This is an optimization exercise on Yosys and OpenROAD, whose aim is small area, not a production implementation. Where RTL was checked, it was by simulation tests only, not by an equivalence proof against the original. The series may have gaps, and a smaller design here may also do less where the tests do not look. For runs 2, 6 and 7, only the layout was checked, not whether the RTL still works. Power is estimated from default activity; no workload was simulated.

==> flow/run.sh <==
#!/bin/bash
# synth_recipe.tcl (not shown) runs the flow's synth.tcl, then flattens the netlist and writes it again
# the make line also repeats each setting of config.mk as NAME=value (left out here)
make -C /OpenROAD-flow-scripts/flow DESIGN_CONFIG=/design/flow/config.mk WORK_HOME=/design/flow/orfs CLKGATE_MAP_FILE= SYNTH_SCRIPT=/design/flow/synth_recipe.tcl finish
==> flow/config.mk <==
export PLATFORM = sky130hd
export DESIGN_NAME = top
export DESIGN_NICKNAME = top
export VERILOG_FILES = /design/flow/design.v
export SDC_FILE = /design/flow/constraint.sdc
export NUM_CORES = 4
export LEC_CHECK = 0
export CAP_MARGIN = 20
export CORE_MARGIN = 2
export CORE_UTILIZATION = 30
export PLACE_DENSITY = 0.5
export SLEW_MARGIN = 20
==> flow/constraint.sdc <==
create_clock -name core_clock -period 20.0 [get_ports {clk}]
set_input_delay 4.0000 -clock core_clock [delete_from_list [all_inputs] [get_ports {clk}]]
set_output_delay 4.0000 -clock core_clock [all_outputs]
set_load 0.01 [all_outputs]
==> flow/design.v <==
module DisplayNum (num, hex); 
input [3:0] num;
output [7:0] hex;
reg [7:0] hex;
	always @(num) begin
		case (num)
		0 : hex = 8'b11000000;
		1 : hex = 8'b11111001;
		2 : hex = 8'b10100100;
		3 : hex = 8'b10110000;
		4 : hex = 8'b10011001;
		5 : hex = 8'b10010010;
		6 : hex = 8'b10000010;
		7 : hex = 8'b11111000;
		8 : hex = 8'b10000000;
		9 : hex = 8'b10010000;
		default : hex = 8'b1111111;
		endcase
	end
endmodule
module lfsr(
    input clk,             
    input reset,           
    output reg [2:0] rnd   
);
    reg [15:0] lfsr;
    wire feedback;
    assign feedback = lfsr[15] ^ lfsr[13] ^ lfsr[12] ^ lfsr[10];
    always @(posedge clk or posedge reset) begin
        if (reset) begin
            lfsr <= 16'hACE1;  
        end else begin
            lfsr <= {lfsr[14:0], feedback};
            rnd <= lfsr[15:13] % 7;
        end
    end
endmodule
module pattern_generator (
    input clk,
    input ce,                      
    input [9:0]   counter_x,       
    input [9:0]   counter_y,       
    output reg [4:0] disp_row,     
    output reg    disp_valid,      
    input [11:0]  disp_data,       
    output reg    pix              
);
    parameter COL_START = 340;
    parameter COL_END = COL_START + 12*BLOCK_SIZE + 11*GAP;
    parameter ROW_START = 67;
    parameter ROW_END = ROW_START + 20*BLOCK_SIZE + 19*GAP;
    parameter BLOCK_SIZE = 17;
    parameter GAP = 4;
    integer i;
    always @(*) begin
        disp_valid = 0;
        disp_row = 0;
        for (i = 0; i < 20; i = i + 1) begin
            if ((counter_y >= ROW_START + i * (BLOCK_SIZE + GAP)) &&
                (counter_y <= ROW_START + i * (BLOCK_SIZE + GAP) + BLOCK_SIZE)) begin
                disp_row = i;
                disp_valid = 1;
            end
        end
    end
    reg block, frame;
    always @(*) begin
        block = 0;
        frame = 0;
        for (i = 0; i < 12; i = i + 1) begin
            if (disp_valid && disp_data[i] &&
                (counter_x >= COL_START + i * (BLOCK_SIZE + GAP)) &&
                (counter_x <= COL_START + i * (BLOCK_SIZE + GAP) + BLOCK_SIZE))
                block = 1;
        end
        if ((counter_y == ROW_START - GAP || counter_y == ROW_END + GAP) &&
            (counter_x >= COL_START - GAP && counter_x <= COL_END + GAP))
            frame = 1;
        else if ((counter_x == COL_START - GAP || counter_x == COL_END + GAP) &&
                 (counter_y >= ROW_START - GAP && counter_y <= ROW_END + GAP))
            frame = 1;
    end
    reg pix_pre;
    always @(posedge clk) begin
        pix_pre <= block | frame;
        if (ce)
            pix <= pix_pre;
    end
endmodule
module vga(
   input clock50MHz,
   input rst,
   output [4:0] disp_row,
   output disp_valid,
   input [11:0] disp_data,
   output [3:0] red,
   output [3:0] blue,
   output [3:0] green,
   output hsync,
   output vsync
);
	reg [9:0] counter_x;   
	reg [9:0] counter_y;   
	wire pix;
	reg pix_en;
	always @(posedge clock50MHz)
		begin
			if (rst)
				pix_en <= 1'b0;
			else
				pix_en <= ~pix_en;
		end
	always @(posedge clock50MHz)   
		begin
			if (rst)
				counter_x <= 0;
			else if (!pix_en)
				counter_x <= counter_x;
			else if (counter_x < 799)
				counter_x <= counter_x + 1;
			else
				counter_x <= 0;
		end
	always @ (posedge clock50MHz)   
		begin
			if (rst)
				counter_y <= 0;
			else if (pix_en && counter_x == 799)
				begin
					if (counter_y < 525)
						counter_y <= counter_y + 1;
					else
						counter_y <= 0;
				end
		end
	assign hsync = (counter_x < 96);
	assign vsync = (counter_y < 2);
	pattern_generator pattern_gen(
		.clk(clock50MHz),
		.ce(pix_en),
		.counter_x(counter_x),
		.counter_y(counter_y),
		.disp_row(disp_row),
		.disp_valid(disp_valid),
		.disp_data(disp_data),
		.pix(pix)
	);
	wire on = (counter_x > 144 && counter_x <= 787 && counter_y > 35 && counter_y <= 514) && pix;
	assign red = {4{on}};
	assign blue = {4{on}};
	assign green = {4{on}};
endmodule
module game_state_machine (
    input clk,
    input rst,
    input start_game,  
    input drop,  
    input rotate,  
    input left,  
    input right,  
    input [2:0] chooseBlock,
    input [4:0] disp_row,           
    input disp_valid,
    output [11:0] disp_data,        
    output pts_clr,                 
    output pts_inc                  
);
	parameter INIT         = 4'b0000;
	parameter SPAWN_BLOCK  = 4'b0001;
	parameter MOVE_BLOCK   = 4'b0010;
	parameter MOVE_LEFT    = 4'b0011;
	parameter MOVE_RIGHT   = 4'b0100;
	parameter MOVE_DOWN    = 4'b0101;
	parameter EVALUATE     = 4'b0110;
	parameter PREROTATE    = 4'b0111;
	parameter ROTATE_BLOCK = 4'b1000;
	parameter END_GAME     = 4'b1001;
	parameter FALL_SLOW    = 1999;
	parameter FALL_FAST    = 199;
	reg [11:0] game_space[19:0];
	reg [11:0] game_space_newblock[3:0];   
	reg [11:0] game_space_previous[3:0];   
	reg [3:0] gamestate;
	reg [4:0] current_top;    
	reg [3:0] current_left;   
	reg [2:0] block_row;
	reg [4:0] game_row;
	wire gameborder_left  = game_space_newblock[0][11] | game_space_newblock[1][11] | game_space_newblock[2][11] | game_space_newblock[3][11];
	wire gameborder_right = game_space_newblock[0][0]  | game_space_newblock[1][0]  | game_space_newblock[2][0]  | game_space_newblock[3][0];
	reg collision;
	reg collision_begin_check;
	reg collision_complete;
	wire fall;
	reg quick_fall;
	reg [10:0] cntr;
	reg [3:0] rotate_cntr;    
	integer i;
	reg left_d;
	reg right_d;
	reg drop_d;
	reg start_game_d;
	reg rotate_d;
	always @ (posedge clk) begin
		left_d <= left;
		right_d <= right;
		drop_d <= drop;
		start_game_d <= start_game;
		rotate_d <= rotate;
	end
	always @ (posedge clk) begin
		if(rst)
			cntr <= 0;
		else if(~quick_fall && (cntr >= FALL_SLOW))
			cntr <= 0;
		else if(quick_fall && (cntr >= FALL_FAST))
			cntr <= 0;
		else
			cntr <= cntr + 1;
	end
	assign fall = quick_fall?(cntr == FALL_FAST):(cntr == FALL_SLOW);
	wire start_edge  = start_game_d ^ start_game;
	wire left_rel    = left_d & ~left;
	wire right_rel   = right_d & ~right;
	wire drop_edge   = drop_d ^ drop;
	wire rotate_edge = rotate_d ^ rotate;
	wire [11:0] gs_rd = (game_row < 20) ? game_space[game_row] : 12'h000;
	wire [4:0] ev_off = game_row - current_top;
	wire [11:0] ev_blk = (game_row >= current_top && ev_off < 4) ? game_space_newblock[ev_off[1:0]] : 12'h000;
	wire [11:0] ev_row = gs_rd | ev_blk;
	wire ev_full = (ev_row == 12'hFFF);
	reg fs_clear;         
	reg fs_write;         
	reg fs_shift;         
	always @(*) begin
		fs_clear = 0;
		fs_write = 0;
		fs_shift = 0;
		if (~rst && ~collision_begin_check) begin
			if (gamestate == INIT && start_edge)
				fs_clear = 1;
			if (gamestate == EVALUATE && game_row != 20) begin
				if (ev_full)
					fs_shift = 1;
				else
					fs_write = 1;
			end
		end
	end
	wire [11:0] wr_data = fs_clear ? 12'h000 : ev_row;
	always @(posedge clk) begin
		for (i = 0; i < 20; i = i + 1) begin
			if (fs_shift && i <= game_row)
				game_space[i] <= (i == 0) ? 12'h000 : game_space[(i == 0) ? 0 : i - 1];
			else if (fs_clear || (fs_write && i == game_row))
				game_space[i] <= wr_data;
		end
	end
	assign pts_clr = rst | (~collision_begin_check && gamestate == INIT && start_edge);
	assign pts_inc = fs_shift;
	always @ (posedge clk) begin
		if (rst) begin
			gamestate <= INIT;
			collision_begin_check <= 0;
			quick_fall <= 0;
		end else if(collision_begin_check) begin
			block_row <= block_row +1;
			game_row <= game_row +1;
			if(~collision && (block_row <4) && (game_row <20)) begin
				 if(game_space[game_row] & game_space_newblock[block_row[1:0]]) begin
					  collision <= 1;
				 end
			end else if((game_row == 20) && (block_row <4) && (game_space_newblock[block_row[1:0]]!=0))
				 collision <= 1;
			else begin
				 collision_complete <= 1;
				 collision_begin_check <= 0;
			end
		end else begin
			case (gamestate)
				 INIT: begin
					  if (start_edge) begin
							gamestate <= SPAWN_BLOCK;
							collision_complete <= 0;
					  end
				 end
				 SPAWN_BLOCK: begin
					  if(~collision_complete) begin
							case (chooseBlock)
								3'b000: begin  
									 game_space_newblock[0] <= 12'b000011000000;
									 game_space_newblock[1] <= 12'b000011000000;
									 game_space_newblock[2] <= 12'b000000000000;
									 game_space_newblock[3] <= 12'b000000000000;
								end
								3'b001: begin  
									 game_space_newblock[0] <= 12'b000011110000;
									 game_space_newblock[1] <= 12'b000000000000;
									 game_space_newblock[2] <= 12'b000000000000;
									 game_space_newblock[3] <= 12'b000000000000;
								end
								3'b010: begin  
									 game_space_newblock[0] <= 12'b000001000000;
									 game_space_newblock[1] <= 12'b000011100000;
									 game_space_newblock[2] <= 12'b000000000000;
									 game_space_newblock[3] <= 12'b000000000000;
								end
								3'b011: begin  
									 game_space_newblock[0] <= 12'b000011100000;
									 game_space_newblock[1] <= 12'b000000100000;
									 game_space_newblock[2] <= 12'b000000000000;
									 game_space_newblock[3] <= 12'b000000000000;
								end
								3'b100: begin  
									 game_space_newblock[0] <= 12'b000011100000;
									 game_space_newblock[1] <= 12'b000010000000;
									 game_space_newblock[2] <= 12'b000000000000;
									 game_space_newblock[3] <= 12'b000000000000;
								end
								3'b101: begin  
									 game_space_newblock[0] <= 12'b000011000000;
									 game_space_newblock[1] <= 12'b000001100000;
									 game_space_newblock[2] <= 12'b000000000000;
									 game_space_newblock[3] <= 12'b000000000000;
								end
								3'b110: begin  
									 game_space_newblock[0] <= 12'b000001100000;
									 game_space_newblock[1] <= 12'b000011000000;
									 game_space_newblock[2] <= 12'b000000000000;
									 game_space_newblock[3] <= 12'b000000000000;
								end
							endcase
							current_top <= 0;
							current_left <= 4;
							collision_begin_check <= 1;
							collision <= 0;
							quick_fall <= 0;
							block_row <= 0;
							game_row <= 0;
					  end else if (collision) begin
							gamestate <= END_GAME;
					  end else if (collision_complete) begin
							gamestate <= MOVE_BLOCK;
					  end
				 end
				 MOVE_BLOCK: begin
					  collision_complete <= 0;
					  if(fall) begin
							gamestate <= MOVE_DOWN;
					  end else if (left_rel && ~gameborder_left) begin
							gamestate <= MOVE_LEFT;
					  end else if (right_rel && ~gameborder_right) begin
							gamestate <= MOVE_RIGHT;
					  end else if(drop_edge) begin
							quick_fall <= 1;
					  end else if (rotate_edge) begin
							gamestate <= PREROTATE;
							rotate_cntr <= 0;
							for(i=0;i<4;i=i+1)
								 game_space_previous[i] <= game_space_newblock[i];
					  end
				 end
				 MOVE_LEFT: begin
					  if (~collision_complete) begin
							collision <= 0;
							collision_begin_check <= 1;
							block_row <= 0;
							game_row <= current_top;
							for(i=0;i<4;i=i+1)
								 game_space_newblock[i] <= {game_space_newblock[i][10:0],1'b0};
					  end else begin
							if(collision) begin
								 for(i=0;i<4;i=i+1)
									  game_space_newblock[i] <= {1'b0,game_space_newblock[i][11:1]};
							end else begin
								 current_left <= current_left - 1;
							end
							gamestate <= MOVE_BLOCK;
					  end
				 end
				 MOVE_RIGHT: begin
					  if(~collision_complete) begin
							collision <= 0;
							collision_begin_check <= 1;
							block_row <= 0;
							game_row <= current_top;
							for(i=0;i<4;i=i+1)
								 game_space_newblock[i] <= {1'b0,game_space_newblock[i][11:1]};
					  end else begin
							 if(collision) begin
								 for (i=0;i<4;i=i+1)
									  game_space_newblock[i] <= {game_space_newblock[i][10:0],1'b0};
							 end else begin
								 current_left <= current_left+1;
							 end
							gamestate <= MOVE_BLOCK;
					  end
				 end
				 MOVE_DOWN: begin
					  if(~collision_complete) begin
							if(current_top < 19) begin
								 collision <= 0;
								 collision_begin_check <= 1;
							end else if(current_top == 19 && game_space_newblock[0]!=0) begin
								 collision <= 1;
								 collision_complete <= 1;
							end
							block_row <= 0;
							game_row <= current_top+1;
					  end else if(collision) begin
							gamestate <= EVALUATE;
							rotate_cntr <= 0;
							game_row <= 0;
					  end else begin
							current_top <= current_top + 1;
							gamestate <= MOVE_BLOCK;
					  end
				 end
				 EVALUATE: begin
					if(game_row == 20) begin
						gamestate <= SPAWN_BLOCK;
						collision_complete <= 0;
					end else begin
						game_row <= game_row +1;
					end
				end
				PREROTATE: begin
				  if (rotate_cntr < current_left) begin
						for (i = 0; i < 4; i = i + 1)
							game_space_newblock[i] <= {game_space_newblock[i][10:0], 1'b0};
						rotate_cntr <= rotate_cntr + 1;
					end else begin
						game_space_newblock[0] <= {game_space_newblock[3][11], game_space_newblock[2][11], game_space_newblock[1][11], game_space_newblock[0][11], 8'h00};
						game_space_newblock[1] <= {game_space_newblock[3][10], game_space_newblock[2][10], game_space_newblock[1][10], game_space_newblock[0][10], 8'h00};
						game_space_newblock[2] <= {game_space_newblock[3][9],  game_space_newblock[2][9], game_space_newblock[1][9],  game_space_newblock[0][9],  8'h00};
						game_space_newblock[3] <= {game_space_newblock[3][8],  game_space_newblock[2][8], game_space_newblock[1][8],  game_space_newblock[0][8],  8'h00};
						rotate_cntr <= 0;
						collision_complete <= 0;
						gamestate <= ROTATE_BLOCK;
					 end
				 end
				 ROTATE_BLOCK: begin
					 if (game_space_newblock[0] == 12'h000) begin
						 for (i = 0; i < 3; i = i + 1)
							 game_space_newblock[i] <= game_space_newblock[i + 1];
						 game_space_newblock[3] <= 12'h000;
					 end else if (~gameborder_left && rotate_cntr == 0) begin
						 for (i = 0; i < 4; i = i + 1)
							game_space_newblock[i] <= {game_space_newblock[i][10:0], 1'b0};
					 end else if (rotate_cntr < current_left) begin
						 rotate_cntr <= rotate_cntr + 1;
						 if (~gameborder_right) begin
							for (i = 0; i < 4; i = i + 1)
							  game_space_newblock[i] <= {1'b0, game_space_newblock[i][11:1]};
						 end else begin
							gamestate <= MOVE_BLOCK;
							for (i = 0; i < 4; i = i + 1)
							  game_space_newblock[i] <= game_space_previous[i];
						  end
					  end else begin
						 if (~collision_complete) begin
							collision_begin_check <= 1;
							collision <= 0;
							block_row <= 0;
							game_row <= current_top;
						 end else if (collision) begin
							gamestate <= MOVE_BLOCK;
							for (i = 0; i < 4; i = i + 1)
							  game_space_newblock[i] <= game_space_previous[i];
						 end else begin
							gamestate <= MOVE_BLOCK;
						 end
					  end
				 end
				END_GAME: begin
				  if(start_edge)
					 gamestate <= INIT;
				end
			endcase
		end
	end
	wire [11:0] dp_gs = (disp_row < 20) ? game_space[disp_row] : 12'h000;
	wire [4:0] dp_off = disp_row - current_top;
	wire [11:0] dp_blk = (disp_row >= current_top && dp_off < 4) ? game_space_newblock[dp_off[1:0]] : 12'h000;
	assign disp_data = dp_gs | dp_blk;
endmodule
module top(
    input clk,                  
    input rst,                  
    input start_game,           
    input drop,                 
    input rotate,               
    input left,                 
    input right,                
    output [3:0] red,           
    output [3:0] blue,
    output [3:0] green,
    output hsync,               
    output vsync,               
    output [7:0] disp0,         
    output [7:0] disp1          
);
	wire [2:0] chooseBlock;
	wire [4:0] disp_row;
	wire disp_valid;
	wire [11:0] disp_data;
	wire pts_clr, pts_inc;
	game_state_machine game_state_machine_inst (
		.clk(clk),
		.rst(rst),
		.start_game(start_game),
		.drop(drop),
		.rotate(rotate),
		.left(left),
		.right(right),
		.chooseBlock(chooseBlock),
		.disp_row(disp_row),
		.disp_valid(disp_valid),
		.disp_data(disp_data),
		.pts_clr(pts_clr),
		.pts_inc(pts_inc)
	);
	vga vga_inst (
		.clock50MHz(clk),
		.rst(rst),
		.disp_row(disp_row),
		.disp_valid(disp_valid),
		.disp_data(disp_data),
		.red(red),
		.blue(blue),
		.green(green),
		.hsync(hsync),
		.vsync(vsync)
	);
	reg pts_clr_d, pts_inc_d;
	reg [3:0] ones;
	reg [4:0] tens;
	always @(posedge clk) begin
		pts_clr_d <= pts_clr;
		pts_inc_d <= pts_inc;
		if (pts_clr_d) begin
			ones <= 0;
			tens <= 0;
		end else if (pts_inc_d) begin
			if (ones == 9) begin
				ones <= 0;
				tens <= tens + 1;
			end else if (tens == 25 && ones == 5) begin
				ones <= 0;
				tens <= 0;
			end else
				ones <= ones + 1;
		end
	end
	DisplayNum disp_ones (ones, disp0);
	DisplayNum disp_tens (tens[3:0], disp1);
	lfsr random_block_generator (
		.clk(clk),
		.reset(rst),
		.rnd(chooseBlock)
	);
endmodule
==> results.json, run 1 <==
{
  "status": "complete, no violations",
  "ys_ff_latch": 450,
  "ys_warn_count": 9,
  "whs_ps": 347.8,
  "yosysUniqueCellTypes": 99,
  "vdd.ir_drop.worst_mv": 0.09812,
  "core-area_sq_um": 91520,
  "cts_tree": "built",
  "cts_setup_buffers": 0,
  "cts_root_buffer": "clkbuf_16",
  "cts-htree-levels": 2,
  "leakage_nw": 10.70,
  "start_kind": "flop",
  "wl_um": 119800,
  "clk_pin_slew_ps": 60,
  "path_class": "reg2out",
  "place_inst": 3659,
  "slowest_stage": "nor4_2",
  "path_buf_inv": 1,
  "cpMostUsedCell": "nand2_1",
  "clkLatencyLatePin_ps": 660,
  "start_util": 0.3024,
  "synth_nets": 2658,
  "nNetsFinal": 2588,
  "rr_worst_depth": 13,
  "fmax_mhz": 133.2,
  "endpoint_kind": "output pin",
  "rsz0062_at_grt": "no",
  "slew_headroom": 0.1994,
  "drc": 0,
  "crit_chain": "nor2_1, nand2_1, nand2_1, nand2_1, a211oi_1, nor4_2, clkdlybuf4s50_1",
  "synth_seq_area_share": 0.4557,
  "hpwl_um": 83800,
  "cp.arrival_ps": 3510
}
[run 1: Yosys cell counts (12+ instances only)]
master,n,share of area
mux2_2,215,0.087
a22oi_1,115,0.031
a31oi_1,12,0.0027
o22ai_1,19,0.0043
nor3_1,57,0.010
buf_2,33,0.0060
xnor2_1,33,0.010
xor2_1,18,0.0057
or3_1,12,0.0027
a221o_1,13,0.0047
nand4_1,34,0.0077
nor2b_1,22,0.0050
a222oi_1,63,0.023
o221ai_1,14,0.0044
o21ai_0,83,0.015
nand2_1,169,0.023
o211ai_1,39,0.011
mux4_2,15,0.012
a21oi_1,122,0.022
nor4_1,21,0.0047
mux2_1,16,0.0065
buf_4,40,0.011
nand3_1,68,0.012
nand2b_1,22,0.0050
buf_1,16,0.0022
and3_1,22,0.0050
a211oi_1,23,0.0062
nor2_1,190,0.026
a22o_1,39,0.012
a41oi_1,13,0.0041
inv_1,73,0.0099
clkbuf_1,131,0.018
a221oi_1,39,0.012
ha_1,49,0.022
mux2i_1,72,0.026
and2_1,22,0.0050
edfxtp_1,351,0.38
dfxtp_1,83,0.060
[run 1: logic make-up (layout without fill, tap and decap cells)]
family / after synthesis / after routing / synth area share
multiplexers: 318 / 318 / 0.1322
other: 0 / 3 / 0
AND/OR/NAND/NOR: 719 / 719 / 0.1338
buffers and inverters: 303 / 277 / 0.04900
AO/OA/AOI/OAI: 706 / 706 / 0.1889
adder cells (fa/ha/maj): 52 / 52 / 0.02432
XOR/XNOR: 51 / 51 / 0.01614
flip-flops: 450 / 450 / 0.4557
[run 1: flip-flops by register name (all words and copies together) (netlist names), 3 cells and up]
name,cells
game_state_machine_inst.current_left,4
game_state_machine_inst.block_row,3
tens,5
game_state_machine_inst.current_top,5
game_state_machine_inst.gamestate,4
disp1,8
random_block_generator.lfsr,16
game_state_machine_inst.game_space,240
vga_inst.counter_x,10
random_block_generator.rnd,3
game_state_machine_inst.game_space_newblock,48
game_state_machine_inst.game_space_previous,48
ones,4
vga_inst.counter_y,10
game_state_machine_inst.game_row,5
game_state_machine_inst.cntr,11
disp0,8
game_state_machine_inst.rotate_cntr,4
[run 1: per-layer routing]
| metal | up-vias | wire length (um) | part of all wire | track usage |
|---|---|---|---|---|
| met2 | 1717 | 51750 | 0.43 | 0.3741 |
| met1 | 12120 | 48570 | 0.41 | 0.3271 |
| met4 | 4 | 6491 | 0.054 | 0.1124 |
| li1 | 10050 | - | - | - |
| met5 | - | 41 | 0.00034 | 0 |
| met3 | 371 | 12920 | 0.11 | 0.06386 |
[run 1: worst paths after layout]
path / slack [ps] / startpoint / endpoint
setup / recovery: 12490 / vga_inst.counter_x[2] / blue[2]
hold / removal: 350 / random_block_generator.lfsr[3] / random_block_generator.lfsr[4]
setup reg to reg: 13370 / game_state_machine_inst.game_row[1] / game_state_machine_inst.game_space[4][10]
hold reg to reg: 350 / random_block_generator.lfsr[3] / random_block_generator.lfsr[4]
max in group asynchronous: 15490 / rst / random_block_generator.lfsr[10]
min in group asynchronous: 4180 / rst / random_block_generator.lfsr[3]
[run 1: through the flow]
stage                     area, sq um  setup WS [ps]
after floorplan                 27680          12920
after global placement          29130          12760
after detailed placement        29160          12810
after CTS                       30960          12390
after global routing            30970          12200
final                           30980          12490
[run 1: final cells by class]
type                       count  area (sq um)
clock buffer                  71          1516
antenna                        3         7.507
multi-input combinational   1846         13940
tap                         1186          1484
clock inverter                29         287.8
timing repair buffer         101         848.3
inverter                      76         285.3
fill                        9131         60550
sequential                   450         12610
[run 1: worst register-to-register path, delay by kind of cell (launching register included)]
| family | cells | cell delay [ps] |
|---|---|---|
| AOI/OAI and AO/OA | 6 | 2320 |
| and+or+nand+nor | 4 | 2070 |
| DFF | 1 | 670 |
| buffers and inverters | 2 | 630 |
| adders and majority gates | 1 | 570 |
[run 1: power by group]
part	internal, mW	leakage (nW)	switching [mW]	total [mW]
Clock	0.587	0.884	0.436	1.02
Sequential	1.32	4.14	0.308	1.63
Combinational	0.531	5.67	0.874	1.41
**Run 1: sequential cells grouped by signal name**

Scale bar: 100 um. Other sequential cells in the stronger grey, the rest of the logic in the fainter grey.
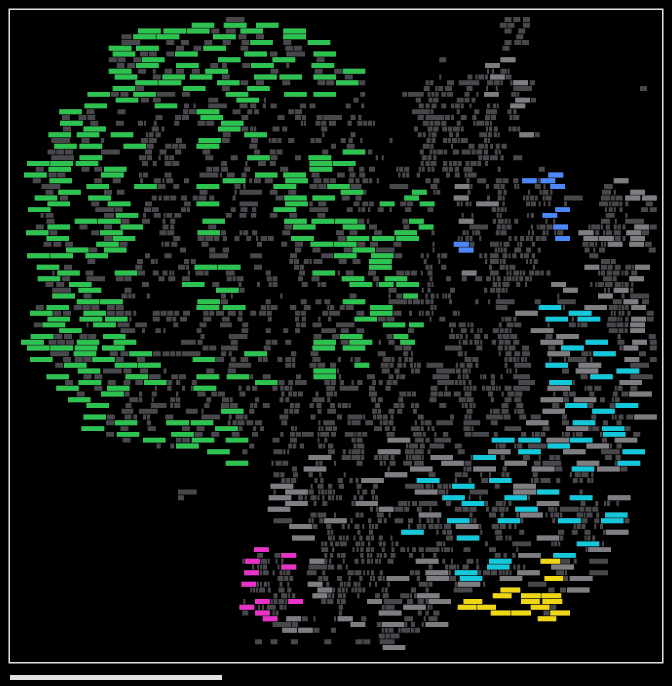
| colour | signal | sequential cells |
|---|---|---|
| green | game_state_machine_inst.game_space | 240 |
| cyan | game_state_machine_inst.game_space_newblock | 48 |
| blue | vga_inst.counter_x | 10 |
| yellow | random_block_generator.lfsr | 16 |
| magenta | game_state_machine_inst.cntr | 11 |

**Run 1: routed metal per tile**

Scale bar: 100 um. 31 x 31 tiles, from dark blue (low) to red (high), scaled to the fullest tile. Values are wire area over tile area, all layers added.
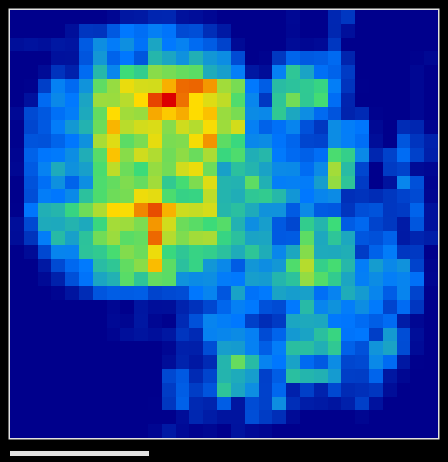
densest ninth of the die: centre
mean over tiles: 0.22
nearly empty tiles: 28%
emptiest ninth of the die: south-west

**Run 1: final layout**

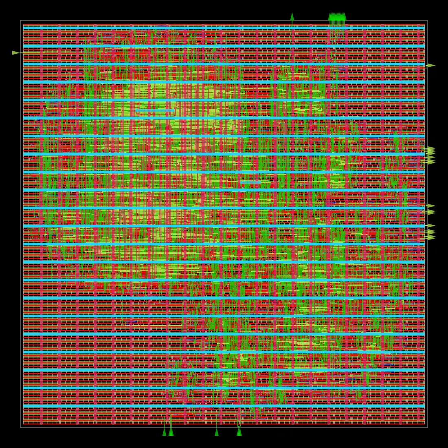
I/O Pins: 37
post-route cell area: 30980 sq um
fin util: 0.3385
die width: 307.7 um

**Run 1: cells by drive strength**

Scale bar: 100 um.
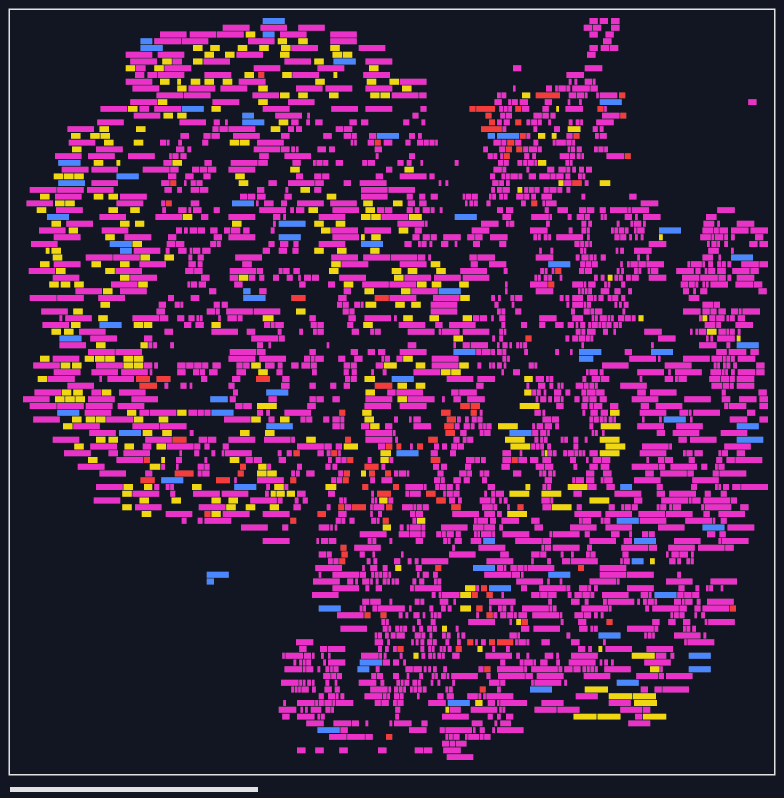

==> run 2: a larger rewrite; changed files in full <==
==> flow/design.v <==
module DisplayNum (num, hex); 
input [3:0] num;
output [7:0] hex;
reg [7:0] hex;
	always @(num) begin
		case (num)
		0 : hex = 8'b11000000;
		1 : hex = 8'b11111001;
		2 : hex = 8'b10100100;
		3 : hex = 8'b10110000;
		4 : hex = 8'b10011001;
		5 : hex = 8'b10010010;
		6 : hex = 8'b10000010;
		7 : hex = 8'b11111000;
		8 : hex = 8'b10000000;
		9 : hex = 8'b10010000;
		default : hex = 8'b1111111;
		endcase
	end
endmodule
module lfsr(
    input clk,             
    input reset,           
    output reg [2:0] rnd   
);
    reg [15:0] lfsr;
    wire feedback;
    assign feedback = lfsr[15] ^ lfsr[13] ^ lfsr[12] ^ lfsr[10];
    always @(posedge clk or posedge reset) begin
        if (reset) begin
            lfsr <= 16'hACE1;  
        end else begin
            lfsr <= {lfsr[14:0], feedback};
            rnd <= lfsr[15:13] % 7;
        end
    end
endmodule
module pattern_generator (
    input clk,
    input ce,                      
    input rst,
    input [9:0]   counter_x,       
    input [9:0]   counter_y,       
    input [239:0] data,            
    output [3:0]  r_red,           
    output [3:0]  r_green,         
    output [3:0]  r_blue           
);
    parameter COL_START = 340;
    parameter COL_END = COL_START + 12*BLOCK_SIZE + 11*GAP;
    parameter ROW_START = 67;
    parameter ROW_END = ROW_START + 20*BLOCK_SIZE + 19*GAP;
    parameter BLOCK_SIZE = 17;
    parameter GAP = 4;
    reg [4:0] game_area_row;
    reg valid_line;
    integer i;
     always @ (posedge clk) begin
	 if (rst) begin
		  valid_line <= 0;
		  game_area_row <= 0;
	 end else if (ce) begin
		  valid_line <= 0;  
		  for (i = 0; i < 20; i = i + 1) begin
				if ((counter_y >= ROW_START + i * (BLOCK_SIZE + GAP)) &&
					 (counter_y <= ROW_START + i * (BLOCK_SIZE + GAP) + BLOCK_SIZE)) begin
					 game_area_row <= i;  
					 valid_line <= 1;  
				end
		  end
	 end
     end
    reg [11:0] game_area_mx;
	 always @(*) begin
        case (game_area_row)
            0: game_area_mx = valid_line ? data[11:0]    : 12'h000;
            1: game_area_mx = valid_line ? data[23:12]   : 12'h000;
            2: game_area_mx = valid_line ? data[35:24]   : 12'h000;
            3: game_area_mx = valid_line ? data[47:36]   : 12'h000;
            4: game_area_mx = valid_line ? data[59:48]   : 12'h000;
            5: game_area_mx = valid_line ? data[71:60]   : 12'h000;
            6: game_area_mx = valid_line ? data[83:72]   : 12'h000;
            7: game_area_mx = valid_line ? data[95:84]   : 12'h000;
            8: game_area_mx = valid_line ? data[107:96]  : 12'h000;
            9: game_area_mx = valid_line ? data[119:108] : 12'h000;
            10: game_area_mx = valid_line  ? data[131:120] : 12'h000;
            11: game_area_mx = valid_line  ? data[143:132] : 12'h000;
            12: game_area_mx = valid_line  ? data[155:144] : 12'h000;
            13: game_area_mx = valid_line  ? data[167:156] : 12'h000;
            14: game_area_mx = valid_line  ? data[179:168] : 12'h000;
            15: game_area_mx = valid_line  ? data[191:180] : 12'h000;
            16: game_area_mx = valid_line  ? data[203:192] : 12'h000;
            17: game_area_mx = valid_line  ? data[215:204] : 12'h000;
            18: game_area_mx = valid_line  ? data[227:216] : 12'h000;
            19: game_area_mx = valid_line  ? data[239:228] : 12'h000;
            default: game_area_mx = 12'b0;
        endcase
    end
	reg block;  
	reg frame;  
	always @ (posedge clk) if (ce) begin
	  block = 0;   
	  frame = 0;   
	  for (i = 0; i < 12; i = i + 1) begin
			if ((game_area_mx[i] == 1) &&
				 (counter_x >= COL_START + i * (BLOCK_SIZE + GAP)) &&
				 (counter_x <= COL_START + i * (BLOCK_SIZE + GAP) + BLOCK_SIZE)) begin
				 block = 1;  
			end
	  end
	  if ((counter_y == ROW_START - GAP || counter_y == ROW_END + GAP) &&
			(counter_x >= COL_START - GAP && counter_x <= COL_END + GAP)) begin
			frame = 1;  
	  end else if ((counter_x == COL_START - GAP || counter_x == COL_END + GAP) &&
				   (counter_y >= ROW_START - GAP && counter_y <= ROW_END + GAP)) begin
			frame = 1;  
	  end
	end
	assign r_red   = (block || frame) && ~rst ? 4'hF : 4'h0;
	assign r_blue  = (block || frame) && ~rst ? 4'hF : 4'h0;
	assign r_green = (block || frame) && ~rst ? 4'hF : 4'h0;
endmodule
module vga(
   input clock50MHz,
   input rst,
   input [239:0] data, 
   output [3:0] red,
   output [3:0] blue,
   output [3:0] green,
   output hsync,
   output vsync
);
	reg [9:0] counter_x;   
	reg [9:0] counter_y;   
	wire [3:0] r_red;
	wire [3:0] r_blue;
	wire [3:0] r_green;
	wire reset = 1'b0;   
	reg pix_en;
	always @(posedge clock50MHz)
		begin
			if (rst)
				pix_en <= 1'b0;
			else
				pix_en <= ~pix_en;
		end
	always @(posedge clock50MHz)   
		begin 
			if (rst)
				counter_x <= 0;
			else if (!pix_en)
				counter_x <= counter_x;
			else if (counter_x < 799)
				counter_x <= counter_x + 1;   
			else
				counter_x <= 0;              
		end   
	always @ (posedge clock50MHz)   
		begin 
			if (rst)
				counter_y <= 0;
			else if (pix_en && counter_x == 799)   
				begin
					if (counter_y < 525)   
						counter_y <= counter_y + 1;
					else
						counter_y <= 0;              
				end 
		end
	assign hsync = (counter_x >= 0 && counter_x < 96) ? 1:0;   
	assign vsync = (counter_y >= 0 && counter_y < 2) ? 1:0;    
	pattern_generator pattern_gen(
		.clk(clock50MHz),
		.ce(pix_en),
		.rst(reset),
		.counter_x(counter_x),
		.counter_y(counter_y),
		.data(data),
		.r_red(r_red),
		.r_green(r_green),
		.r_blue(r_blue)
	);			
	assign red = (counter_x > 144 && counter_x <= 787 && counter_y > 35 && counter_y <= 514) ? r_red : 4'h0;
	assign blue = (counter_x > 144 && counter_x <= 787 && counter_y > 35 && counter_y <= 514) ? r_blue : 4'h0;
	assign green = (counter_x > 144 && counter_x <= 787 && counter_y > 35 && counter_y <= 514) ? r_green : 4'h0;
endmodule
module game_state_machine (
    input clk,
    input rst,
    input start_game,  
    input drop,  
    input rotate,  
    input left,  
    input right,  
    input [2:0] chooseBlock,
    output reg [239:0] game_space_vga,
    output reg [7:0] gamepoints
);
	parameter INIT         = 4'b0000;
	parameter SPAWN_BLOCK  = 4'b0001;
	parameter MOVE_BLOCK   = 4'b0010;
	parameter MOVE_LEFT    = 4'b0011;
	parameter MOVE_RIGHT   = 4'b0100;
	parameter MOVE_DOWN    = 4'b0101;
	parameter EVALUATE     = 4'b0110;
	parameter PREROTATE    = 4'b0111;
	parameter ROTATE_BLOCK = 4'b1000;
	parameter END_GAME     = 4'b1001;
	parameter FALL_SLOW    = 1999;
	parameter FALL_FAST    = 199;
	reg [11:0] game_space[19:0];           
	reg [11:0] game_space_newblock[3:0];   
	reg [11:0] game_space_previous[3:0];   
	reg [3:0] gamestate;          
	reg [4:0] current_top;    
	reg [3:0] current_left;   
	reg [2:0] block_row;
	reg [4:0] game_row;
	wire gameborder_left;
	wire gameborder_right;
	assign gameborder_left  = |(game_space_newblock[0][11] | game_space_newblock[1][11] | game_space_newblock[2][11] | game_space_newblock[3][11]);
	assign gameborder_right = |(game_space_newblock[0][0]  | game_space_newblock[1][0]  | game_space_newblock[2][0]  | game_space_newblock[3][0]);
	reg collision;
	reg collision_begin_check;
	reg collision_complete;
	wire fall;
	reg quick_fall;
	reg [10:0] cntr;
	reg [7:0] rotate_cntr;
	integer i;
	integer row;
	reg left_d;
	reg right_d;
	reg drop_d;
	reg start_game_d;
	reg rotate_d;
	always @ (posedge clk) begin
		left_d <= left;
		right_d <= right;
		drop_d <= drop;
		start_game_d <= start_game;
		rotate_d <= rotate;
	end
	always @ (posedge clk) begin
		if(rst) begin
			cntr <= 0;   
		end else begin
			if(~quick_fall && (cntr >= FALL_SLOW))
				cntr <= 0;   
			else if(quick_fall && (cntr >= FALL_FAST))
				cntr <= 0;   
			else
				cntr <= cntr + 1;   
		end
	end
	assign fall = quick_fall?(cntr == FALL_FAST):(cntr == FALL_SLOW);
	always @ (posedge clk) begin
		if (rst) begin
			gamestate <= INIT;
			collision_begin_check <= 0;
			gamepoints <= 0;
			quick_fall <= 0;
		end else if(collision_begin_check) begin
			block_row <= block_row +1;
			game_row <= game_row +1;
			if(~collision && (block_row <4) && (game_row <20)) begin
				 if(game_space[game_row] & game_space_newblock[block_row]) begin
					  collision <= 1;
				 end
			end else if((game_row == 20) && (block_row <4) && (game_space_newblock[block_row]!=0))
				 collision <= 1;
			else begin
				 collision_complete <= 1;
				 collision_begin_check <= 0;
			end
		end else begin
			case (gamestate)
				 INIT: begin
					  if (start_game_d && ~start_game || ~start_game_d && start_game) begin
							gamestate <= SPAWN_BLOCK;   
							collision_complete <= 0;
							gamepoints <= 0;
							for (i = 0; i < 20; i = i + 1) begin
								 game_space[i] <= 0;   
							end
					  end
				 end
				 SPAWN_BLOCK: begin
					  if(~collision_complete) begin
							case (chooseBlock)
								3'b000: begin  
									 game_space_newblock[0] <= 12'b000011000000;
									 game_space_newblock[1] <= 12'b000011000000;
									 game_space_newblock[2] <= 12'b000000000000;
									 game_space_newblock[3] <= 12'b000000000000;
								end
								3'b001: begin  
									 game_space_newblock[0] <= 12'b000011110000;
									 game_space_newblock[1] <= 12'b000000000000;
									 game_space_newblock[2] <= 12'b000000000000;
									 game_space_newblock[3] <= 12'b000000000000;
								end
								3'b010: begin  
									 game_space_newblock[0] <= 12'b000001000000;
									 game_space_newblock[1] <= 12'b000011100000;
									 game_space_newblock[2] <= 12'b000000000000;
									 game_space_newblock[3] <= 12'b000000000000;
								end
								3'b011: begin  
									 game_space_newblock[0] <= 12'b000011100000;
									 game_space_newblock[1] <= 12'b000000100000;
									 game_space_newblock[2] <= 12'b000000000000;
									 game_space_newblock[3] <= 12'b000000000000;
								end
								3'b100: begin  
									 game_space_newblock[0] <= 12'b000011100000;
									 game_space_newblock[1] <= 12'b000010000000;
									 game_space_newblock[2] <= 12'b000000000000;
									 game_space_newblock[3] <= 12'b000000000000;
								end
								3'b101: begin  
									 game_space_newblock[0] <= 12'b000011000000;
									 game_space_newblock[1] <= 12'b000001100000;
									 game_space_newblock[2] <= 12'b000000000000;
									 game_space_newblock[3] <= 12'b000000000000;
								end
								3'b110: begin  
									 game_space_newblock[0] <= 12'b000001100000;
									 game_space_newblock[1] <= 12'b000011000000;
									 game_space_newblock[2] <= 12'b000000000000;
									 game_space_newblock[3] <= 12'b000000000000;
								end
							endcase
							current_top <= 0;   
							current_left <= 4;  
							collision_begin_check <= 1;
							collision <= 0;
							quick_fall <= 0;
							block_row <= 0;
							game_row <= 0;
					  end else if (collision) begin
							gamestate <= END_GAME;
					  end else if (collision_complete) begin
							gamestate <= MOVE_BLOCK;
					  end
				 end
				 MOVE_BLOCK: begin
					  collision_complete <= 0;
					  if(fall) begin
							gamestate <= MOVE_DOWN;
					  end else if ((left_d && ~left) && ~gameborder_left) begin
							gamestate <= MOVE_LEFT;
					  end else if ((right_d && ~right) && ~gameborder_right) begin
							gamestate <= MOVE_RIGHT;
					  end else if(drop_d && ~drop || ~drop_d && drop) begin
							quick_fall <= 1;
					  end else if (rotate_d && ~rotate || ~rotate_d && rotate) begin
							gamestate <= PREROTATE;
							rotate_cntr <= 0;
							for(i=0;i<4;i=i+1) begin
								 game_space_previous[i] <= game_space_newblock[i];
							end
					  end
				 end
				 MOVE_LEFT: begin
					  if (~collision_complete) begin
							collision <= 0;
							collision_begin_check <= 1;
							block_row <= 0;
							game_row <= current_top;
							for(i=0;i<4;i=i+1) begin
								 game_space_newblock[i] <= {game_space_newblock[i][10:0],1'b0};
							end
					  end else begin
							if(collision) begin
								 for(i=0;i<4;i=i+1) begin
									  game_space_newblock[i] <= {1'b0,game_space_newblock[i][11:1]};
								 end
							end else begin
								 current_left <= current_left - 1;
							end
							gamestate <= MOVE_BLOCK;   
					  end
				 end
				 MOVE_RIGHT: begin
					  if(~collision_complete) begin
							collision <= 0;
							collision_begin_check <= 1;
							block_row <= 0;
							game_row <= current_top;
							for(i=0;i<4;i=i+1) begin
								 game_space_newblock[i] <= {1'b0,game_space_newblock[i][11:1]};
							end
					  end else begin
							 if(collision) begin
								 for (i=0;i<4;i=i+1) begin
									  game_space_newblock[i] <= {game_space_newblock[i][10:0],1'b0};
								 end
							 end else begin
								 current_left <= current_left+1;
							 end
							gamestate <= MOVE_BLOCK;
					  end
				 end
				 MOVE_DOWN: begin
					  if(~collision_complete) begin
							if(current_top < 19) begin
								 collision <= 0;
								 collision_begin_check <= 1;
							end else if(current_top == 19 && game_space_newblock[0]!=0) begin
								 collision <= 1;
								 collision_complete <= 1;
							end
							block_row <= 0;
							game_row <= current_top+1;
					  end else if(collision) begin   
							for(i=0;i<20;i=i+1) begin
								 if(i>=current_top && (i-current_top) < 4) begin
									game_space[i] <= game_space[i] | game_space_newblock[i-current_top];
								 end
							end
							gamestate <= EVALUATE;
							rotate_cntr <= 0;
							game_row <= 0;
					  end else begin
							current_top <= current_top + 1;
							gamestate <= MOVE_BLOCK;
					  end
				 end
				 EVALUATE: begin
					if(game_row == 20) begin
						gamestate <= SPAWN_BLOCK;  
						collision_complete <= 0;  
					end else begin
						game_row <= game_row +1;  
						if(game_space[game_row]==12'hFFF) begin
								gamepoints <= gamepoints + 1;  
								for(i=19;i>0;i=i-1) begin
									if(i<=game_row) begin
										game_space[i] <= game_space[i-1];  
									end
								end
								game_space[0]<=12'h000;  
						end
					end
				end
				PREROTATE: begin
				  if (rotate_cntr < current_left) begin
						for (i = 0; i < 4; i = i + 1) begin
							game_space_newblock[i] <= {game_space_newblock[i][10:0], 1'b0};
							rotate_cntr <= rotate_cntr + 1;
						end
					end else begin
						game_space_newblock[0] <= {game_space_newblock[3][11], game_space_newblock[2][11], game_space_newblock[1][11], game_space_newblock[0][11], 8'h00};
						game_space_newblock[1] <= {game_space_newblock[3][10], game_space_newblock[2][10], game_space_newblock[1][10], game_space_newblock[0][10], 8'h00};
						game_space_newblock[2] <= {game_space_newblock[3][9],  game_space_newblock[2][9], game_space_newblock[1][9],  game_space_newblock[0][9],  8'h00};
						game_space_newblock[3] <= {game_space_newblock[3][8],  game_space_newblock[2][8], game_space_newblock[1][8],  game_space_newblock[0][8],  8'h00};
						rotate_cntr <= 0;
						collision_complete <= 0;
						gamestate <= ROTATE_BLOCK;
					 end
				 end
				 ROTATE_BLOCK: begin
					 if (game_space_newblock[0] == 12'h000) begin
						 for (i = 0; i < 3; i = i + 1) begin
							 game_space_newblock[i] <= game_space_newblock[i + 1];
						 end
						 game_space_newblock[3] <= 12'h000;
					 end else if (~gameborder_left && rotate_cntr == 0) begin
						 for (i = 0; i < 4; i = i + 1) begin
							game_space_newblock[i] <= {game_space_newblock[i][10:0], 1'b0};
						 end
					 end else if (rotate_cntr < current_left) begin
						 rotate_cntr <= rotate_cntr + 1;
						 if (~gameborder_right) begin
							for (i = 0; i < 4; i = i + 1) begin
							  game_space_newblock[i] <= {1'b0, game_space_newblock[i][11:1]};
							end
						 end else begin
							gamestate <= MOVE_BLOCK;
							for (i = 0; i < 4; i = i + 1) begin
							  game_space_newblock[i] <= game_space_previous[i];
							end
						  end
					  end else begin
						 if (~collision_complete) begin
							collision_begin_check <= 1;
							collision <= 0;
							block_row <= 0;
							game_row <= current_top;
						 end else if (collision) begin
							gamestate <= MOVE_BLOCK;
							for (i = 0; i < 4; i = i + 1) begin
							  game_space_newblock[i] <= game_space_previous[i];
							end
						 end else begin
							gamestate <= MOVE_BLOCK;
						 end
					  end
				 end
				END_GAME: begin
				  if(start_game_d && ~start_game || ~start_game_d && start_game) begin
					 gamestate <= INIT;
				  end
				end
			endcase  
		end  
	end  
	always @ (posedge clk) begin
		for (row = 0; row < 20; row = row + 1) begin
			if (row >= current_top && row < current_top + 4) begin
				game_space_vga[(row * 12) +: 12] <= game_space[row] | game_space_newblock[row - current_top];
			end else begin
				game_space_vga[(row * 12) +: 12] <= game_space[row];
			end
		end
	end
endmodule
module top(
    input clk,                  
    input rst,                  
    input start_game,           
    input drop,                 
    input rotate,               
    input left,                 
    input right,                
    output [3:0] red,           
    output [3:0] blue,
    output [3:0] green,
    output hsync,               
    output vsync,               
    output [7:0] disp0,         
    output [7:0] disp1          
);
	reg [3:0] ones;
	reg [3:0] tens;
	wire [2:0] chooseBlock;
	wire [239:0] game_space_vga;
	wire [7:0] gamepoints;
	game_state_machine game_state_machine_inst (
		.clk(clk),
		.rst(rst),
		.start_game(start_game),
		.drop(drop),
		.rotate(rotate),
		.left(left),
		.right(right),
		.chooseBlock(chooseBlock),
		.game_space_vga(game_space_vga),
		.gamepoints(gamepoints)
	);
	vga vga_inst (
		.clock50MHz(clk),
		.rst(rst),
		.data(game_space_vga),
		.red(red),
		.blue(blue),
		.green(green),
		.hsync(hsync),
		.vsync(vsync)
	);
	always @ (posedge clk) begin
		ones <= gamepoints % 10;
		tens <= gamepoints / 10;
	end
	DisplayNum disp_ones (ones, disp0);
	DisplayNum disp_tens (tens, disp1);
	lfsr random_block_generator (
		.clk(clk),
		.reset(rst),
		.rnd(chooseBlock)
	);
endmodule
**Run 2: cells by drive strength**

Scale bar: 100 um.
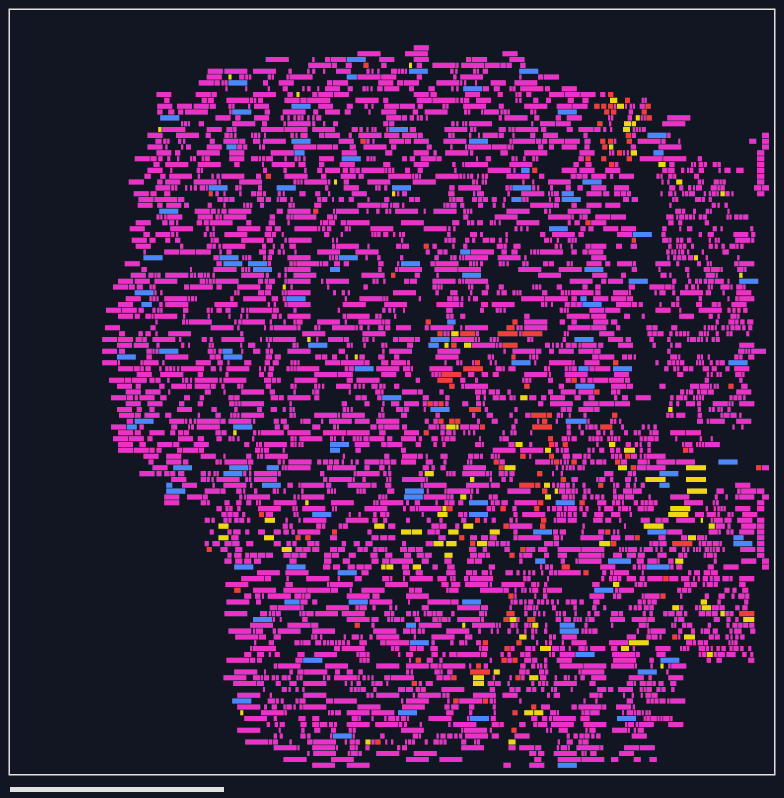
| colour | size | cells | share |
|---|---|---|---|
| yellow | _2 cells | 100 | 2.5% |
| red | _3 and _4 cells | 136 | 3.4% |
| blue | _6 and larger | 116 | 2.9% |
| magenta | _0 and _1 cells | 3640 | 91% |

**Run 2: final layout**

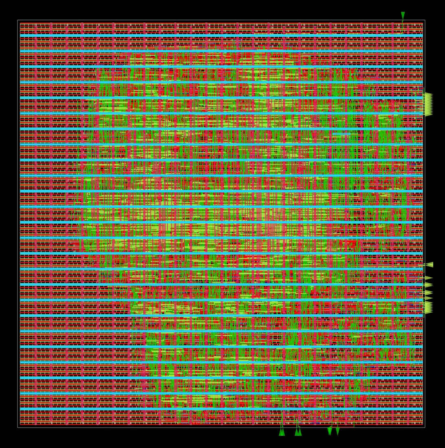
DIE AREA: 127000 sq um
Routed WL: 170600 um
Std-Cell Rows: 129
Non-Filler Instances: 5634

==> run 2 against run 1 <==
Net effect: clock skew fell by 2.6 ps; register-to-register slack improved by 430 ps; area after synthesis rose by 35%; synthesized cell count rose by 54%; clock power rose by 52%; utilization rose by 0.51 points; setup slack got worse by 35 ps; sequential cell count rose by 247; first-iteration DRC count rose by 50%; sequential power rose by 43%; critical path type unchanged; critical endpoint is now red[0].
==> results.json, run 2 <==
{
  "synth_seq_area_share": 0.4777,
  "cts-htree-levels": 3,
  "place_area_sq_um": 39570,
  "top_regs": "game_state_machine_inst.game_space (240), game_state_machine_inst.game_space_vga (240)",
  "drc": 0,
  "final.fill_count": 12620,
  "hpwl_um": 116600,
  "nNetsFinal": 3994,
  "place_ws_ps": 12560,
  "grt_max_degree": 89,
  "clkLatencyLatePin_ps": 690,
  "start_kind": "flop",
  "port_buffers": 36,
  "synth_top_family_by_area": "compound AO/OA/AOI/OAI gates",
  "ys_ff_latch": 697,
  "cts_setup_buffers": 0,
  "ys_warn_count": 9,
  "synth_fa_ha_area_frac": 0.02137,
  "synthMuxAreaShare": 0.02705,
  "synth_compound_area_frac": 0.2638,
  "path_class": "reg2out",
  "cts_tree": "built",
  "layout_setup_ws_ps": 12460,
  "yosysMostFrequentCell": "nand2_1",
  "synthSimpleGateAreaFrac": 0.1523,
  "clk_pin_slew_ps": 60,
  "ios": 37,
  "core-area_sq_um": 123500,
  "endpoint_kind": "output pin",
  "synth_top_area_frac": 0.3016,
  "synthXorXnorAreaFrac": 0.01411,
  "final_max_slew_viol_count": 0,
  "status": "complete, no violations",
  "yosys-top-cells-area": "edfxtp_1 (30%), dfxtp_1 (17%), nand2_1 (5.1%)",
  "post-route-util": 0.3436,
  "fmax_mhz": 132.5,
  "leakage_nw": 16.27,
  "synth_nets": 4084,
  "cp.arrival_ps": 3540,
  "yosysUniqueCellTypes": 93,
  "vdd.ir_drop.worst_mv": 0.06079,
  "start_util": 0.3016,
  "cts_root_buffer": "clkbuf_16"
}
**Run 2: sequential cells grouped by signal name**

Scale bar: 100 um. Other sequential cells in the stronger grey, the rest of the logic in the fainter grey.
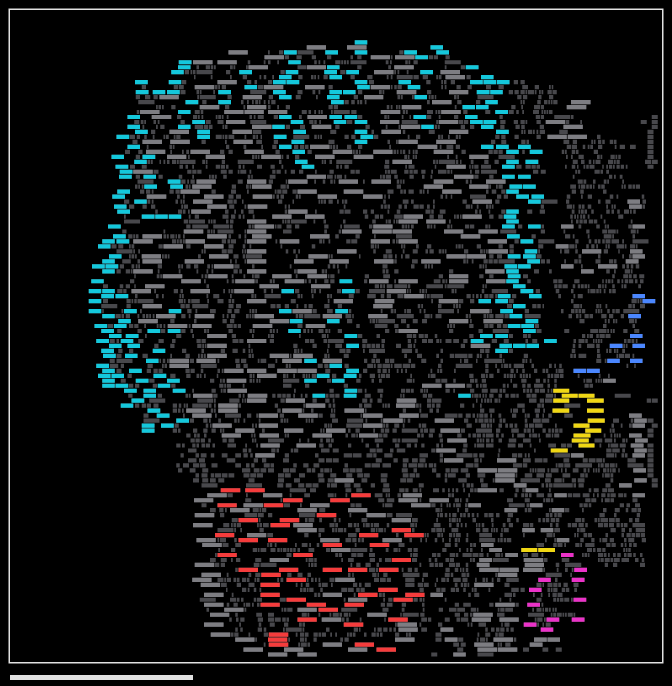
| colour | signal | sequential cells |
|---|---|---|
| red | game_state_machine_inst.game_space_newblock | 48 |
| magenta | game_state_machine_inst.cntr | 11 |
| cyan | game_state_machine_inst.game_space_vga | 240 |
| yellow | random_block_generator.lfsr | 16 |
| blue | vga_inst.counter_x | 10 |

**Run 2: routed metal per tile**

Scale bar: 100 um. 36 x 36 tiles, from dark blue (low) to red (high), scaled to the fullest tile. Values are wire area over tile area, all layers added.
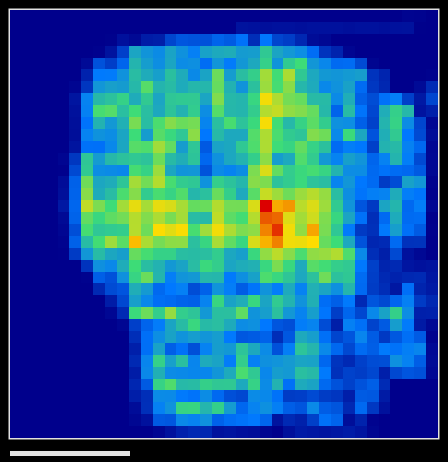
emptiest ninth of the die: south-west
densest ninth of the die: centre
nearly empty tiles: 29%
tiles over half the peak: 14%
fullest tile: 0.95
mean over tiles: 0.23

run 2: cell count changes after synthesis, sizes merged, moves of 189 or more:
cell / delta
mux2: -226
dfxtp: +224
nand2: +339
a21o: +191
nor2: +189
o21ai: +276
run 2: per-layer routing:
layer	part of all wire	wire length, um	track usage	vias up
met3	0.11	18470	0.06046	400
met2	0.43	73660	0.3904	2173
met5	0.000076	13	0	-
met4	0.052	8942	0.1256	2
met1	0.41	69490	0.3513	16860
li1	-	-	-	14820
run 2: path summary, 6_finish.rpt:
path                                                          start                                        to  slack [ps]  depth (start not counted)
worst max-delay path                          vga_inst.counter_y[2]                                    red[0]       12460                          6
worst min-delay path                 random_block_generator.lfsr[3]            random_block_generator.lfsr[4]         350                          0
worst max register to register  game_state_machine_inst.game_row[2]  game_state_machine_inst.game_space[7][9]       13800                         12
worst min register to register       random_block_generator.lfsr[3]            random_block_generator.lfsr[4]         350                          0
max in group asynchronous                                       rst           random_block_generator.lfsr[13]       15780                          4
min in group asynchronous                                       rst            random_block_generator.lfsr[3]        3920                          4
run 2: through the flow:
stage	std cells	hold slack [ps]
floorplan	4014	331.2
global placement	5472	334.3
detailed placement	5473	334.7
CTS	5626	349.2
global route	5629	361.5
finish	5634	350.2
run 2: cells by family (layout without fill, tap and decap cells):
logic type | count (synthesis) | count (layout)
compound gates | 1414 | 1414
xor+xnor | 60 | 60
fa+ha+maj | 63 | 63
buf+inv | 409 | 387
flops | 697 | 697
mux | 100 | 100
other cells | 0 | 5
simple gates | 1271 | 1271
run 2: layout make-up:
| class | count | area [sq um] | area share |
|---|---|---|---|
| antenna | 5 | 12.51 | 0.0002949 |
| clock inverter | 35 | 292.8 | 0.006901 |
| clock buffer | 118 | 2486 | 0.05860 |
| inverter | 85 | 319.1 | 0.007521 |
| timing repair buffer | 149 | 1236 | 0.02914 |
| tap | 1637 | 2048 | 0.04828 |
| sequential | 697 | 17790 | 0.4193 |
| multi-input combinational | 2908 | 18240 | 0.4300 |
run 2: report_power, final:
| group | switching [mW] | internal, mW | leakage [nW] |
|---|---|---|---|
| registers | 0.404 | 1.93 | 6.29 |
| logic | 0.981 | 0.420 | 8.60 |
| clock network | 0.662 | 0.887 | 1.38 |
| total | 2.05 | 3.23 | 16.3 |
run 2: critical path, stage by stage, from the launching register on:
cell             delay, ps
dfxtp_1                550
nor2_1                 450
o2111ai_1              190
a211oi_1               240
o21ai_0                130
a21oi_1                620
clkdlybuf4s50_1        680
**Run 2: cells coloured by class**

Scale bar: 100 um.
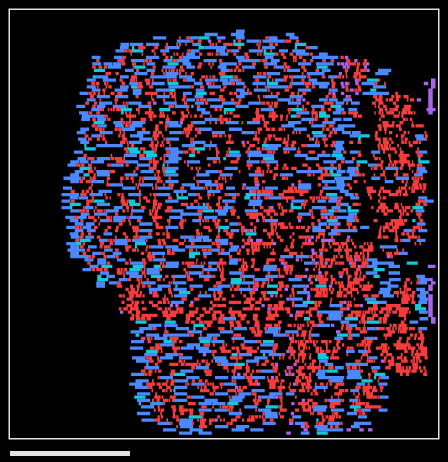

## Run 3: files that changed since run 2, shown whole
==> flow/design.v <==
module DisplayNum (num, hex); 
input [3:0] num;
output [7:0] hex;
reg [7:0] hex;
	always @(num) begin
		case (num)
		0 : hex = 8'b11000000;
		1 : hex = 8'b11111001;
		2 : hex = 8'b10100100;
		3 : hex = 8'b10110000;
		4 : hex = 8'b10011001;
		5 : hex = 8'b10010010;
		6 : hex = 8'b10000010;
		7 : hex = 8'b11111000;
		8 : hex = 8'b10000000;
		9 : hex = 8'b10010000;
		default : hex = 8'b1111111;
		endcase
	end
endmodule
module lfsr(
    input clk,             
    input reset,           
    output reg [2:0] rnd   
);
    reg [15:0] lfsr;
    wire feedback;
    assign feedback = lfsr[15] ^ lfsr[13] ^ lfsr[12] ^ lfsr[10];
    always @(posedge clk or posedge reset) begin
        if (reset) begin
            lfsr <= 16'hACE1;  
        end else begin
            lfsr <= {lfsr[14:0], feedback};
            rnd <= lfsr[15:13] % 7;
        end
    end
endmodule
module pattern_generator (
    input clk,
    input ce,                      
    input [5:0] qx,
    input [4:0] sx,
    input [4:0] qy,
    input [4:0] sy,
    input row_on,                  
    input [11:0] disp_data,        
    output reg pix
);
	reg block;
	integer i;
	always @(*) begin
		block = 0;
		for (i = 0; i < 12; i = i + 1)
			if (qx == 17 + i && disp_data[i])
				block = 1;
		block = block && row_on && (sx <= 17);
	end
	wire x_in = (qx > 16 || (qx == 16 && sx >= 17)) && (qx < 29 || (qx == 29 && sx == 0));
	wire y_in = (qy > 3 || (qy == 3 && sy >= 17)) && (qy < 24 || (qy == 24 && sy == 0));
	wire x_edge = (qx == 16 && sx == 17) || (qx == 29 && sx == 0);
	wire y_edge = (qy == 3 && sy == 17) || (qy == 24 && sy == 0);
	wire frame = (y_edge && x_in) || (x_edge && y_in);
	reg pix_pre;
	always @(posedge clk) begin
		pix_pre <= block | frame;
		if (ce)
			pix <= pix_pre;
	end
endmodule
module vga(
   input clock50MHz,
   input rst,
   output [4:0] qy_o,
   output row_on,
   input [11:0] disp_data,
   output [3:0] red,
   output [3:0] blue,
   output [3:0] green,
   output hsync,
   output vsync
);
	reg [5:0] qx;
	reg [4:0] sx;
	reg [4:0] qy;
	reg [4:0] sy;
	reg pix_en;
	always @(posedge clock50MHz)
		if (rst)
			pix_en <= 1'b0;
		else
			pix_en <= ~pix_en;
	wire x_last = (qx == 38) && (sx == 18);    
	wire y_last = (qy == 25) && (sy == 17);    
	always @(posedge clock50MHz) begin
		if (rst) begin
			qx <= 0;
			sx <= 17;
		end else if (pix_en) begin
			if (x_last) begin
				qx <= 0;
				sx <= 17;
			end else if (sx == 20) begin
				qx <= qx + 1;
				sx <= 0;
			end else
				sx <= sx + 1;
		end
	end
	always @(posedge clock50MHz) begin
		if (rst) begin
			qy <= 0;
			sy <= 17;
		end else if (pix_en && x_last) begin
			if (y_last) begin
				qy <= 0;
				sy <= 17;
			end else if (sy == 20) begin
				qy <= qy + 1;
				sy <= 0;
			end else
				sy <= sy + 1;
		end
	end
	assign hsync = (qx < 5) || (qx == 5 && sx < 8);        
	assign vsync = (qy == 0) && (sy < 19);                 
	assign qy_o = qy;
	assign row_on = (qy >= 4) && (qy <= 23) && (sy <= 17);
	wire pix;
	pattern_generator pattern_gen (
		.clk(clock50MHz),
		.ce(pix_en),
		.qx(qx), .sx(sx), .qy(qy), .sy(sy),
		.row_on(row_on),
		.disp_data(disp_data),
		.pix(pix)
	);
	wire vis_x = (qx > 7 || (qx == 7 && sx > 14)) && (qx < 38 || (qx == 38 && sx <= 6));
	wire vis_y = (qy > 2 || (qy == 2 && sy > 10)) && (qy < 25 || (qy == 25 && sy <= 6));
	wire on = vis_x && vis_y && pix;
	assign red = {4{on}};
	assign blue = {4{on}};
	assign green = {4{on}};
endmodule
module game_state_machine (
    input clk,
    input rst,
    input start_game,  
    input drop,  
    input rotate,  
    input left,  
    input right,  
    input [2:0] chooseBlock,
    input [4:0] disp_qy,            
    output [11:0] disp_data,        
    output pts_clr,                 
    output pts_inc                  
);
	parameter INIT         = 4'b0000;
	parameter SPAWN_BLOCK  = 4'b0001;
	parameter MOVE_BLOCK   = 4'b0010;
	parameter MOVE_LEFT    = 4'b0011;
	parameter MOVE_RIGHT   = 4'b0100;
	parameter MOVE_DOWN    = 4'b0101;
	parameter EVALUATE     = 4'b0110;
	parameter PREROTATE    = 4'b0111;
	parameter ROTATE_BLOCK = 4'b1000;
	parameter END_GAME     = 4'b1001;
	parameter FALL_SLOW    = 1999;
	parameter FALL_FAST    = 199;
	reg [11:0] game_space[19:0];
	reg [3:0] blk[3:0];
	reg [3:0] blk_col;
	reg [3:0] prev[3:0];      
	reg [3:0] gamestate;
	reg [4:0] current_top;    
	reg [3:0] current_left;   
	reg [2:0] block_row;
	reg [4:0] game_row;
	wire blk_any3 = blk[0][3] | blk[1][3] | blk[2][3] | blk[3][3];    
	wire gameborder_left  = (blk_col == 0) && blk_any3;
	reg gameborder_right;
	always @(*) begin
		case (blk_col)
			4'd8:  gameborder_right = blk[0][0] | blk[1][0] | blk[2][0] | blk[3][0];
			4'd9:  gameborder_right = blk[0][1] | blk[1][1] | blk[2][1] | blk[3][1];
			4'd10: gameborder_right = blk[0][2] | blk[1][2] | blk[2][2] | blk[3][2];
			4'd11: gameborder_right = blk[0][3] | blk[1][3] | blk[2][3] | blk[3][3];
			default: gameborder_right = 1'b0;
		endcase
	end
	reg collision;
	reg collision_begin_check;
	reg collision_complete;
	wire fall;
	reg quick_fall;
	reg [10:0] cntr;
	integer i;
	reg left_d;
	reg right_d;
	reg drop_d;
	reg start_game_d;
	reg rotate_d;
	always @ (posedge clk) begin
		left_d <= left;
		right_d <= right;
		drop_d <= drop;
		start_game_d <= start_game;
		rotate_d <= rotate;
	end
	always @ (posedge clk) begin
		if(rst)
			cntr <= 0;
		else if(~quick_fall && (cntr >= FALL_SLOW))
			cntr <= 0;
		else if(quick_fall && (cntr >= FALL_FAST))
			cntr <= 0;
		else
			cntr <= cntr + 1;
	end
	assign fall = quick_fall?(cntr == FALL_FAST):(cntr == FALL_SLOW);
	wire start_edge  = start_game_d ^ start_game;
	wire left_rel    = left_d & ~left;
	wire right_rel   = right_d & ~right;
	wire drop_edge   = drop_d ^ drop;
	wire rotate_edge = rotate_d ^ rotate;
	wire [11:0] gs_rd = (game_row < 20) ? game_space[game_row] : 12'h000;
	wire [4:0] ev_off = game_row - current_top;
	wire ev_in = (game_row >= current_top) && (ev_off < 4);
	wire [1:0] br_sel = collision_begin_check ? block_row[1:0] : ev_off[1:0];
	wire [3:0] br_box = blk[br_sel];
	wire [11:0] br_row = {br_box, 8'h00} >> blk_col;
	wire [11:0] ev_row = gs_rd | (ev_in ? br_row : 12'h000);
	wire ev_full = (ev_row == 12'hFFF);
	reg fs_clear;         
	reg fs_write;         
	reg fs_shift;         
	always @(*) begin
		fs_clear = 0;
		fs_write = 0;
		fs_shift = 0;
		if (~rst && ~collision_begin_check) begin
			if (gamestate == INIT && start_edge)
				fs_clear = 1;
			if (gamestate == EVALUATE && game_row != 20) begin
				if (ev_full)
					fs_shift = 1;
				else
					fs_write = 1;
			end
		end
	end
	wire [11:0] wr_data = fs_clear ? 12'h000 : ev_row;
	always @(posedge clk) begin
		for (i = 0; i < 20; i = i + 1) begin
			if (fs_shift && i <= game_row)
				game_space[i] <= (i == 0) ? 12'h000 : game_space[(i == 0) ? 0 : i - 1];
			else if (fs_clear || (fs_write && i == game_row))
				game_space[i] <= wr_data;
		end
	end
	assign pts_clr = rst | (~collision_begin_check && gamestate == INIT && start_edge);
	assign pts_inc = fs_shift;
	task shift_left;    
		begin
			if (blk_col != 0)
				blk_col <= blk_col - 1;
			else
				for (i = 0; i < 4; i = i + 1)
					blk[i] <= {blk[i][2:0], 1'b0};
		end
	endtask
	task shift_right;   
		blk_col <= blk_col + 1;
	endtask
	task restore;
		begin
			for (i = 0; i < 4; i = i + 1)
				blk[i] <= prev[i];
			blk_col <= current_left;
		end
	endtask
	always @ (posedge clk) begin
		if (rst) begin
			gamestate <= INIT;
			collision_begin_check <= 0;
			quick_fall <= 0;
		end else if(collision_begin_check) begin
			block_row <= block_row +1;
			game_row <= game_row +1;
			if(~collision && (block_row <4) && (game_row <20)) begin
				 if(gs_rd & br_row)
					  collision <= 1;
			end else if((game_row == 20) && (block_row <4) && (br_box != 0))
				 collision <= 1;
			else begin
				 collision_complete <= 1;
				 collision_begin_check <= 0;
			end
		end else begin
			case (gamestate)
				 INIT: begin
					  if (start_edge) begin
							gamestate <= SPAWN_BLOCK;
							collision_complete <= 0;
					  end
				 end
				 SPAWN_BLOCK: begin
					  if(~collision_complete) begin
							case (chooseBlock)
								3'b001: begin blk[0] <= 4'b1111; blk[1] <= 4'b0000; end  
								3'b010: begin blk[0] <= 4'b0100; blk[1] <= 4'b1110; end  
								3'b011: begin blk[0] <= 4'b1110; blk[1] <= 4'b0010; end  
								3'b100: begin blk[0] <= 4'b1110; blk[1] <= 4'b1000; end  
								3'b101: begin blk[0] <= 4'b1100; blk[1] <= 4'b0110; end  
								3'b110: begin blk[0] <= 4'b0110; blk[1] <= 4'b1100; end  
								default: begin blk[0] <= 4'b1100; blk[1] <= 4'b1100; end  
							endcase
							blk[2] <= 4'b0000;
							blk[3] <= 4'b0000;
							blk_col <= 4;
							current_top <= 0;
							current_left <= 4;
							collision_begin_check <= 1;
							collision <= 0;
							quick_fall <= 0;
							block_row <= 0;
							game_row <= 0;
					  end else if (collision) begin
							gamestate <= END_GAME;
					  end else if (collision_complete) begin
							gamestate <= MOVE_BLOCK;
					  end
				 end
				 MOVE_BLOCK: begin
					  collision_complete <= 0;
					  if(fall) begin
							gamestate <= MOVE_DOWN;
					  end else if (left_rel && ~gameborder_left) begin
							gamestate <= MOVE_LEFT;
					  end else if (right_rel && ~gameborder_right) begin
							gamestate <= MOVE_RIGHT;
					  end else if(drop_edge) begin
							quick_fall <= 1;
					  end else if (rotate_edge) begin
							gamestate <= PREROTATE;
							for(i=0;i<4;i=i+1)
								 prev[i] <= blk[i];
					  end
				 end
				 MOVE_LEFT: begin
					  if (~collision_complete) begin
							collision <= 0;
							collision_begin_check <= 1;
							block_row <= 0;
							game_row <= current_top;
							shift_left;
					  end else begin
							if(collision)
								 shift_right;
							else
								 current_left <= current_left - 1;
							gamestate <= MOVE_BLOCK;
					  end
				 end
				 MOVE_RIGHT: begin
					  if(~collision_complete) begin
							collision <= 0;
							collision_begin_check <= 1;
							block_row <= 0;
							game_row <= current_top;
							shift_right;
					  end else begin
							 if(collision)
								 shift_left;
							 else
								 current_left <= current_left+1;
							gamestate <= MOVE_BLOCK;
					  end
				 end
				 MOVE_DOWN: begin
					  if(~collision_complete) begin
							if(current_top < 19) begin
								 collision <= 0;
								 collision_begin_check <= 1;
							end else if(current_top == 19 && blk[0] != 0) begin
								 collision <= 1;
								 collision_complete <= 1;
							end
							block_row <= 0;
							game_row <= current_top+1;
					  end else if(collision) begin
							gamestate <= EVALUATE;
							game_row <= 0;
					  end else begin
							current_top <= current_top + 1;
							gamestate <= MOVE_BLOCK;
					  end
				 end
				 EVALUATE: begin
					if(game_row == 20) begin
						gamestate <= SPAWN_BLOCK;
						collision_complete <= 0;
					end else begin
						game_row <= game_row +1;
					end
				end
				PREROTATE: begin
				  if (blk_col != 0) begin
						blk_col <= blk_col - 1;
					end else begin
						for (i = 0; i < 4; i = i + 1)
							blk[i] <= {blk[3][3-i], blk[2][3-i], blk[1][3-i], blk[0][3-i]};
						collision_complete <= 0;
						gamestate <= ROTATE_BLOCK;
					 end
				 end
				 ROTATE_BLOCK: begin
					 if (blk[0] == 4'h0) begin
						 for (i = 0; i < 3; i = i + 1)
							 blk[i] <= blk[i + 1];
						 blk[3] <= 4'h0;
					 end else if (blk_col == 0 && ~blk_any3) begin
						 for (i = 0; i < 4; i = i + 1)
							blk[i] <= {blk[i][2:0], 1'b0};
					 end else if (blk_col < current_left) begin
						 if (~gameborder_right) begin
							shift_right;
						 end else begin
							gamestate <= MOVE_BLOCK;
							restore;
						  end
					  end else begin
						 if (~collision_complete) begin
							collision_begin_check <= 1;
							collision <= 0;
							block_row <= 0;
							game_row <= current_top;
						 end else if (collision) begin
							gamestate <= MOVE_BLOCK;
							restore;
						 end else begin
							gamestate <= MOVE_BLOCK;
						 end
					  end
				 end
				END_GAME: begin
				  if(start_edge)
					 gamestate <= INIT;
				end
			endcase
		end
	end
	wire [4:0] dp_row = disp_qy - 5'd4;
	reg [11:0] dp_gs;
	always @(*) begin
		dp_gs = 12'h000;
		for (i = 0; i < 20; i = i + 1)
			if (disp_qy == i + 4)
				dp_gs = game_space[i];
	end
	wire [4:0] dp_off = dp_row - current_top;
	wire dp_in = (dp_row >= current_top) && (dp_off < 4);
	wire [11:0] dp_blk = {blk[dp_off[1:0]], 8'h00} >> blk_col;
	assign disp_data = dp_gs | (dp_in ? dp_blk : 12'h000);
endmodule
module top(
    input clk,                  
    input rst,                  
    input start_game,           
    input drop,                 
    input rotate,               
    input left,                 
    input right,                
    output [3:0] red,           
    output [3:0] blue,
    output [3:0] green,
    output hsync,               
    output vsync,               
    output [7:0] disp0,         
    output [7:0] disp1          
);
	wire [2:0] chooseBlock;
	wire [4:0] disp_qy;
	wire disp_on;
	wire [11:0] disp_data;
	wire pts_clr, pts_inc;
	game_state_machine game_state_machine_inst (
		.clk(clk),
		.rst(rst),
		.start_game(start_game),
		.drop(drop),
		.rotate(rotate),
		.left(left),
		.right(right),
		.chooseBlock(chooseBlock),
		.disp_qy(disp_qy),
		.disp_data(disp_data),
		.pts_clr(pts_clr),
		.pts_inc(pts_inc)
	);
	vga vga_inst (
		.clock50MHz(clk),
		.rst(rst),
		.qy_o(disp_qy),
		.row_on(disp_on),
		.disp_data(disp_data),
		.red(red),
		.blue(blue),
		.green(green),
		.hsync(hsync),
		.vsync(vsync)
	);
	reg pts_clr_d, pts_inc_d;
	reg [3:0] ones;
	reg [4:0] tens;
	always @(posedge clk) begin
		pts_clr_d <= pts_clr;
		pts_inc_d <= pts_inc;
		if (pts_clr_d) begin
			ones <= 0;
			tens <= 0;
		end else if (pts_inc_d) begin
			if (ones == 9) begin
				ones <= 0;
				tens <= tens + 1;
			end else if (tens == 25 && ones == 5) begin
				ones <= 0;
				tens <= 0;
			end else
				ones <= ones + 1;
		end
	end
	DisplayNum disp_ones (ones, disp0);
	DisplayNum disp_tens (tens[3:0], disp1);
	lfsr random_block_generator (
		.clk(clk),
		.reset(rst),
		.rnd(chooseBlock)
	);
endmodule
==> flow/config.mk <==
export PLATFORM = sky130hd
export DESIGN_NAME = top
export DESIGN_NICKNAME = top
export VERILOG_FILES = /design/flow/design.v
export SDC_FILE = /design/flow/constraint.sdc
export NUM_CORES = 4
export LEC_CHECK = 0
export CAP_MARGIN = 20
export CORE_MARGIN = 2
export CORE_UTILIZATION = 50
export CTS_BUF_LIST = sky130_fd_sc_hd__clkbuf_4
export PLACE_DENSITY = 0.65
export SLEW_MARGIN = 20
**Run 3: cells coloured by class**

Scale bar: 50 um.
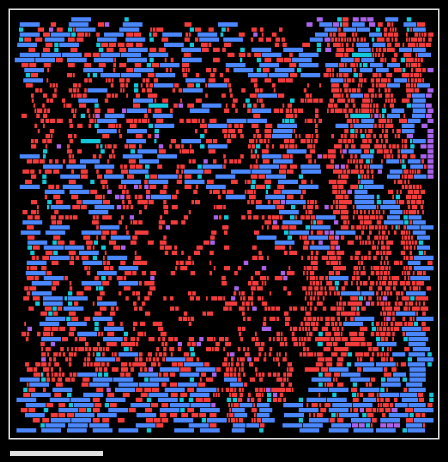
| colour | class | cells | share of their area |
|---|---|---|---|
| red | combinational and other logic | 1995 | 52% |
| purple | other buffers and delay cells | 102 | 3.2% |
| blue | flops | 387 | 40% |
| cyan | clock drivers and dummy loads | 191 | 5.3% |
core area: 50170 sq um
post-route cell area: 27940 sq um
fin util: 0.5568
Std-Cell Rows: 82
Seq area share: 0.3834

**Run 3: final layout**

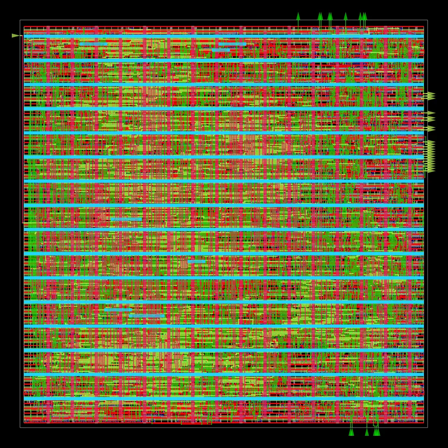
Die Y: 229.5 um
Routed WL: 116700 um
Non-Filler Instances: 3362
DIE AREA: 52650 sq um

**Run 3: cells by drive strength**

Scale bar: 50 um.
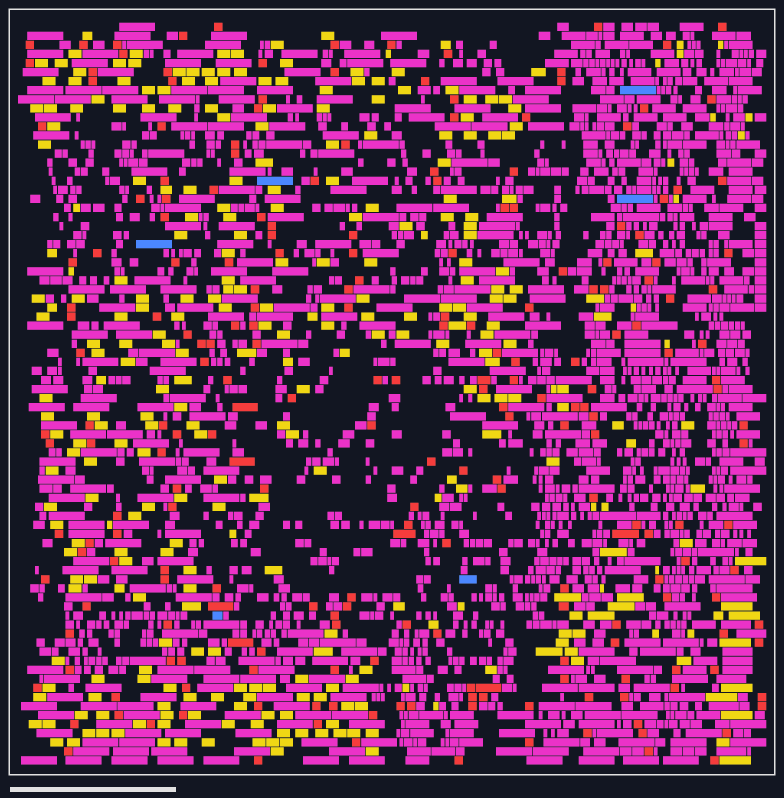
| colour | size | cells | share |
|---|---|---|---|
| magenta | _0 and _1 cells | 2117 | 79% |
| blue | _6 and larger | 6 | 0.22% |
| red | _3 and _4 cells | 228 | 8.5% |
| yellow | _2 cells | 324 | 12% |
PnR worst setup slack: 11320 ps
P&R area growth vs syn: 9.925%
Non-clk bufs: 102

**Run 3: routed metal per tile**

Scale bar: 50 um. 23 x 23 tiles, from dark blue (low) to red (high), scaled to the fullest tile. Values are wire area over tile area, all layers added.
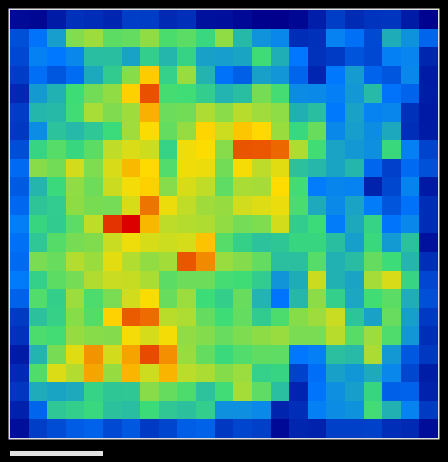
fullest tile: 0.93
emptiest ninth of the die: north-east
densest ninth of the die: centre
vias: 24400
All-Layer GR Usage: 0.4363

==> run 3 against run 2 <==
Net effect: critical path depth increased by 2; non-clock buffer count down 47; global-route usage increased by 18 points; register-to-register slack worse by 730 ps; final area is 34% lower; setup slack got worse by 1100 ps; sequential share of layout area fell by 3.6 points; critical path type unchanged; highest routed layer unchanged.
==> results.json, run 3 <==
{
  "grt_max_degree": 59,
  "cpLargestDelayFamily": "buffers and inverters",
  "slowest_delay_ps": 910,
  "ios": 37,
  "ys_ff_latch": 387,
  "path_class": "reg2out",
  "synth_seq_area_share": 0.4214,
  "leakage_nw": 10.10,
  "port_buffers": 36,
  "vdd.ir_drop.worst_mv": 0.06339,
  "yosysMostFrequentCell": "edfxtp_1",
  "cts-htree-levels": 3,
  "cts_tree": "built",
  "nNetsFinal": 2665,
  "synth_top_cells_by_count": "edfxtp_1 (287), mux2_2 (243), nor2_1 (195), nand2_1 (171), a21oi_1 (133)",
  "hpwl_um": 86430,
  "p_sw_frac": 0.3919,
  "p_comb_frac": 0.312,
  "yosysUniqueCellTypes": 92,
  "synth_nets": 2651,
  "worstMarginPinSlew_ps": 1316,
  "cts_setup_buffers": 0,
  "slew_headroom": 0.1001,
  "start_kind": "flop",
  "clkLatencyLatePin_ps": 940,
  "p_switching_mw": 1.168,
  "yosys-top-cells-area": "edfxtp_1 (34%), mux2_2 (11%), dfxtp_1 (6.6%)",
  "ys_warn_count": 9,
  "clockPowerShare": 0.260,
  "slowest_stage": "a2111oi_2",
  "clk_pin_slew_ps": 60,
  "rsz0062_at_grt": "no",
  "synth_area_leader_cell": "edfxtp_1",
  "max_flop_register": "game_state_machine_inst.game_space",
  "cp.arrival_ps": 4680,
  "endpoint_kind": "output pin",
  "final_max_slew_viol_count": 0,
  "place_ws_ps": 12260,
  "cts_root_buffer": "clkbuf_4",
  "crit_chain": "inv_1, ha_2, buf_4, nand2_1, nor4b_1, o311ai_0, a2111oi_2, clkdlybuf4s50_1",
  "start_util": 0.5066,
  "fmax_mhz": 115.2,
  "synth_top_area_frac": 0.3391,
  "status": "complete, no violations",
  "die_w_um": 229.5
}
## run 3: cell families after synthesis
kind of cell / count (synthesis) / share of synthesized area
mux: 292 / 0.1304
xor+xnor: 39 / 0.01344
buf+inv: 271 / 0.04426
fa+ha+maj: 67 / 0.03387
compound gates: 659 / 0.1788
flops: 387 / 0.4214
simple gates: 862 / 0.1778
## run 3: cell type report
cell class,count,area [sq um]
fillers,4486,22230
multi-input cells,1919,13770
flip-flops and latches,387,10710
clock buffers,153,1149
repair buffers,102,860.8
well taps,672,840.8
inverters,76,285.3
clock inverters,38,279.0
diodes,15,37.54
## run 3: metrics by stage
step,hold WS [ps],cell area (sq um),std cells,util
5_1_grt,360.5,27900,3348,0.5561
6_report,358.4,27940,3362,0.5568
2_1_floorplan,331.2,25410,2577,-
4_1_cts,360.7,27820,3345,0.5545
3_5_place_dp,336.5,26390,3154,0.5261
3_3_place_gp,343.4,26350,3152,0.5252
## run 3: power by group through the flow
stage / Combinational, mW / Sequential, mW / Clock (mW)
global route: 0.972 / 1.27 / 0.818
CTS: 0.890 / 1.26 / 0.774
finish: 0.931 / 1.28 / 0.774
global placement: 0.858 / 1.27 / 0
floorplan: 0.609 / 1.14 / 0
detailed placement: 0.883 / 1.28 / 0
## run 3: worst paths after layout
kind	start	endpoint	slack [ps]	depth (start not counted)
max	vga_inst.qy[1]	red[3]	11320	8
min	random_block_generator.lfsr[4]	random_block_generator.lfsr[5]	360	0
max reg2reg	game_state_machine_inst.game_row[0]	game_state_machine_inst.game_space[3][9]	13070	12
min reg2reg	random_block_generator.lfsr[4]	random_block_generator.lfsr[5]	360	0
max in group asynchronous	rst	random_block_generator.lfsr[11]	15920	4
min in group asynchronous	rst	random_block_generator.lfsr[12]	3780	4
## run 3: metal layers
metal | share of wire | vias up | routed length, um | global-route usage
li1 | - | 10050 | - | -
met1 | 0.35 | 11840 | 41250 | 0.5246
met2 | 0.43 | 1938 | 50330 | 0.6566
met3 | 0.12 | 551 | 14470 | 0.1417
met4 | 0.091 | 14 | 10590 | 0.3157
met5 | 0.00079 | - | 92 | 0
## run 3: worst register-to-register path: cells and delay by family, from the launching register on
kind	cells	cell delay, ps
AND/OR/NAND/NOR	4	2220
buffers and inverters	4	1770
AO/OA/AOI/OAI	3	1640
flip-flops	1	670
adder cells (fa/ha/maj)	1	220
**Run 3: sequential cells grouped by signal name**

Scale bar: 50 um. Other sequential cells in the stronger grey, the rest of the logic in the fainter grey.
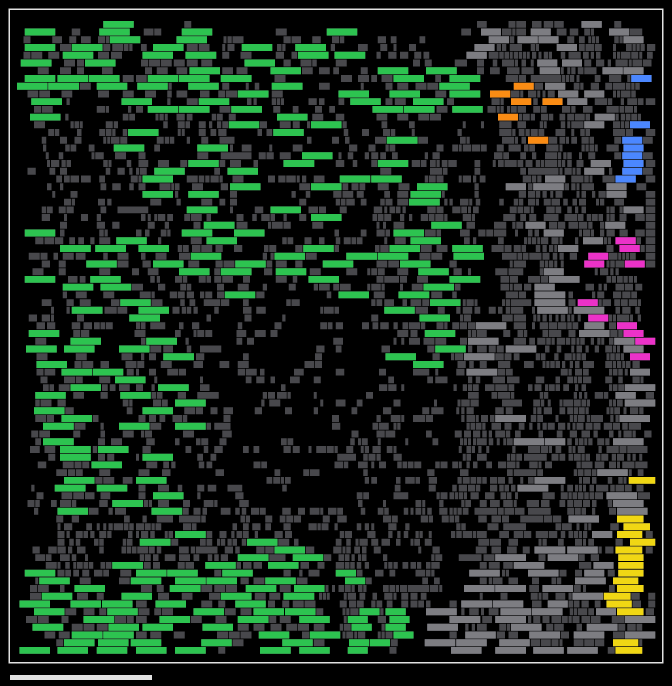

## Run 4: what changed since run 3
--- a/flow/config.mk
+++ b/flow/config.mk
@@ -7,7 +7,6 @@
 export LEC_CHECK = 0
 export CAP_MARGIN = 20
 export CORE_MARGIN = 2
-export CORE_UTILIZATION = 50
-export CTS_BUF_LIST = sky130_fd_sc_hd__clkbuf_4
-export PLACE_DENSITY = 0.65
+export CORE_UTILIZATION = 30
+export PLACE_DENSITY = 0.5
 export SLEW_MARGIN = 20
**Run 4: sequential cells grouped by signal name**

Scale bar: 100 um. Other sequential cells in the stronger grey, the rest of the logic in the fainter grey.
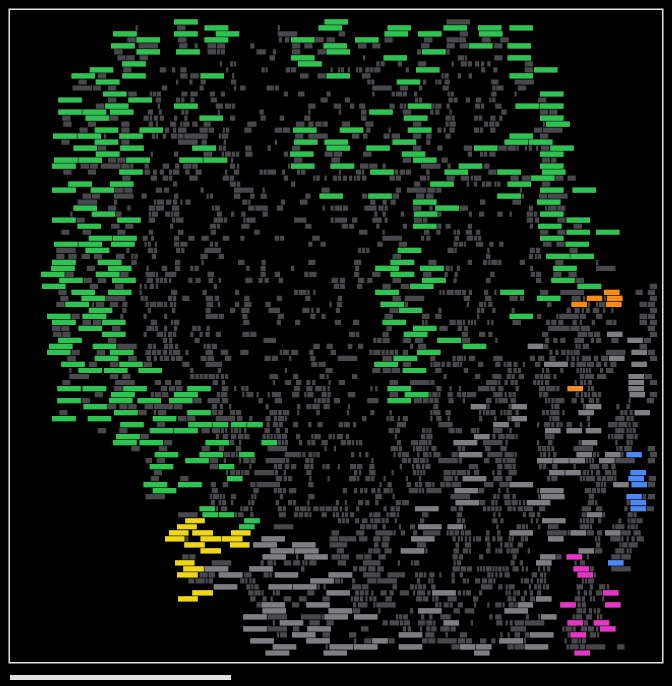
| colour | signal | sequential cells |
|---|---|---|
| yellow | random_block_generator.lfsr | 16 |
| green | game_state_machine_inst.game_space | 240 |
| blue | disp0 | 8 |
| magenta | game_state_machine_inst.cntr | 11 |
| orange | vga_inst.qx | 6 |
not coloured: 106
seq pwr: 1.29 mW
Seq area share: 0.3723
Register Area: 10710 sq um
fin util: 0.3432

**Run 4: cells coloured by class**

Scale bar: 100 um.
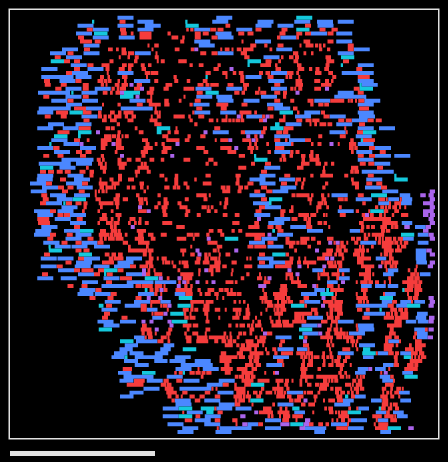
| colour | class | cells | share of their area |
|---|---|---|---|
| blue | flops | 387 | 39% |
| purple | other buffers and delay cells | 116 | 3.5% |
| red | combinational and other logic | 1995 | 51% |
| cyan | clock drivers and dummy loads | 89 | 5.9% |
Std-Cell Rows: 106
post-route cell area: 28770 sq um
core area: 83820 sq um

**Run 4: cells by drive strength**

Scale bar: 100 um.
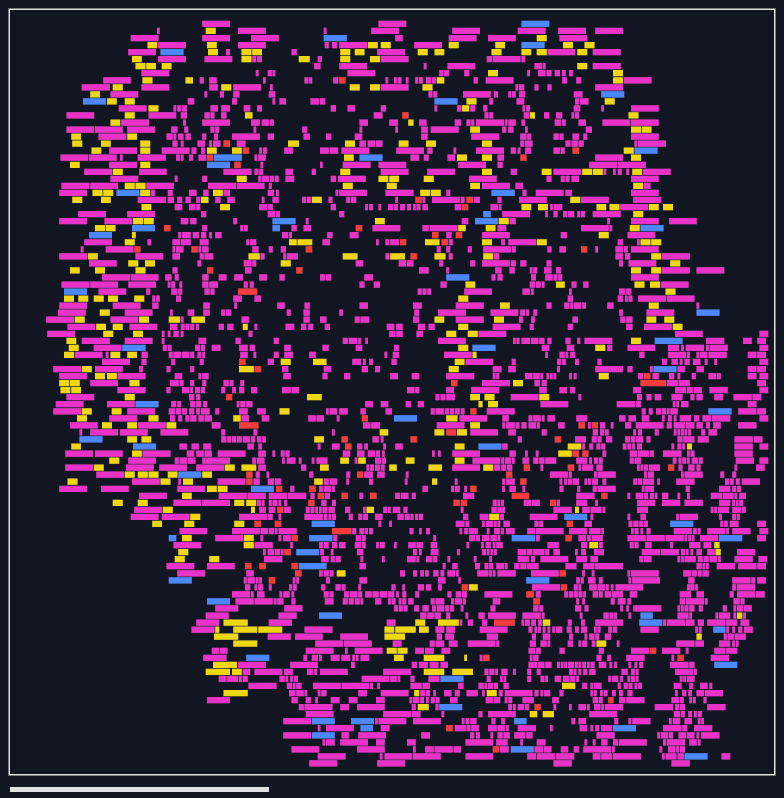
| colour | size | cells | share |
|---|---|---|---|
| blue | _6 and larger | 63 | 2.4% |
| yellow | _2 cells | 317 | 12% |
| magenta | _0 and _1 cells | 2118 | 82% |
| red | _3 and _4 cells | 89 | 3.4% |
P&R area growth vs syn: 13.19%
PnR worst setup slack: 11940 ps
Non-clk bufs: 116

**Run 4: routed metal per tile**

Scale bar: 100 um. 30 x 30 tiles, from dark blue (low) to red (high), scaled to the fullest tile. Values are wire area over tile area, all layers added.
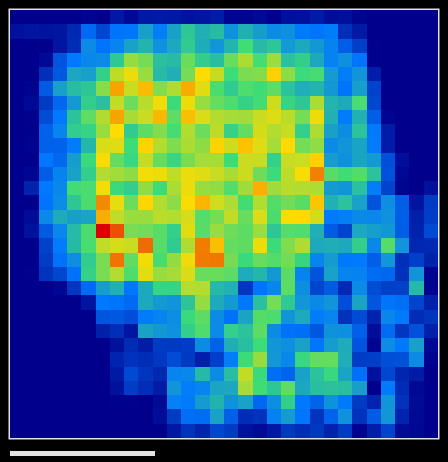
tiles over half the peak: 26%
mean over tiles: 0.24
densest ninth of the die: centre
nearly empty tiles: 21%

==> run 4 against run 3 <==
Net effect: critical path depth down 1; synthesized cell count unchanged; final cell count up 11%; die area up 65%; sequential power about the same; still clean; largest cell class unchanged; critical path type unchanged; critical endpoint is now blue[3]; setup slack better by 620 ps; total power up 5.8%; clock power up 17%; clock skew down 41 ps; sequential share of layout area down 1.1 points; register-to-register slack better by 410 ps; largest power group unchanged.
==> results.json, run 4 <==
{
  "status": "complete, no violations",
  "start_kind": "flop",
  "cts_tree": "built",
  "synth_top_cells_by_count": "edfxtp_1 (287), mux2_2 (243), nor2_1 (195), nand2_1 (171), a21oi_1 (133)",
  "grtUsageTotal": 0.2812,
  "largest_reg_flops": 240,
  "met2_usage": 0.4253,
  "endpoint_kind": "output pin",
  "ys_warn_count": 9,
  "max_flop_register": "game_state_machine_inst.game_space",
  "hpwl_um": 92700,
  "clk_pin_slew_ps": 60,
  "worstMarginPinSlew_ps": 1295,
  "fp.dieH_um": 295.1,
  "busiest_layer": "met2",
  "die-area_sq_um": 87060,
  "seq_power_share": 0.410,
  "cp.arrival_ps": 4060,
  "synth_top_family_by_area": "compound AO/OA/AOI/OAI gates",
  "nNetsFinal": 2622,
  "die_w_um": 295.1,
  "final_max_slew_viol_count": 0,
  "place_ws_ps": 12270,
  "yosysUniqueCellTypes": 92,
  "wl_um": 124800,
  "ys_ff_latch": 387,
  "grtUsageMet3": 0.05450,
  "port_buffers": 36,
  "cts_setup_buffers": 0,
  "synthMuxAreaShare": 0.1304,
  "internal_power_mw": 1.950,
  "cts-htree-levels": 2,
  "leakage_nw": 10.11,
  "synth_top_area_frac": 0.3391,
  "rsz0062_at_grt": "no",
  "synth_nets": 2651,
  "yosysMostFrequentCell": "edfxtp_1",
  "synthSimpleGateAreaFrac": 0.1778,
  "grtUsageMet1": 0.3944
}
-- run 4: changes by cell type in the layout (fill, tap and decap cells not counted), moves of 4 or more --
cell	delta
clkbuf_16	+52
buf_4	+16
clkbuf_8	+4
clkbuf_4	-153
clkinv_2	-5
diode_2	-13
clkbuf_1	+11
clkinv_1	-11
-- run 4: path summary, 6_finish.rpt --
path | start | to | slack (ps) | cells past startpoint
worst max register to register | game_state_machine_inst.game_row[0] | game_state_machine_inst.game_space[6][6] | 13480 | 15
worst min-delay path | random_block_generator.lfsr[2] | random_block_generator.lfsr[3] | 350 | 0
worst min register to register | random_block_generator.lfsr[2] | random_block_generator.lfsr[3] | 350 | 0
worst max-delay path | vga_inst.qy[1] | blue[3] | 11940 | 7
min in group asynchronous | rst | random_block_generator.lfsr[9] | 4100 | 4
max in group asynchronous | rst | random_block_generator.lfsr[13] | 15590 | 4
-- run 4: cell families after synthesis --
logic type / count (synthesis)
adder cells (fa/ha/maj): 67
AO/OA/AOI/OAI: 659
flip-flops: 387
XOR/XNOR: 39
buffers and inverters: 271
multiplexers: 292
AND/OR/NAND/NOR: 862
-- run 4: worst max-delay path: stages, from the launching register on --
cell and delay [ps]:
dfxtp_1 520, inv_1 220, ha_2 620, nand2_1 210, nor4b_1 290, o311ai_0 270
a2111oi_4 630, clkdlybuf4s50_1 660
-- run 4: per-stage QoR --
stage	area, sq um	hold slack, ps	std cells	power (mW)	util
2_1_floorplan	25410	331.2	2577	1.749	-
3_3_place_gp	27070	338.0	3630	2.205	0.3229
3_5_place_dp	27090	339.4	3630	2.215	0.3231
4_1_cts	28700	355.0	3719	3.131	0.3424
5_1_grt	28760	356.4	3721	3.246	0.3431
6_report	28770	349.3	3723	3.154	0.3432
-- run 4: routing by layer --
metal / wire length, um / vias up
met5: 40 / -
met4: 5703 / 6
met3: 11770 / 268
met2: 53480 / 1497
met1: 53820 / 11850
li1: - / 9889
-- run 4: final cells by class --
type	count	area share
Antenna cell	2	0.0001740
Multi-Input combinational cell	1919	0.4787
Inverter	76	0.009917
Sequential cell	387	0.3723
Tap cell	1134	0.04932
Clock buffer	67	0.04858
Timing Repair Buffer	116	0.03340
Clock inverter	22	0.007568
-- run 4: power groups by stage --
stage / combinational, mW / clock [mW] / sequential (mW)
4_1_cts: 0.928 / 0.925 / 1.28
3_5_place_dp: 0.923 / 0 / 1.29
3_3_place_gp: 0.910 / 0 / 1.29
5_1_grt: 1.00 / 0.954 / 1.29
2_1_floorplan: 0.609 / 0 / 1.14
6_report: 0.953 / 0.909 / 1.29
**Run 4: final layout**

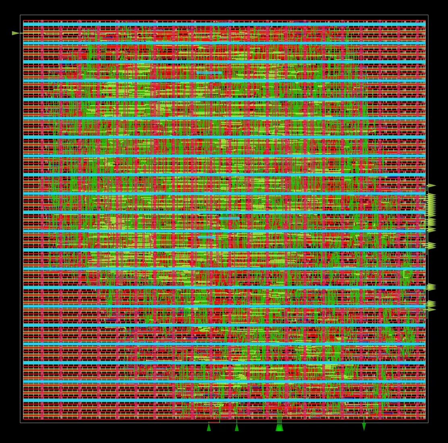

## Run 5: what changed since run 4
==> flow/flow/run.sh (new file) <==
#!/bin/bash
# The standard layout (standard.sh), with one change in synthesis: the ABC
# technology-mapping step uses flow/area.abc, an area-oriented script, in
# place of ORFS's delay-oriented abc_speed.script (the 20 ns clock leaves
# plenty of slack). Everything else, including register mapping, is the
# standard synthesis and layout.
set -euo pipefail
W=$PWD
cat > "$W/abc_override.tcl" <<EOT
proc abc {args} {
  foreach opt {-script -D -constr} {
    set i [lsearch -exact \$args \$opt]
    if {\$i >= 0} { set args [lreplace \$args \$i [expr {\$i + 1}]] }
  }
  yosys abc -script $W/flow/area.abc {*}\$args
}
EOT
cat "$W/abc_override.tcl" "$W/synth_recipe.tcl" > "$W/synth_area.tcl"
sed "s|SYNTH_SCRIPT=[^ ]*|SYNTH_SCRIPT=$W/synth_area.tcl|" "$W/standard.sh" > "$W/standard_area.sh"
bash "$W/standard_area.sh" > "$W/flow.log" 2>&1
==> flow/flow/area.abc (new file) <==
strash
&get -n
&fraig -x
&put
scorr
dc2
strash
&get -n
&synch2
&dch -f
&nf -R 1000
&put
strash
&get -n
&dch -f
&nf -R 1000
&put
==> flow/standard.sh (new file) <==
#!/bin/bash
# synth_recipe.tcl (not shown) runs the flow's synth.tcl, then flattens the netlist and writes it again
# the make line also repeats each setting of config.mk as NAME=value (left out here)
make -C /OpenROAD-flow-scripts/flow DESIGN_CONFIG=/design/flow/config.mk WORK_HOME=/design/flow/orfs CLKGATE_MAP_FILE= SYNTH_SCRIPT=/design/flow/synth_recipe.tcl "${@:-finish}"
--- a/flow/config.mk
+++ b/flow/config.mk
@@ -7,6 +7,7 @@
 export LEC_CHECK = 0
 export CAP_MARGIN = 20
 export CORE_MARGIN = 2
-export CORE_UTILIZATION = 30
-export PLACE_DENSITY = 0.5
+export CORE_UTILIZATION = 50
+export CTS_BUF_LIST = sky130_fd_sc_hd__clkbuf_4
+export PLACE_DENSITY = 0.65
 export SLEW_MARGIN = 20
removed: flow/run.sh
**Run 5: final layout**

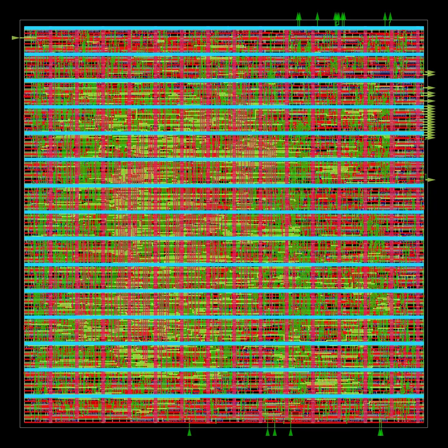
Std-Cell Rows: 75
fin util: 0.5730
DIE AREA: 44470 sq um
Routed WL: 86210 um
Die Y: 210.9 um

**Run 5: routed metal per tile**

Scale bar: 50 um. 21 x 21 tiles, from dark blue (low) to red (high), scaled to the fullest tile. Values are wire area over tile area, all layers added.
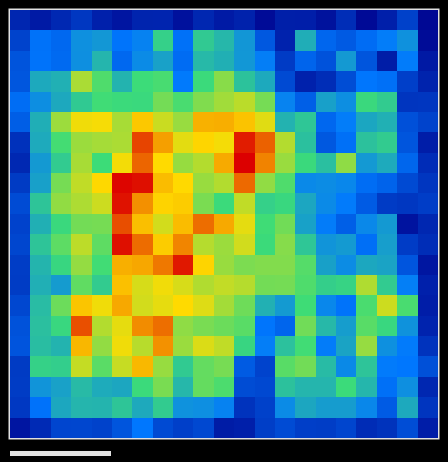
densest ninth of the die: centre
nearly empty tiles: 0.20%
tiles over half the peak: 36%
fullest tile: 0.82
emptiest ninth of the die: north-east
mean over tiles: 0.34
All-Layer GR Usage: 0.3855
Routed wire per std cell: 29.56 um

**Run 5: cells by drive strength**

Scale bar: 50 um.
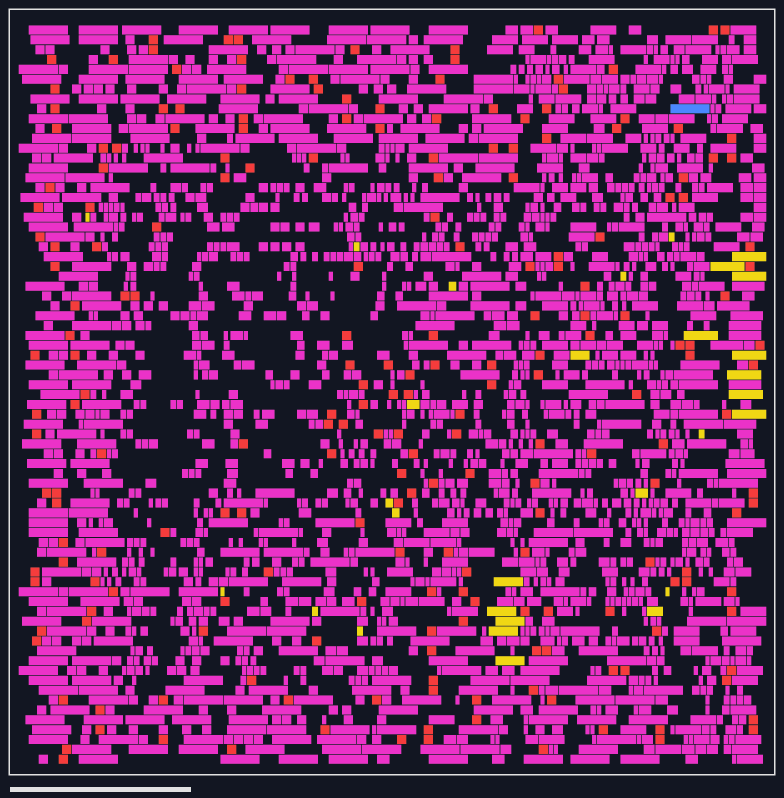
| colour | size | cells | share |
|---|---|---|---|
| magenta | _0 and _1 cells | 2123 | 90% |
| red | _3 and _4 cells | 215 | 9.1% |
| blue | _6 and larger | 1 | 0.042% |
| yellow | _2 cells | 29 | 1.2% |

**Run 5: cells coloured by class**

Scale bar: 50 um.
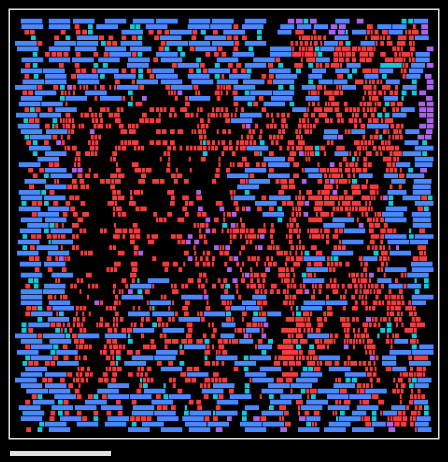
| colour | class | cells | share of their area |
|---|---|---|---|
| blue | flops | 387 | 46% |
| red | combinational and other logic | 1703 | 45% |
| purple | other buffers and delay cells | 90 | 3.3% |
| cyan | clock drivers and dummy loads | 188 | 5.7% |
post-route cell area: 24140 sq um
Seq area share: 0.4436
core area: 42130 sq um

==> run 5 against run 4 <==
Net effect: still clean; non-clock buffer count decreased by 26; combinational power grew 11%; sequential share of layout area rose by 7.1 points; utilization rose by 23 points; final area down 16%; critical endpoint is now blue[0]; largest power group unchanged; highest routed layer is now met4.
==> results.json, run 5 <==
{
  "crit_chain": "clkinv_1, ha_1, nand2_1, a2111oi_0, o21ai_0, nand3_1, a211o_1, nor2_1, clkdlybuf4s50_1",
  "clk_pin_slew_ps": 70,
  "port_buffers": 36,
  "fmax_mhz": 126.2,
  "multiInputGateArea_sq_um": 10430,
  "status": "complete, no violations",
  "cts_root_buffer": "clkbuf_4",
  "slowest_stage": "clkdlybuf4s50_1",
  "place_area_sq_um": 22770,
  "slew_headroom": 0.2010,
  "vias": 20170,
  "seq_area_sq_um": 10710,
  "synth_seq_area_share": 0.5005,
  "leakage_nw": 8.392,
  "start_kind": "flop",
  "max_flop_register": "game_state_machine_inst.game_space",
  "grtUsageMet3": 0.08950,
  "synth_top_area_frac": 0.4028,
  "ys_ff_latch": 387,
  "synthToLayoutAreaGrowth_pct": 12.83,
  "ys_warn_count": 9,
  "synth_area_leader_cell": "edfxtp_1",
  "rsz0062_at_grt": "no",
  "final.fill_count": 3739,
  "path_class": "reg2out",
  "grtUsageMet1": 0.4931,
  "cpLargestDelayFamily": "buffers and inverters",
  "yosys-top-cells-area": "edfxtp_1 (40%), dfxtp_1 (7.9%), o21a_1 (7.5%)",
  "drc": 0,
  "start_util": 0.5079,
  "hpwl_um": 62860,
  "finalPower_mw": 3.177,
  "grt_max_degree": 30,
  "cts_tree": "built",
  "synth_top_cells_by_count": "edfxtp_1 (287), o21a_1 (214), nand2_1 (197), nor2_1 (174), a21oi_1 (169)",
  "cp.arrival_ps": 3920
}
==> run 5: cell count changes after synthesis, sizes merged, moves of 40 or more <==
cell / delta
mux2: -240
clkbuf: -129
buf: -54
o21a: +202
inv: -72
o21ai: +40
nand3: -46
clkinv: +48
==> run 5: per-layer routing <==
layer / part of all wire / wire, um
met4: 0.073 / 6331
met5: 0 / 0
met1: 0.38 / 33190
met2: 0.44 / 37820
met3: 0.10 / 8877
==> run 5: where the power goes <==
part | internal (mW) | total (mW) | leakage (nW) | switching, mW
sequential | 1.14 | 1.40 | 3.56 | 0.257
clock | 0.379 | 0.719 | 0.818 | 0.339
combinational | 0.379 | 1.06 | 4.01 | 0.679
total | 1.90 | 3.18 | 8.39 | 1.27
==> run 5: logic make-up after synthesis <==
group / count (synthesis) / synth area share
compound gates: 871 / 0.2760
simple gates: 658 / 0.1431
flops: 387 / 0.5005
fa+ha+maj: 67 / 0.04023
buf+inv: 64 / 0.01333
xor+xnor: 35 / 0.01433
mux: 20 / 0.01245
==> run 5: final timing paths <==
path,startpoint,endpoint,slack [ps],cells after the start
max,vga_inst.qy[2],blue[0],12080,9
min,random_block_generator.lfsr[1],random_block_generator.lfsr[2],350,0
max reg2reg,game_state_machine_inst.game_row[0],game_state_machine_inst.game_space[16][4],13710,19
min reg2reg,random_block_generator.lfsr[1],random_block_generator.lfsr[2],350,0
max in group asynchronous,rst,random_block_generator.lfsr[15],15900,4
min in group asynchronous,rst,random_block_generator.lfsr[9],3800,4
==> run 5: stage by stage <==
stage                     setup slack (ps)  hold WS (ps)  cells
final                                12080         349.0   2916
after global routing                 11790         359.3   2913
after CTS                            12040         350.1   2906
after detailed placement             12430         341.8   2718
after global placement               12480         337.5   2717
after floorplan                      13480         331.2   2102
==> run 5: area by class of cell <==
type                       count  share of cell area
sequential                   387              0.4436
multi-input combinational   1651              0.4321
clock buffer                 162             0.05037
timing repair buffer          90             0.03161
tap                          539             0.02793
inverter                      52            0.008085
clock inverter                26            0.005390
antenna                        9           0.0009328
==> run 5: worst register-to-register path, cell delays in order, from the launching register on <==
cell	delay (ps)
edfxtp_1	600
clkinv_1	260
ha_1	260
clkinv_1	70
fa_1	420
mux2i_1	550
mux2_1	390
o21ai_0	340
nor2_1	80
a21oi_1	340
mux2i_1	140
and2_0	220
a21oi_1	450
nor4_1	130
nand4b_1	140
nor2_1	60
buf_4	230
and2_0	250
nand2_1	350
nand3_1	540
**Run 5: sequential cells grouped by signal name**

Scale bar: 50 um. Other sequential cells in the stronger grey, the rest of the logic in the fainter grey.
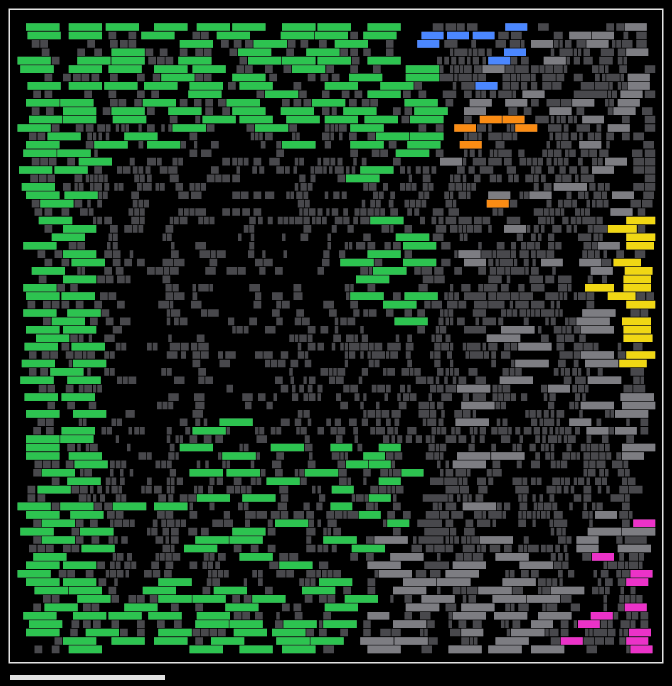

## Run 6: what changed since run 5
--- a/flow/design.v
+++ b/flow/design.v
@@ -43,18 +43,10 @@
     input [4:0] qy,
     input [4:0] sy,
     input row_on,                  
-    input [11:0] disp_data,        
+    input disp_bit,                
     output reg pix
 );
-	reg block;
-	integer i;
-	always @(*) begin
-		block = 0;
-		for (i = 0; i < 12; i = i + 1)
-			if (qx == 17 + i && disp_data[i])
-				block = 1;
-		block = block && row_on && (sx <= 17);
-	end
+	wire block = disp_bit && row_on && (qx >= 17) && (qx <= 28) && (sx <= 17);
 	wire x_in = (qx > 16 || (qx == 16 && sx >= 17)) && (qx < 29 || (qx == 29 && sx == 0));
 	wire y_in = (qy > 3 || (qy == 3 && sy >= 17)) && (qy < 24 || (qy == 24 && sy == 0));
 	wire x_edge = (qx == 16 && sx == 17) || (qx == 29 && sx == 0);
@@ -71,8 +63,8 @@
    input clock50MHz,
    input rst,
    output [4:0] qy_o,
-   output row_on,
-   input [11:0] disp_data,
+   output [5:0] qx_o,
+   input disp_bit,
    output [3:0] red,
    output [3:0] blue,
    output [3:0] green,
@@ -124,14 +116,15 @@
 	assign hsync = (qx < 5) || (qx == 5 && sx < 8);        
 	assign vsync = (qy == 0) && (sy < 19);                 
 	assign qy_o = qy;
-	assign row_on = (qy >= 4) && (qy <= 23) && (sy <= 17);
+	assign qx_o = qx;
+	wire row_on = (qy >= 4) && (qy <= 23) && (sy <= 17);
 	wire pix;
 	pattern_generator pattern_gen (
 		.clk(clock50MHz),
 		.ce(pix_en),
 		.qx(qx), .sx(sx), .qy(qy), .sy(sy),
 		.row_on(row_on),
-		.disp_data(disp_data),
+		.disp_bit(disp_bit),
 		.pix(pix)
 	);
 	wire vis_x = (qx > 7 || (qx == 7 && sx > 14)) && (qx < 38 || (qx == 38 && sx <= 6));
@@ -151,7 +144,8 @@
     input right,  
     input [2:0] chooseBlock,
     input [4:0] disp_qy,            
-    output [11:0] disp_data,        
+    input [5:0] disp_qx,            
+    output disp_bit,                
     output pts_clr,                 
     output pts_inc                  
 );
@@ -223,7 +217,12 @@
 	wire right_rel   = right_d & ~right;
 	wire drop_edge   = drop_d ^ drop;
 	wire rotate_edge = rotate_d ^ rotate;
-	wire [11:0] gs_rd = (game_row < 20) ? game_space[game_row] : 12'h000;
+	reg [11:0] gs_rd;
+	always @(*) begin
+		gs_rd = 12'h000;
+		for (i = 0; i < 20; i = i + 1)
+			gs_rd = gs_rd | (game_space[i] & {12{game_row == i}});
+	end
 	wire [4:0] ev_off = game_row - current_top;
 	wire ev_in = (game_row >= current_top) && (ev_off < 4);
 	wire [1:0] br_sel = collision_begin_check ? block_row[1:0] : ev_off[1:0];
@@ -415,11 +414,7 @@
 					 end
 				 end
 				 ROTATE_BLOCK: begin
-					 if (blk[0] == 4'h0) begin
-						 for (i = 0; i < 3; i = i + 1)
-							 blk[i] <= blk[i + 1];
-						 blk[3] <= 4'h0;
-					 end else if (blk_col == 0 && ~blk_any3) begin
+					 if (blk_col == 0 && ~blk_any3) begin
 						 for (i = 0; i < 4; i = i + 1)
 							blk[i] <= {blk[i][2:0], 1'b0};
 					 end else if (blk_col < current_left) begin
@@ -450,18 +445,26 @@
 			endcase
 		end
 	end
-	wire [4:0] dp_row = disp_qy - 5'd4;
 	reg [11:0] dp_gs;
+	reg dp_gs_bit;
+	reg [19:0] dp_sel;
 	always @(*) begin
+		for (i = 0; i < 20; i = i + 1)
+			dp_sel[i] = (disp_qy == i + 4);
 		dp_gs = 12'h000;
 		for (i = 0; i < 20; i = i + 1)
-			if (disp_qy == i + 4)
-				dp_gs = game_space[i];
+			dp_gs = dp_gs | (game_space[i] & {12{dp_sel[i]}});
+		dp_gs_bit = 1'b0;
+		for (i = 0; i < 12; i = i + 1)
+			dp_gs_bit = dp_gs_bit | (dp_gs[i] & (disp_qx == i + 17));
 	end
+	wire [4:0] dp_row = disp_qy - 5'd4;
 	wire [4:0] dp_off = dp_row - current_top;
 	wire dp_in = (dp_row >= current_top) && (dp_off < 4);
-	wire [11:0] dp_blk = {blk[dp_off[1:0]], 8'h00} >> blk_col;
-	assign disp_data = dp_gs | (dp_in ? dp_blk : 12'h000);
+	wire [5:0] dp_j = disp_qx + {2'b00, blk_col} - 6'd25;
+	wire [3:0] dp_box = blk[dp_off[1:0]];
+	wire dp_blk_bit = dp_in && (dp_j < 4) && dp_box[dp_j[1:0]];
+	assign disp_bit = dp_gs_bit | dp_blk_bit;
 endmodule
 module top(
     input clk,                  
@@ -481,8 +484,8 @@
 );
 	wire [2:0] chooseBlock;
 	wire [4:0] disp_qy;
-	wire disp_on;
-	wire [11:0] disp_data;
+	wire [5:0] disp_qx;
+	wire disp_bit;
 	wire pts_clr, pts_inc;
 	game_state_machine game_state_machine_inst (
 		.clk(clk),
@@ -494,7 +497,8 @@
 		.right(right),
 		.chooseBlock(chooseBlock),
 		.disp_qy(disp_qy),
-		.disp_data(disp_data),
+		.disp_qx(disp_qx),
+		.disp_bit(disp_bit),
 		.pts_clr(pts_clr),
 		.pts_inc(pts_inc)
 	);
@@ -502,8 +506,8 @@
 		.clock50MHz(clk),
 		.rst(rst),
 		.qy_o(disp_qy),
-		.row_on(disp_on),
-		.disp_data(disp_data),
+		.qx_o(disp_qx),
+		.disp_bit(disp_bit),
 		.red(red),
 		.blue(blue),
 		.green(green),
==> flow/flow/run.sh (replaced) <==
#!/bin/bash
# The standard layout (standard.sh) with two changes:
# - synthesis: the ABC technology-mapping step uses flow/area.abc, an
#   area-oriented script, in place of ORFS's delay-oriented abc_speed.script
#   (the 20 ns clock leaves plenty of slack). Register mapping and everything
#   else in synthesis is the standard synthesis.
# - clock tree: clkbuf_4 buffers and no dummy loads.
set -euo pipefail
W=$PWD
cat > "$W/abc_override.tcl" <<EOT
proc abc {args} {
  foreach opt {-script -D -constr} {
    set i [lsearch -exact \$args \$opt]
    if {\$i >= 0} { set args [lreplace \$args \$i [expr {\$i + 1}]] }
  }
  yosys abc -script $W/flow/area.abc {*}\$args
}
EOT
cat "$W/abc_override.tcl" "$W/synth_recipe.tcl" > "$W/synth_area.tcl"
sed "s|SYNTH_SCRIPT=[^ ]*|SYNTH_SCRIPT=$W/synth_area.tcl|" "$W/standard.sh" > "$W/standard_area.sh"
export CTS_ARGS="-sink_clustering_enable -repair_clock_nets -dont_use_dummy_load -buf_list sky130_fd_sc_hd__clkbuf_4"
bash "$W/standard_area.sh" finish > "$W/flow.log" 2>&1
==> flow/flow/area.abc (replaced) <==
strash
&get -n
&fraig -x
&put
scorr
dc2
strash
&get -n
&synch2
&dch -f
&nf -R 1000 -p -F 8
&put
strash
&get -n
&dch -f
&nf -R 1000 -p -F 8
&put
--- a/flow/config.mk
+++ b/flow/config.mk
@@ -8,6 +8,5 @@
 export CAP_MARGIN = 20
 export CORE_MARGIN = 2
 export CORE_UTILIZATION = 50
-export CTS_BUF_LIST = sky130_fd_sc_hd__clkbuf_4
 export PLACE_DENSITY = 0.65
 export SLEW_MARGIN = 20
**Run 6: sequential cells grouped by signal name**

Scale bar: 50 um. Other sequential cells in the stronger grey, the rest of the logic in the fainter grey.
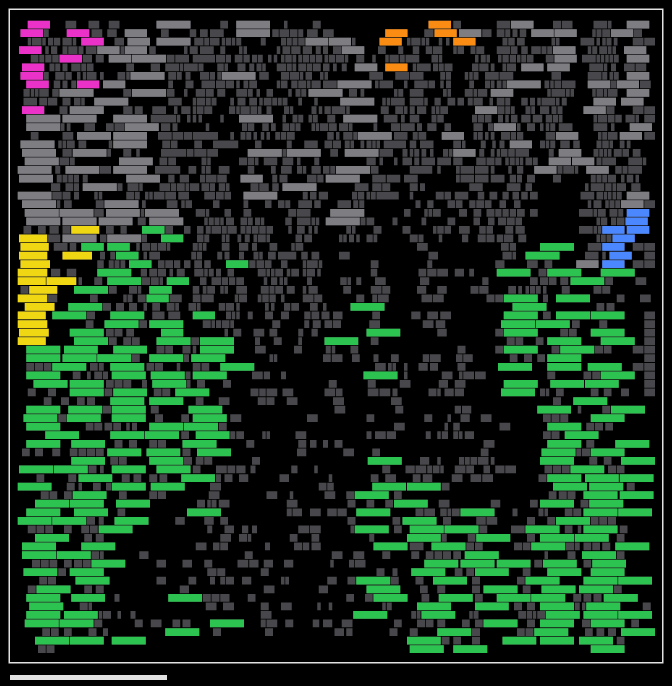
| colour | signal | sequential cells |
|---|---|---|
| orange | vga_inst.qx | 6 |
| green | game_state_machine_inst.game_space | 240 |
| blue | disp0 | 8 |
| yellow | random_block_generator.lfsr | 16 |
| magenta | game_state_machine_inst.cntr | 11 |
not coloured: 106
seq pwr: 1.49 mW
Seq area share: 0.4677
fin util: 0.5608

**Run 6: cells by drive strength**

Scale bar: 50 um.
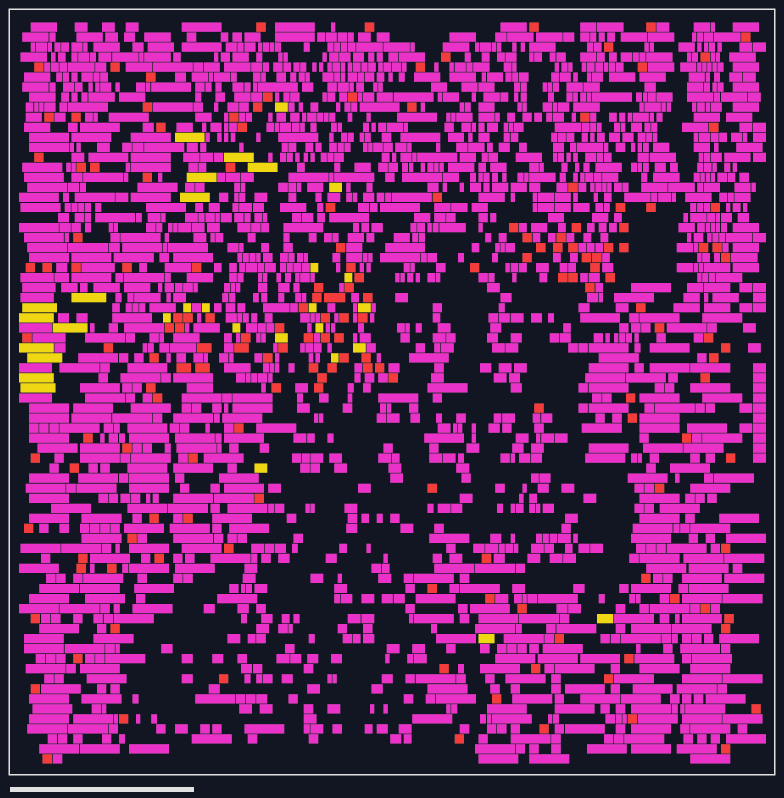
| colour | size | cells | share |
|---|---|---|---|
| magenta | _0 and _1 cells | 1875 | 91% |
| yellow | _2 cells | 30 | 1.4% |
| red | _3 and _4 cells | 164 | 7.9% |

**Run 6: cells coloured by class**

Scale bar: 50 um.
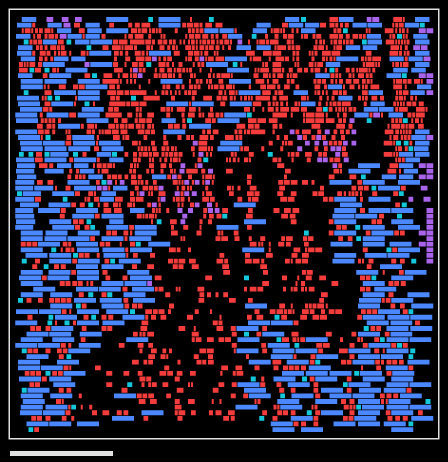
| colour | class | cells | share of their area |
|---|---|---|---|
| cyan | clock drivers | 102 | 3.4% |
| purple | other buffers and delay cells | 93 | 3.5% |
| red | combinational and other logic | 1487 | 45% |
| blue | flops | 387 | 48% |
post-route cell area: 22900 sq um
Std-Cell Rows: 74
core area: 40830 sq um

**Run 6: final layout**

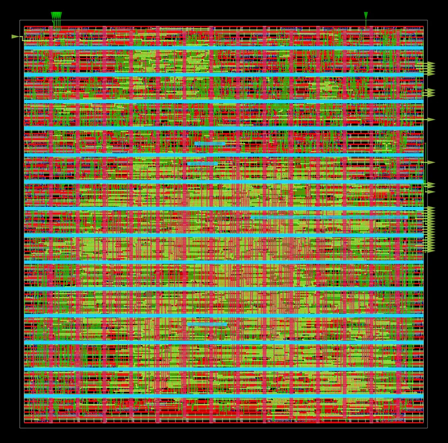
Die Y: 207.3 um
DIE AREA: 42950 sq um
Routed WL: 93380 um
Non-Filler Instances: 2605
die width: 207.3 um

==> run 6 against run 5 <==
Net effect: clock power is 26% lower; final cell count down 11%; highest routed layer is now met5; synthesized cell count decreased by 10%; routed wire length up 8.3%; critical path type unchanged.
==> results.json, run 6 <==
{
  "status": "complete, no violations",
  "synth_nets": 1969,
  "ys_warn_count": 9,
  "synth_area_leader_cell": "edfxtp_1",
  "grtUsageTotal": 0.4291,
  "yosysUniqueCellTypes": 60,
  "max_flop_register": "game_state_machine_inst.game_space",
  "synth_top_cells_by_count": "edfxtp_1 (287), o21a_1 (231), nand2_1 (163), nor2_1 (128), a21oi_1 (103)",
  "start_kind": "flop",
  "final_common_cell": "edfxtp_1",
  "synthToLayoutAreaGrowth_pct": 10.86,
  "rsz0062_at_grt": "no",
  "cts_tree": "built",
  "layout_setup_ws_ps": 12450,
  "synth_seq_area_share": 0.5185,
  "cp.arrival_ps": 3550,
  "cts-htree-levels": 3,
  "vdd.ir_drop.worst_mv": 0.1125,
  "r2r-start": "game_state_machine_inst.game_row[0]",
  "endpoint_kind": "output pin",
  "leakage_nw": 7.923,
  "grt_max_degree": 30,
  "drc": 0,
  "holdCritStartpoint": "random_block_generator.lfsr[4]",
  "syn-instance-count": 1886,
  "path_class": "reg2out",
  "synth_top_area_frac": 0.4172,
  "ios": 37,
  "fmax_mhz": 132.4,
  "cts_setup_buffers": 0,
  "wl_per_cell_um": 35.85,
  "nNetsFinal": 2154,
  "place_area_sq_um": 22120,
  "clkLatencyLatePin_ps": 910,
  "largest_reg_flops": 240,
  "cts_root_buffer": "clkbuf_4",
  "final_max_slew_viol_count": 0,
  "slew_headroom": 0.2093,
  "place_ws_ps": 12030,
  "port_buffers": 36,
  "worstMarginPinSlew_ps": 1186,
  "vias": 19460,
  "clk_pin_slew_ps": 60,
  "ys_ff_latch": 387,
  "critPathLaunch": "vga_inst.qx[0]",
  "hpwl_um": 67540
}
==> run 6: layout make-up <==
type | instances | area, sq um
fill | 3494 | 17930
sequential | 387 | 10710
multi-input combinational | 1426 | 9731
timing repair buffer | 93 | 788.3
clock buffer | 102 | 765.7
tap | 532 | 665.6
inverter | 61 | 229.0
antenna | 4 | 10.01
==> run 6: routing by layer <==
metal	wire, um	GRT usage
met5	124	0.03337
met4	6466	0.2406
met3	16350	0.2271
met2	36480	0.5732
met1	33960	0.5492
==> run 6: final timing paths <==
kind                                                       endpoint  slack, ps  cells after the start
max                                                         blue[3]      12450                     10
min                                  random_block_generator.lfsr[5]        340                      0
max reg2reg                game_state_machine_inst.game_space[4][4]      12630                     19
min reg2reg                          random_block_generator.lfsr[5]        340                      0
max in group asynchronous           random_block_generator.lfsr[15]      15790                      4
min in group asynchronous            random_block_generator.lfsr[8]       3870                      4
==> run 6: worst max-delay path, stage by stage, from the launching register on <==
cell and delay, ps:
dfxtp_1 380, clkinv_1 140, ha_1 280, nand3b_1 150
nor4_1 200, nor2_1 60, o21ai_0 210, nand4_1 110
nor3_1 380, buf_4 250, clkdlybuf4s50_1 550
==> run 6: stage by stage <==
stage	hold WS (ps)	util	power [mW]	cells
floorplan	331.2	-	2.081	1886
global placement	344.4	0.5418	2.674	2499
CTS	346.5	0.5606	3.233	2601
finish	342.9	0.5608	3.328	2605
global route	345.3	0.5606	3.402	2602
detailed placement	338.4	0.5418	2.704	2499
==> run 6: power by group <==
| part | internal [mW] | switching [mW] |
|---|---|---|
| combinational | 0.476 | 0.838 |
| sequential | 1.18 | 0.305 |
| clock | 0.229 | 0.300 |
| total | 1.89 | 1.44 |
==> run 6: cells by family (layout without fill, tap and decap cells) <==
logic type      Yosys count  in the layout  synth area share
fa+ha+maj                76             76           0.04749
simple gates            551            551            0.1285
compound gates          742            742            0.2615
mux                      21             21           0.01333
flops                   387            387            0.5185
xor+xnor                 36             36           0.01526
other cells               0              4                 0
buf+inv                  73            256           0.01545
**Run 6: routed metal per tile**

Scale bar: 50 um. 21 x 21 tiles, from dark blue (low) to red (high), scaled to the fullest tile. Values are wire area over tile area, all layers added.
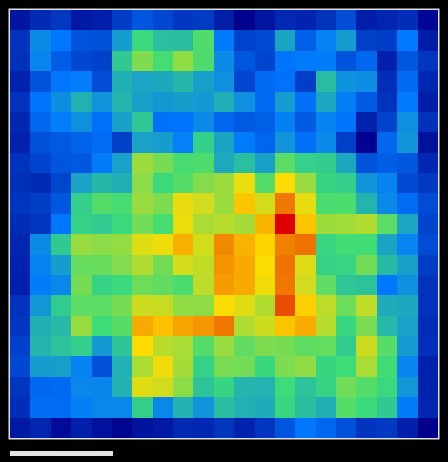

## Run 7: what changed since run 6
--- a/flow/flow/run.sh
+++ b/flow/flow/run.sh
@@ -4,7 +4,7 @@
 #   area-oriented script, in place of ORFS's delay-oriented abc_speed.script
 #   (the 20 ns clock leaves plenty of slack). Register mapping and everything
 #   else in synthesis is the standard synthesis.
-# - clock tree: clkbuf_4 buffers and no dummy loads.
+# - clock tree: clkbuf_8 buffers, clusters of at most 12 sinks, no dummy loads.
 set -euo pipefail
 W=$PWD
 cat > "$W/abc_override.tcl" <<EOT
@@ -18,5 +18,5 @@
 EOT
 cat "$W/abc_override.tcl" "$W/synth_recipe.tcl" > "$W/synth_area.tcl"
 sed "s|SYNTH_SCRIPT=[^ ]*|SYNTH_SCRIPT=$W/synth_area.tcl|" "$W/standard.sh" > "$W/standard_area.sh"
-export CTS_ARGS="-sink_clustering_enable -repair_clock_nets -dont_use_dummy_load -buf_list sky130_fd_sc_hd__clkbuf_4"
+export CTS_ARGS="-sink_clustering_enable -repair_clock_nets -dont_use_dummy_load -buf_list sky130_fd_sc_hd__clkbuf_8 -sink_clustering_size 12 -sink_clustering_max_diameter 50"
 bash "$W/standard_area.sh" finish > "$W/flow.log" 2>&1
**Run 7: routed metal per tile**

Scale bar: 50 um. 21 x 21 tiles, from dark blue (low) to red (high), scaled to the fullest tile. Values are wire area over tile area, all layers added.
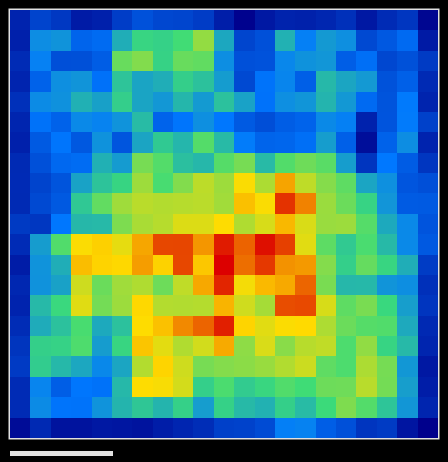
fullest tile: 0.99
mean over tiles: 0.41
densest ninth of the die: centre
nearly empty tiles: 0.70%

**Run 7: final layout**

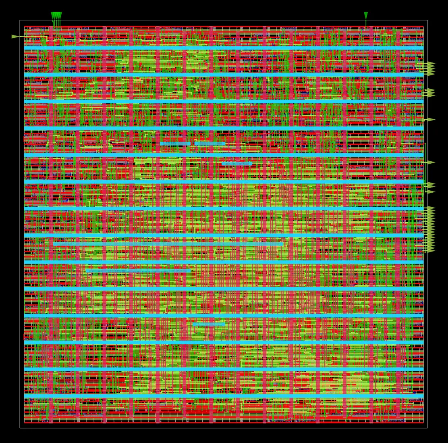
fin util: 0.5575
Non-Filler Instances: 2547
Routed WL: 92710 um
post-route cell area: 22760 sq um

**Run 7: cells by drive strength**

Scale bar: 50 um.
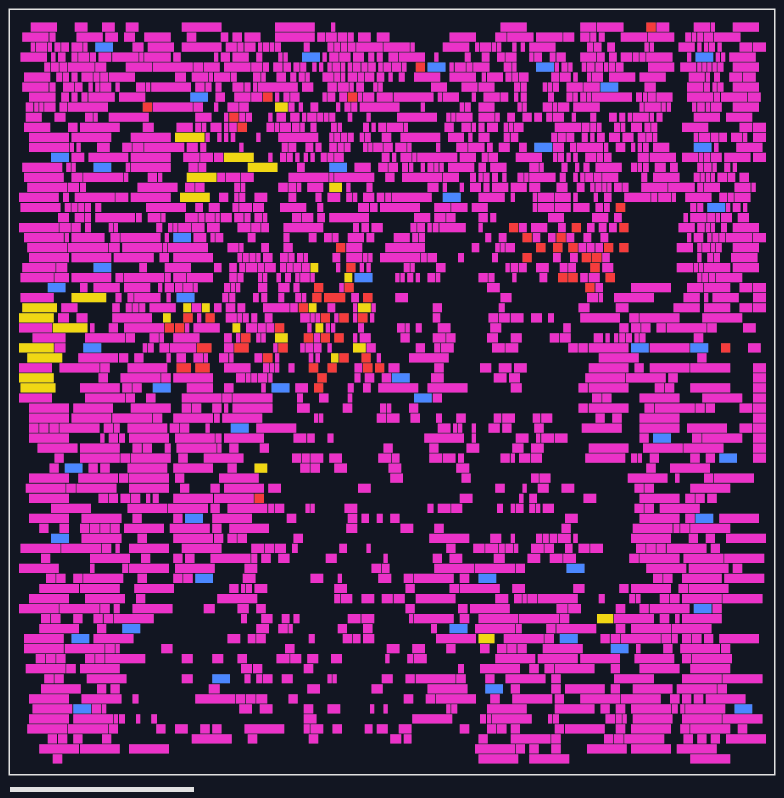
| colour | size | cells | share |
|---|---|---|---|
| magenta | _0 and _1 cells | 1875 | 93% |
| blue | _6 and larger | 46 | 2.3% |
| yellow | _2 cells | 30 | 1.5% |
| red | _3 and _4 cells | 62 | 3.1% |

**Run 7: sequential cells grouped by signal name**

Scale bar: 50 um. Other sequential cells in the stronger grey, the rest of the logic in the fainter grey.
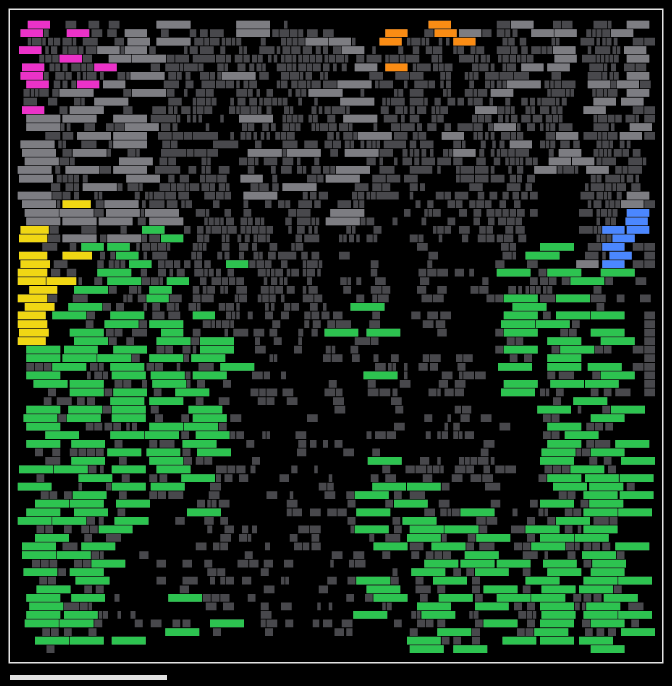
| colour | signal | sequential cells |
|---|---|---|
| green | game_state_machine_inst.game_space | 240 |
| magenta | game_state_machine_inst.cntr | 11 |
| yellow | random_block_generator.lfsr | 16 |
| blue | disp0 | 8 |
| orange | vga_inst.qx | 6 |
Seq area share: 0.4705
seq pwr: 1.48 mW

==> run 7 against run 6 <==
Net effect: sequential cell count unchanged; area after synthesis did not move; via count decreased by 2.2%; final area is 0.60% lower; setup slack improved by 34 ps; synthesized cell count did not move; non-clock buffer count is the same; clock power decreased by 9.6%; utilization decreased by 0.34 points; critical path type is now in2reg; critical endpoint is now game_state_machine_inst.game_space[4][8].
==> results.json, run 7 <==
{
  "min_to": "random_block_generator.lfsr[9]",
  "synth_top_cells_by_count": "edfxtp_1 (287), o21a_1 (231), nand2_1 (163), nor2_1 (128), a21oi_1 (103)",
  "cts_setup_buffers": 0,
  "worstMarginPinSlew_ps": 1139,
  "clockPowerShare": 0.146,
  "comb-power_mw": 1.31,
  "p_switching_mw": 1.409,
  "synthToLayoutAreaGrowth_pct": 10.19,
  "cts_tree": "built",
  "synth_compound_area_frac": 0.2615,
  "path_buf_inv": 3,
  "synth_fa_ha_area_frac": 0.04749,
  "internal_power_mw": 1.858,
  "cp.arrival_ps": 7730,
  "r2r_setup_slack_ps": 12640,
  "ys_ff_latch": 387,
  "slowest_delay_ps": 950,
  "status": "complete, no violations",
  "vias": 19040,
  "die-area_sq_um": 42950,
  "crit_chain": "clkdlybuf4s50_1, buf_4, nor2_1, and3_1, nand2b_1, clkinv_1, o21ai_1, nand2_1",
  "final_max_slew_viol_count": 0,
  "syn-instance-count": 1886,
  "synth_area_leader_cell": "edfxtp_1",
  "largest_reg_flops": 240,
  "cpLargestDelayFamily": "buffers and inverters",
  "yosys-top-cells-area": "edfxtp_1 (42%), o21a_1 (8.4%), dfxtp_1 (8.1%)",
  "slew_headroom": 0.2401,
  "top_power_group": "sequential cells",
  "cts_root_buffer": "clkbuf_8",
  "vdd.ir_drop.worst_mv": 0.1085,
  "synthSimpleGateAreaFrac": 0.1285,
  "fp.dieH_um": 207.3,
  "grtUsageTotal": 0.4229,
  "clockNetworkPower_mw": 0.478,
  "rsz0062_at_grt": "no",
  "path_class": "in2reg",
  "synth_nets": 1969,
  "leakage_nw": 7.784,
  "clkLatencyLatePin_ps": 690,
  "start_kind": "primary input",
  "start_util": 0.5059,
  "max_flop_register": "game_state_machine_inst.game_space",
  "synthMuxAreaShare": 0.01333,
  "rr_worst_depth": 19,
  "clk_pin_slew_ps": 80,
  "synthXorXnorAreaFrac": 0.01526,
  "port_buffers": 36,
  "nNetsFinal": 2098
}
run 7: kinds of logic (layout without fill, tap and decap cells):
| logic type | Yosys count | in the layout |
|---|---|---|
| muxes | 21 | 21 |
| buffers and inverters | 73 | 200 |
| adders and majority gates | 76 | 76 |
| xor gates and xnor gates | 36 | 36 |
| DFF | 387 | 387 |
| AOI/OAI and AO/OA | 742 | 742 |
| other | 0 | 2 |
| and+or+nand+nor | 551 | 551 |
run 7: worst max-delay path by stage:
stage	startpoint	endpoint	cells past startpoint
CTS	vga_inst.qx[0]	blue[3]	10
global placement	rst	game_state_machine_inst.game_space[4][1]	8
floorplan	start_game	game_state_machine_inst.game_space[10][11]	5
finish	rst	game_state_machine_inst.game_space[4][8]	8
detailed placement	rst	game_state_machine_inst.game_space[4][7]	8
global route	game_state_machine_inst.game_row[0]	game_state_machine_inst.game_space[4][11]	19
run 7: metal layers:
| metal | up-vias | track usage | wire (um) |
|---|---|---|---|
| met3 | 395 | 0.2103 | 15530 |
| met4 | 12 | 0.2387 | 6445 |
| met5 | - | 0.02002 | 222 |
| met2 | 1626 | 0.5645 | 36150 |
| met1 | 9199 | 0.5512 | 34360 |
| li1 | 7803 | - | - |
run 7: through the flow:
stage | setup slack (ps) | power [mW] | instance area (sq um) | cells
global placement | 12170 | 2.674 | 22120 | 2499
finish | 12480 | 3.267 | 22760 | 2547
detailed placement | 12030 | 2.704 | 22120 | 2499
CTS | 12570 | 3.176 | 22760 | 2545
global route | 12310 | 3.336 | 22760 | 2545
floorplan | 13070 | 2.081 | 20660 | 1886
run 7: final cells by class:
class	instances	area, sq um
Fill cell	3475	18070
Sequential cell	387	10710
Multi-Input combinational cell	1426	9731
Timing Repair Buffer	93	788.3
Tap cell	532	665.6
Clock buffer	46	633.1
Inverter	61	229.0
Antenna cell	2	5.005
run 7: worst register-to-register path, delay by kind of cell (launching register included):
| kind | cells | cell delay [ps] |
|---|---|---|
| AOI/OAI and AO/OA | 6 | 2380 |
| adders and majority gates | 2 | 730 |
| buffers and inverters | 4 | 1150 |
| DFF | 1 | 430 |
| muxes | 2 | 1030 |
| and+or+nand+nor | 5 | 1190 |

==> port drivers added, routing unchanged <==
The results above use ideal ports. As a check the final layouts listed here were re-extracted and re-timed, cells and wires unchanged.
Step 1, drivers: a clkbuf_16 drives clk and a buf_2 each remaining input, both assumed.
Step 2 also shifts input and output timing later by t, the mid clock arrival at the registers, as if the neighbouring blocks saw the same clock.
a / b / c = ideal ports / drivers / drivers and shift; a / b = the first two.
run | t (ns) | setup slack, ns
run 1 | 0.707 | 12.490 / 12.419 / 12.711
run 2 | 0.750 | 12.455 / 12.379 / 12.552
run 3 | 0.966 | 11.321 / 11.263 / 12.229
run 4 | 0.670 | 11.944 / 11.871 / 12.393
run 5 | 0.929 | 12.078 / 12.018 / 12.284
run 6 | 0.924 | 12.446 / 12.389 / 11.821
run 7 | 0.699 | 12.480 / 12.513 / 11.814
After both steps every run listed still meets setup and hold.
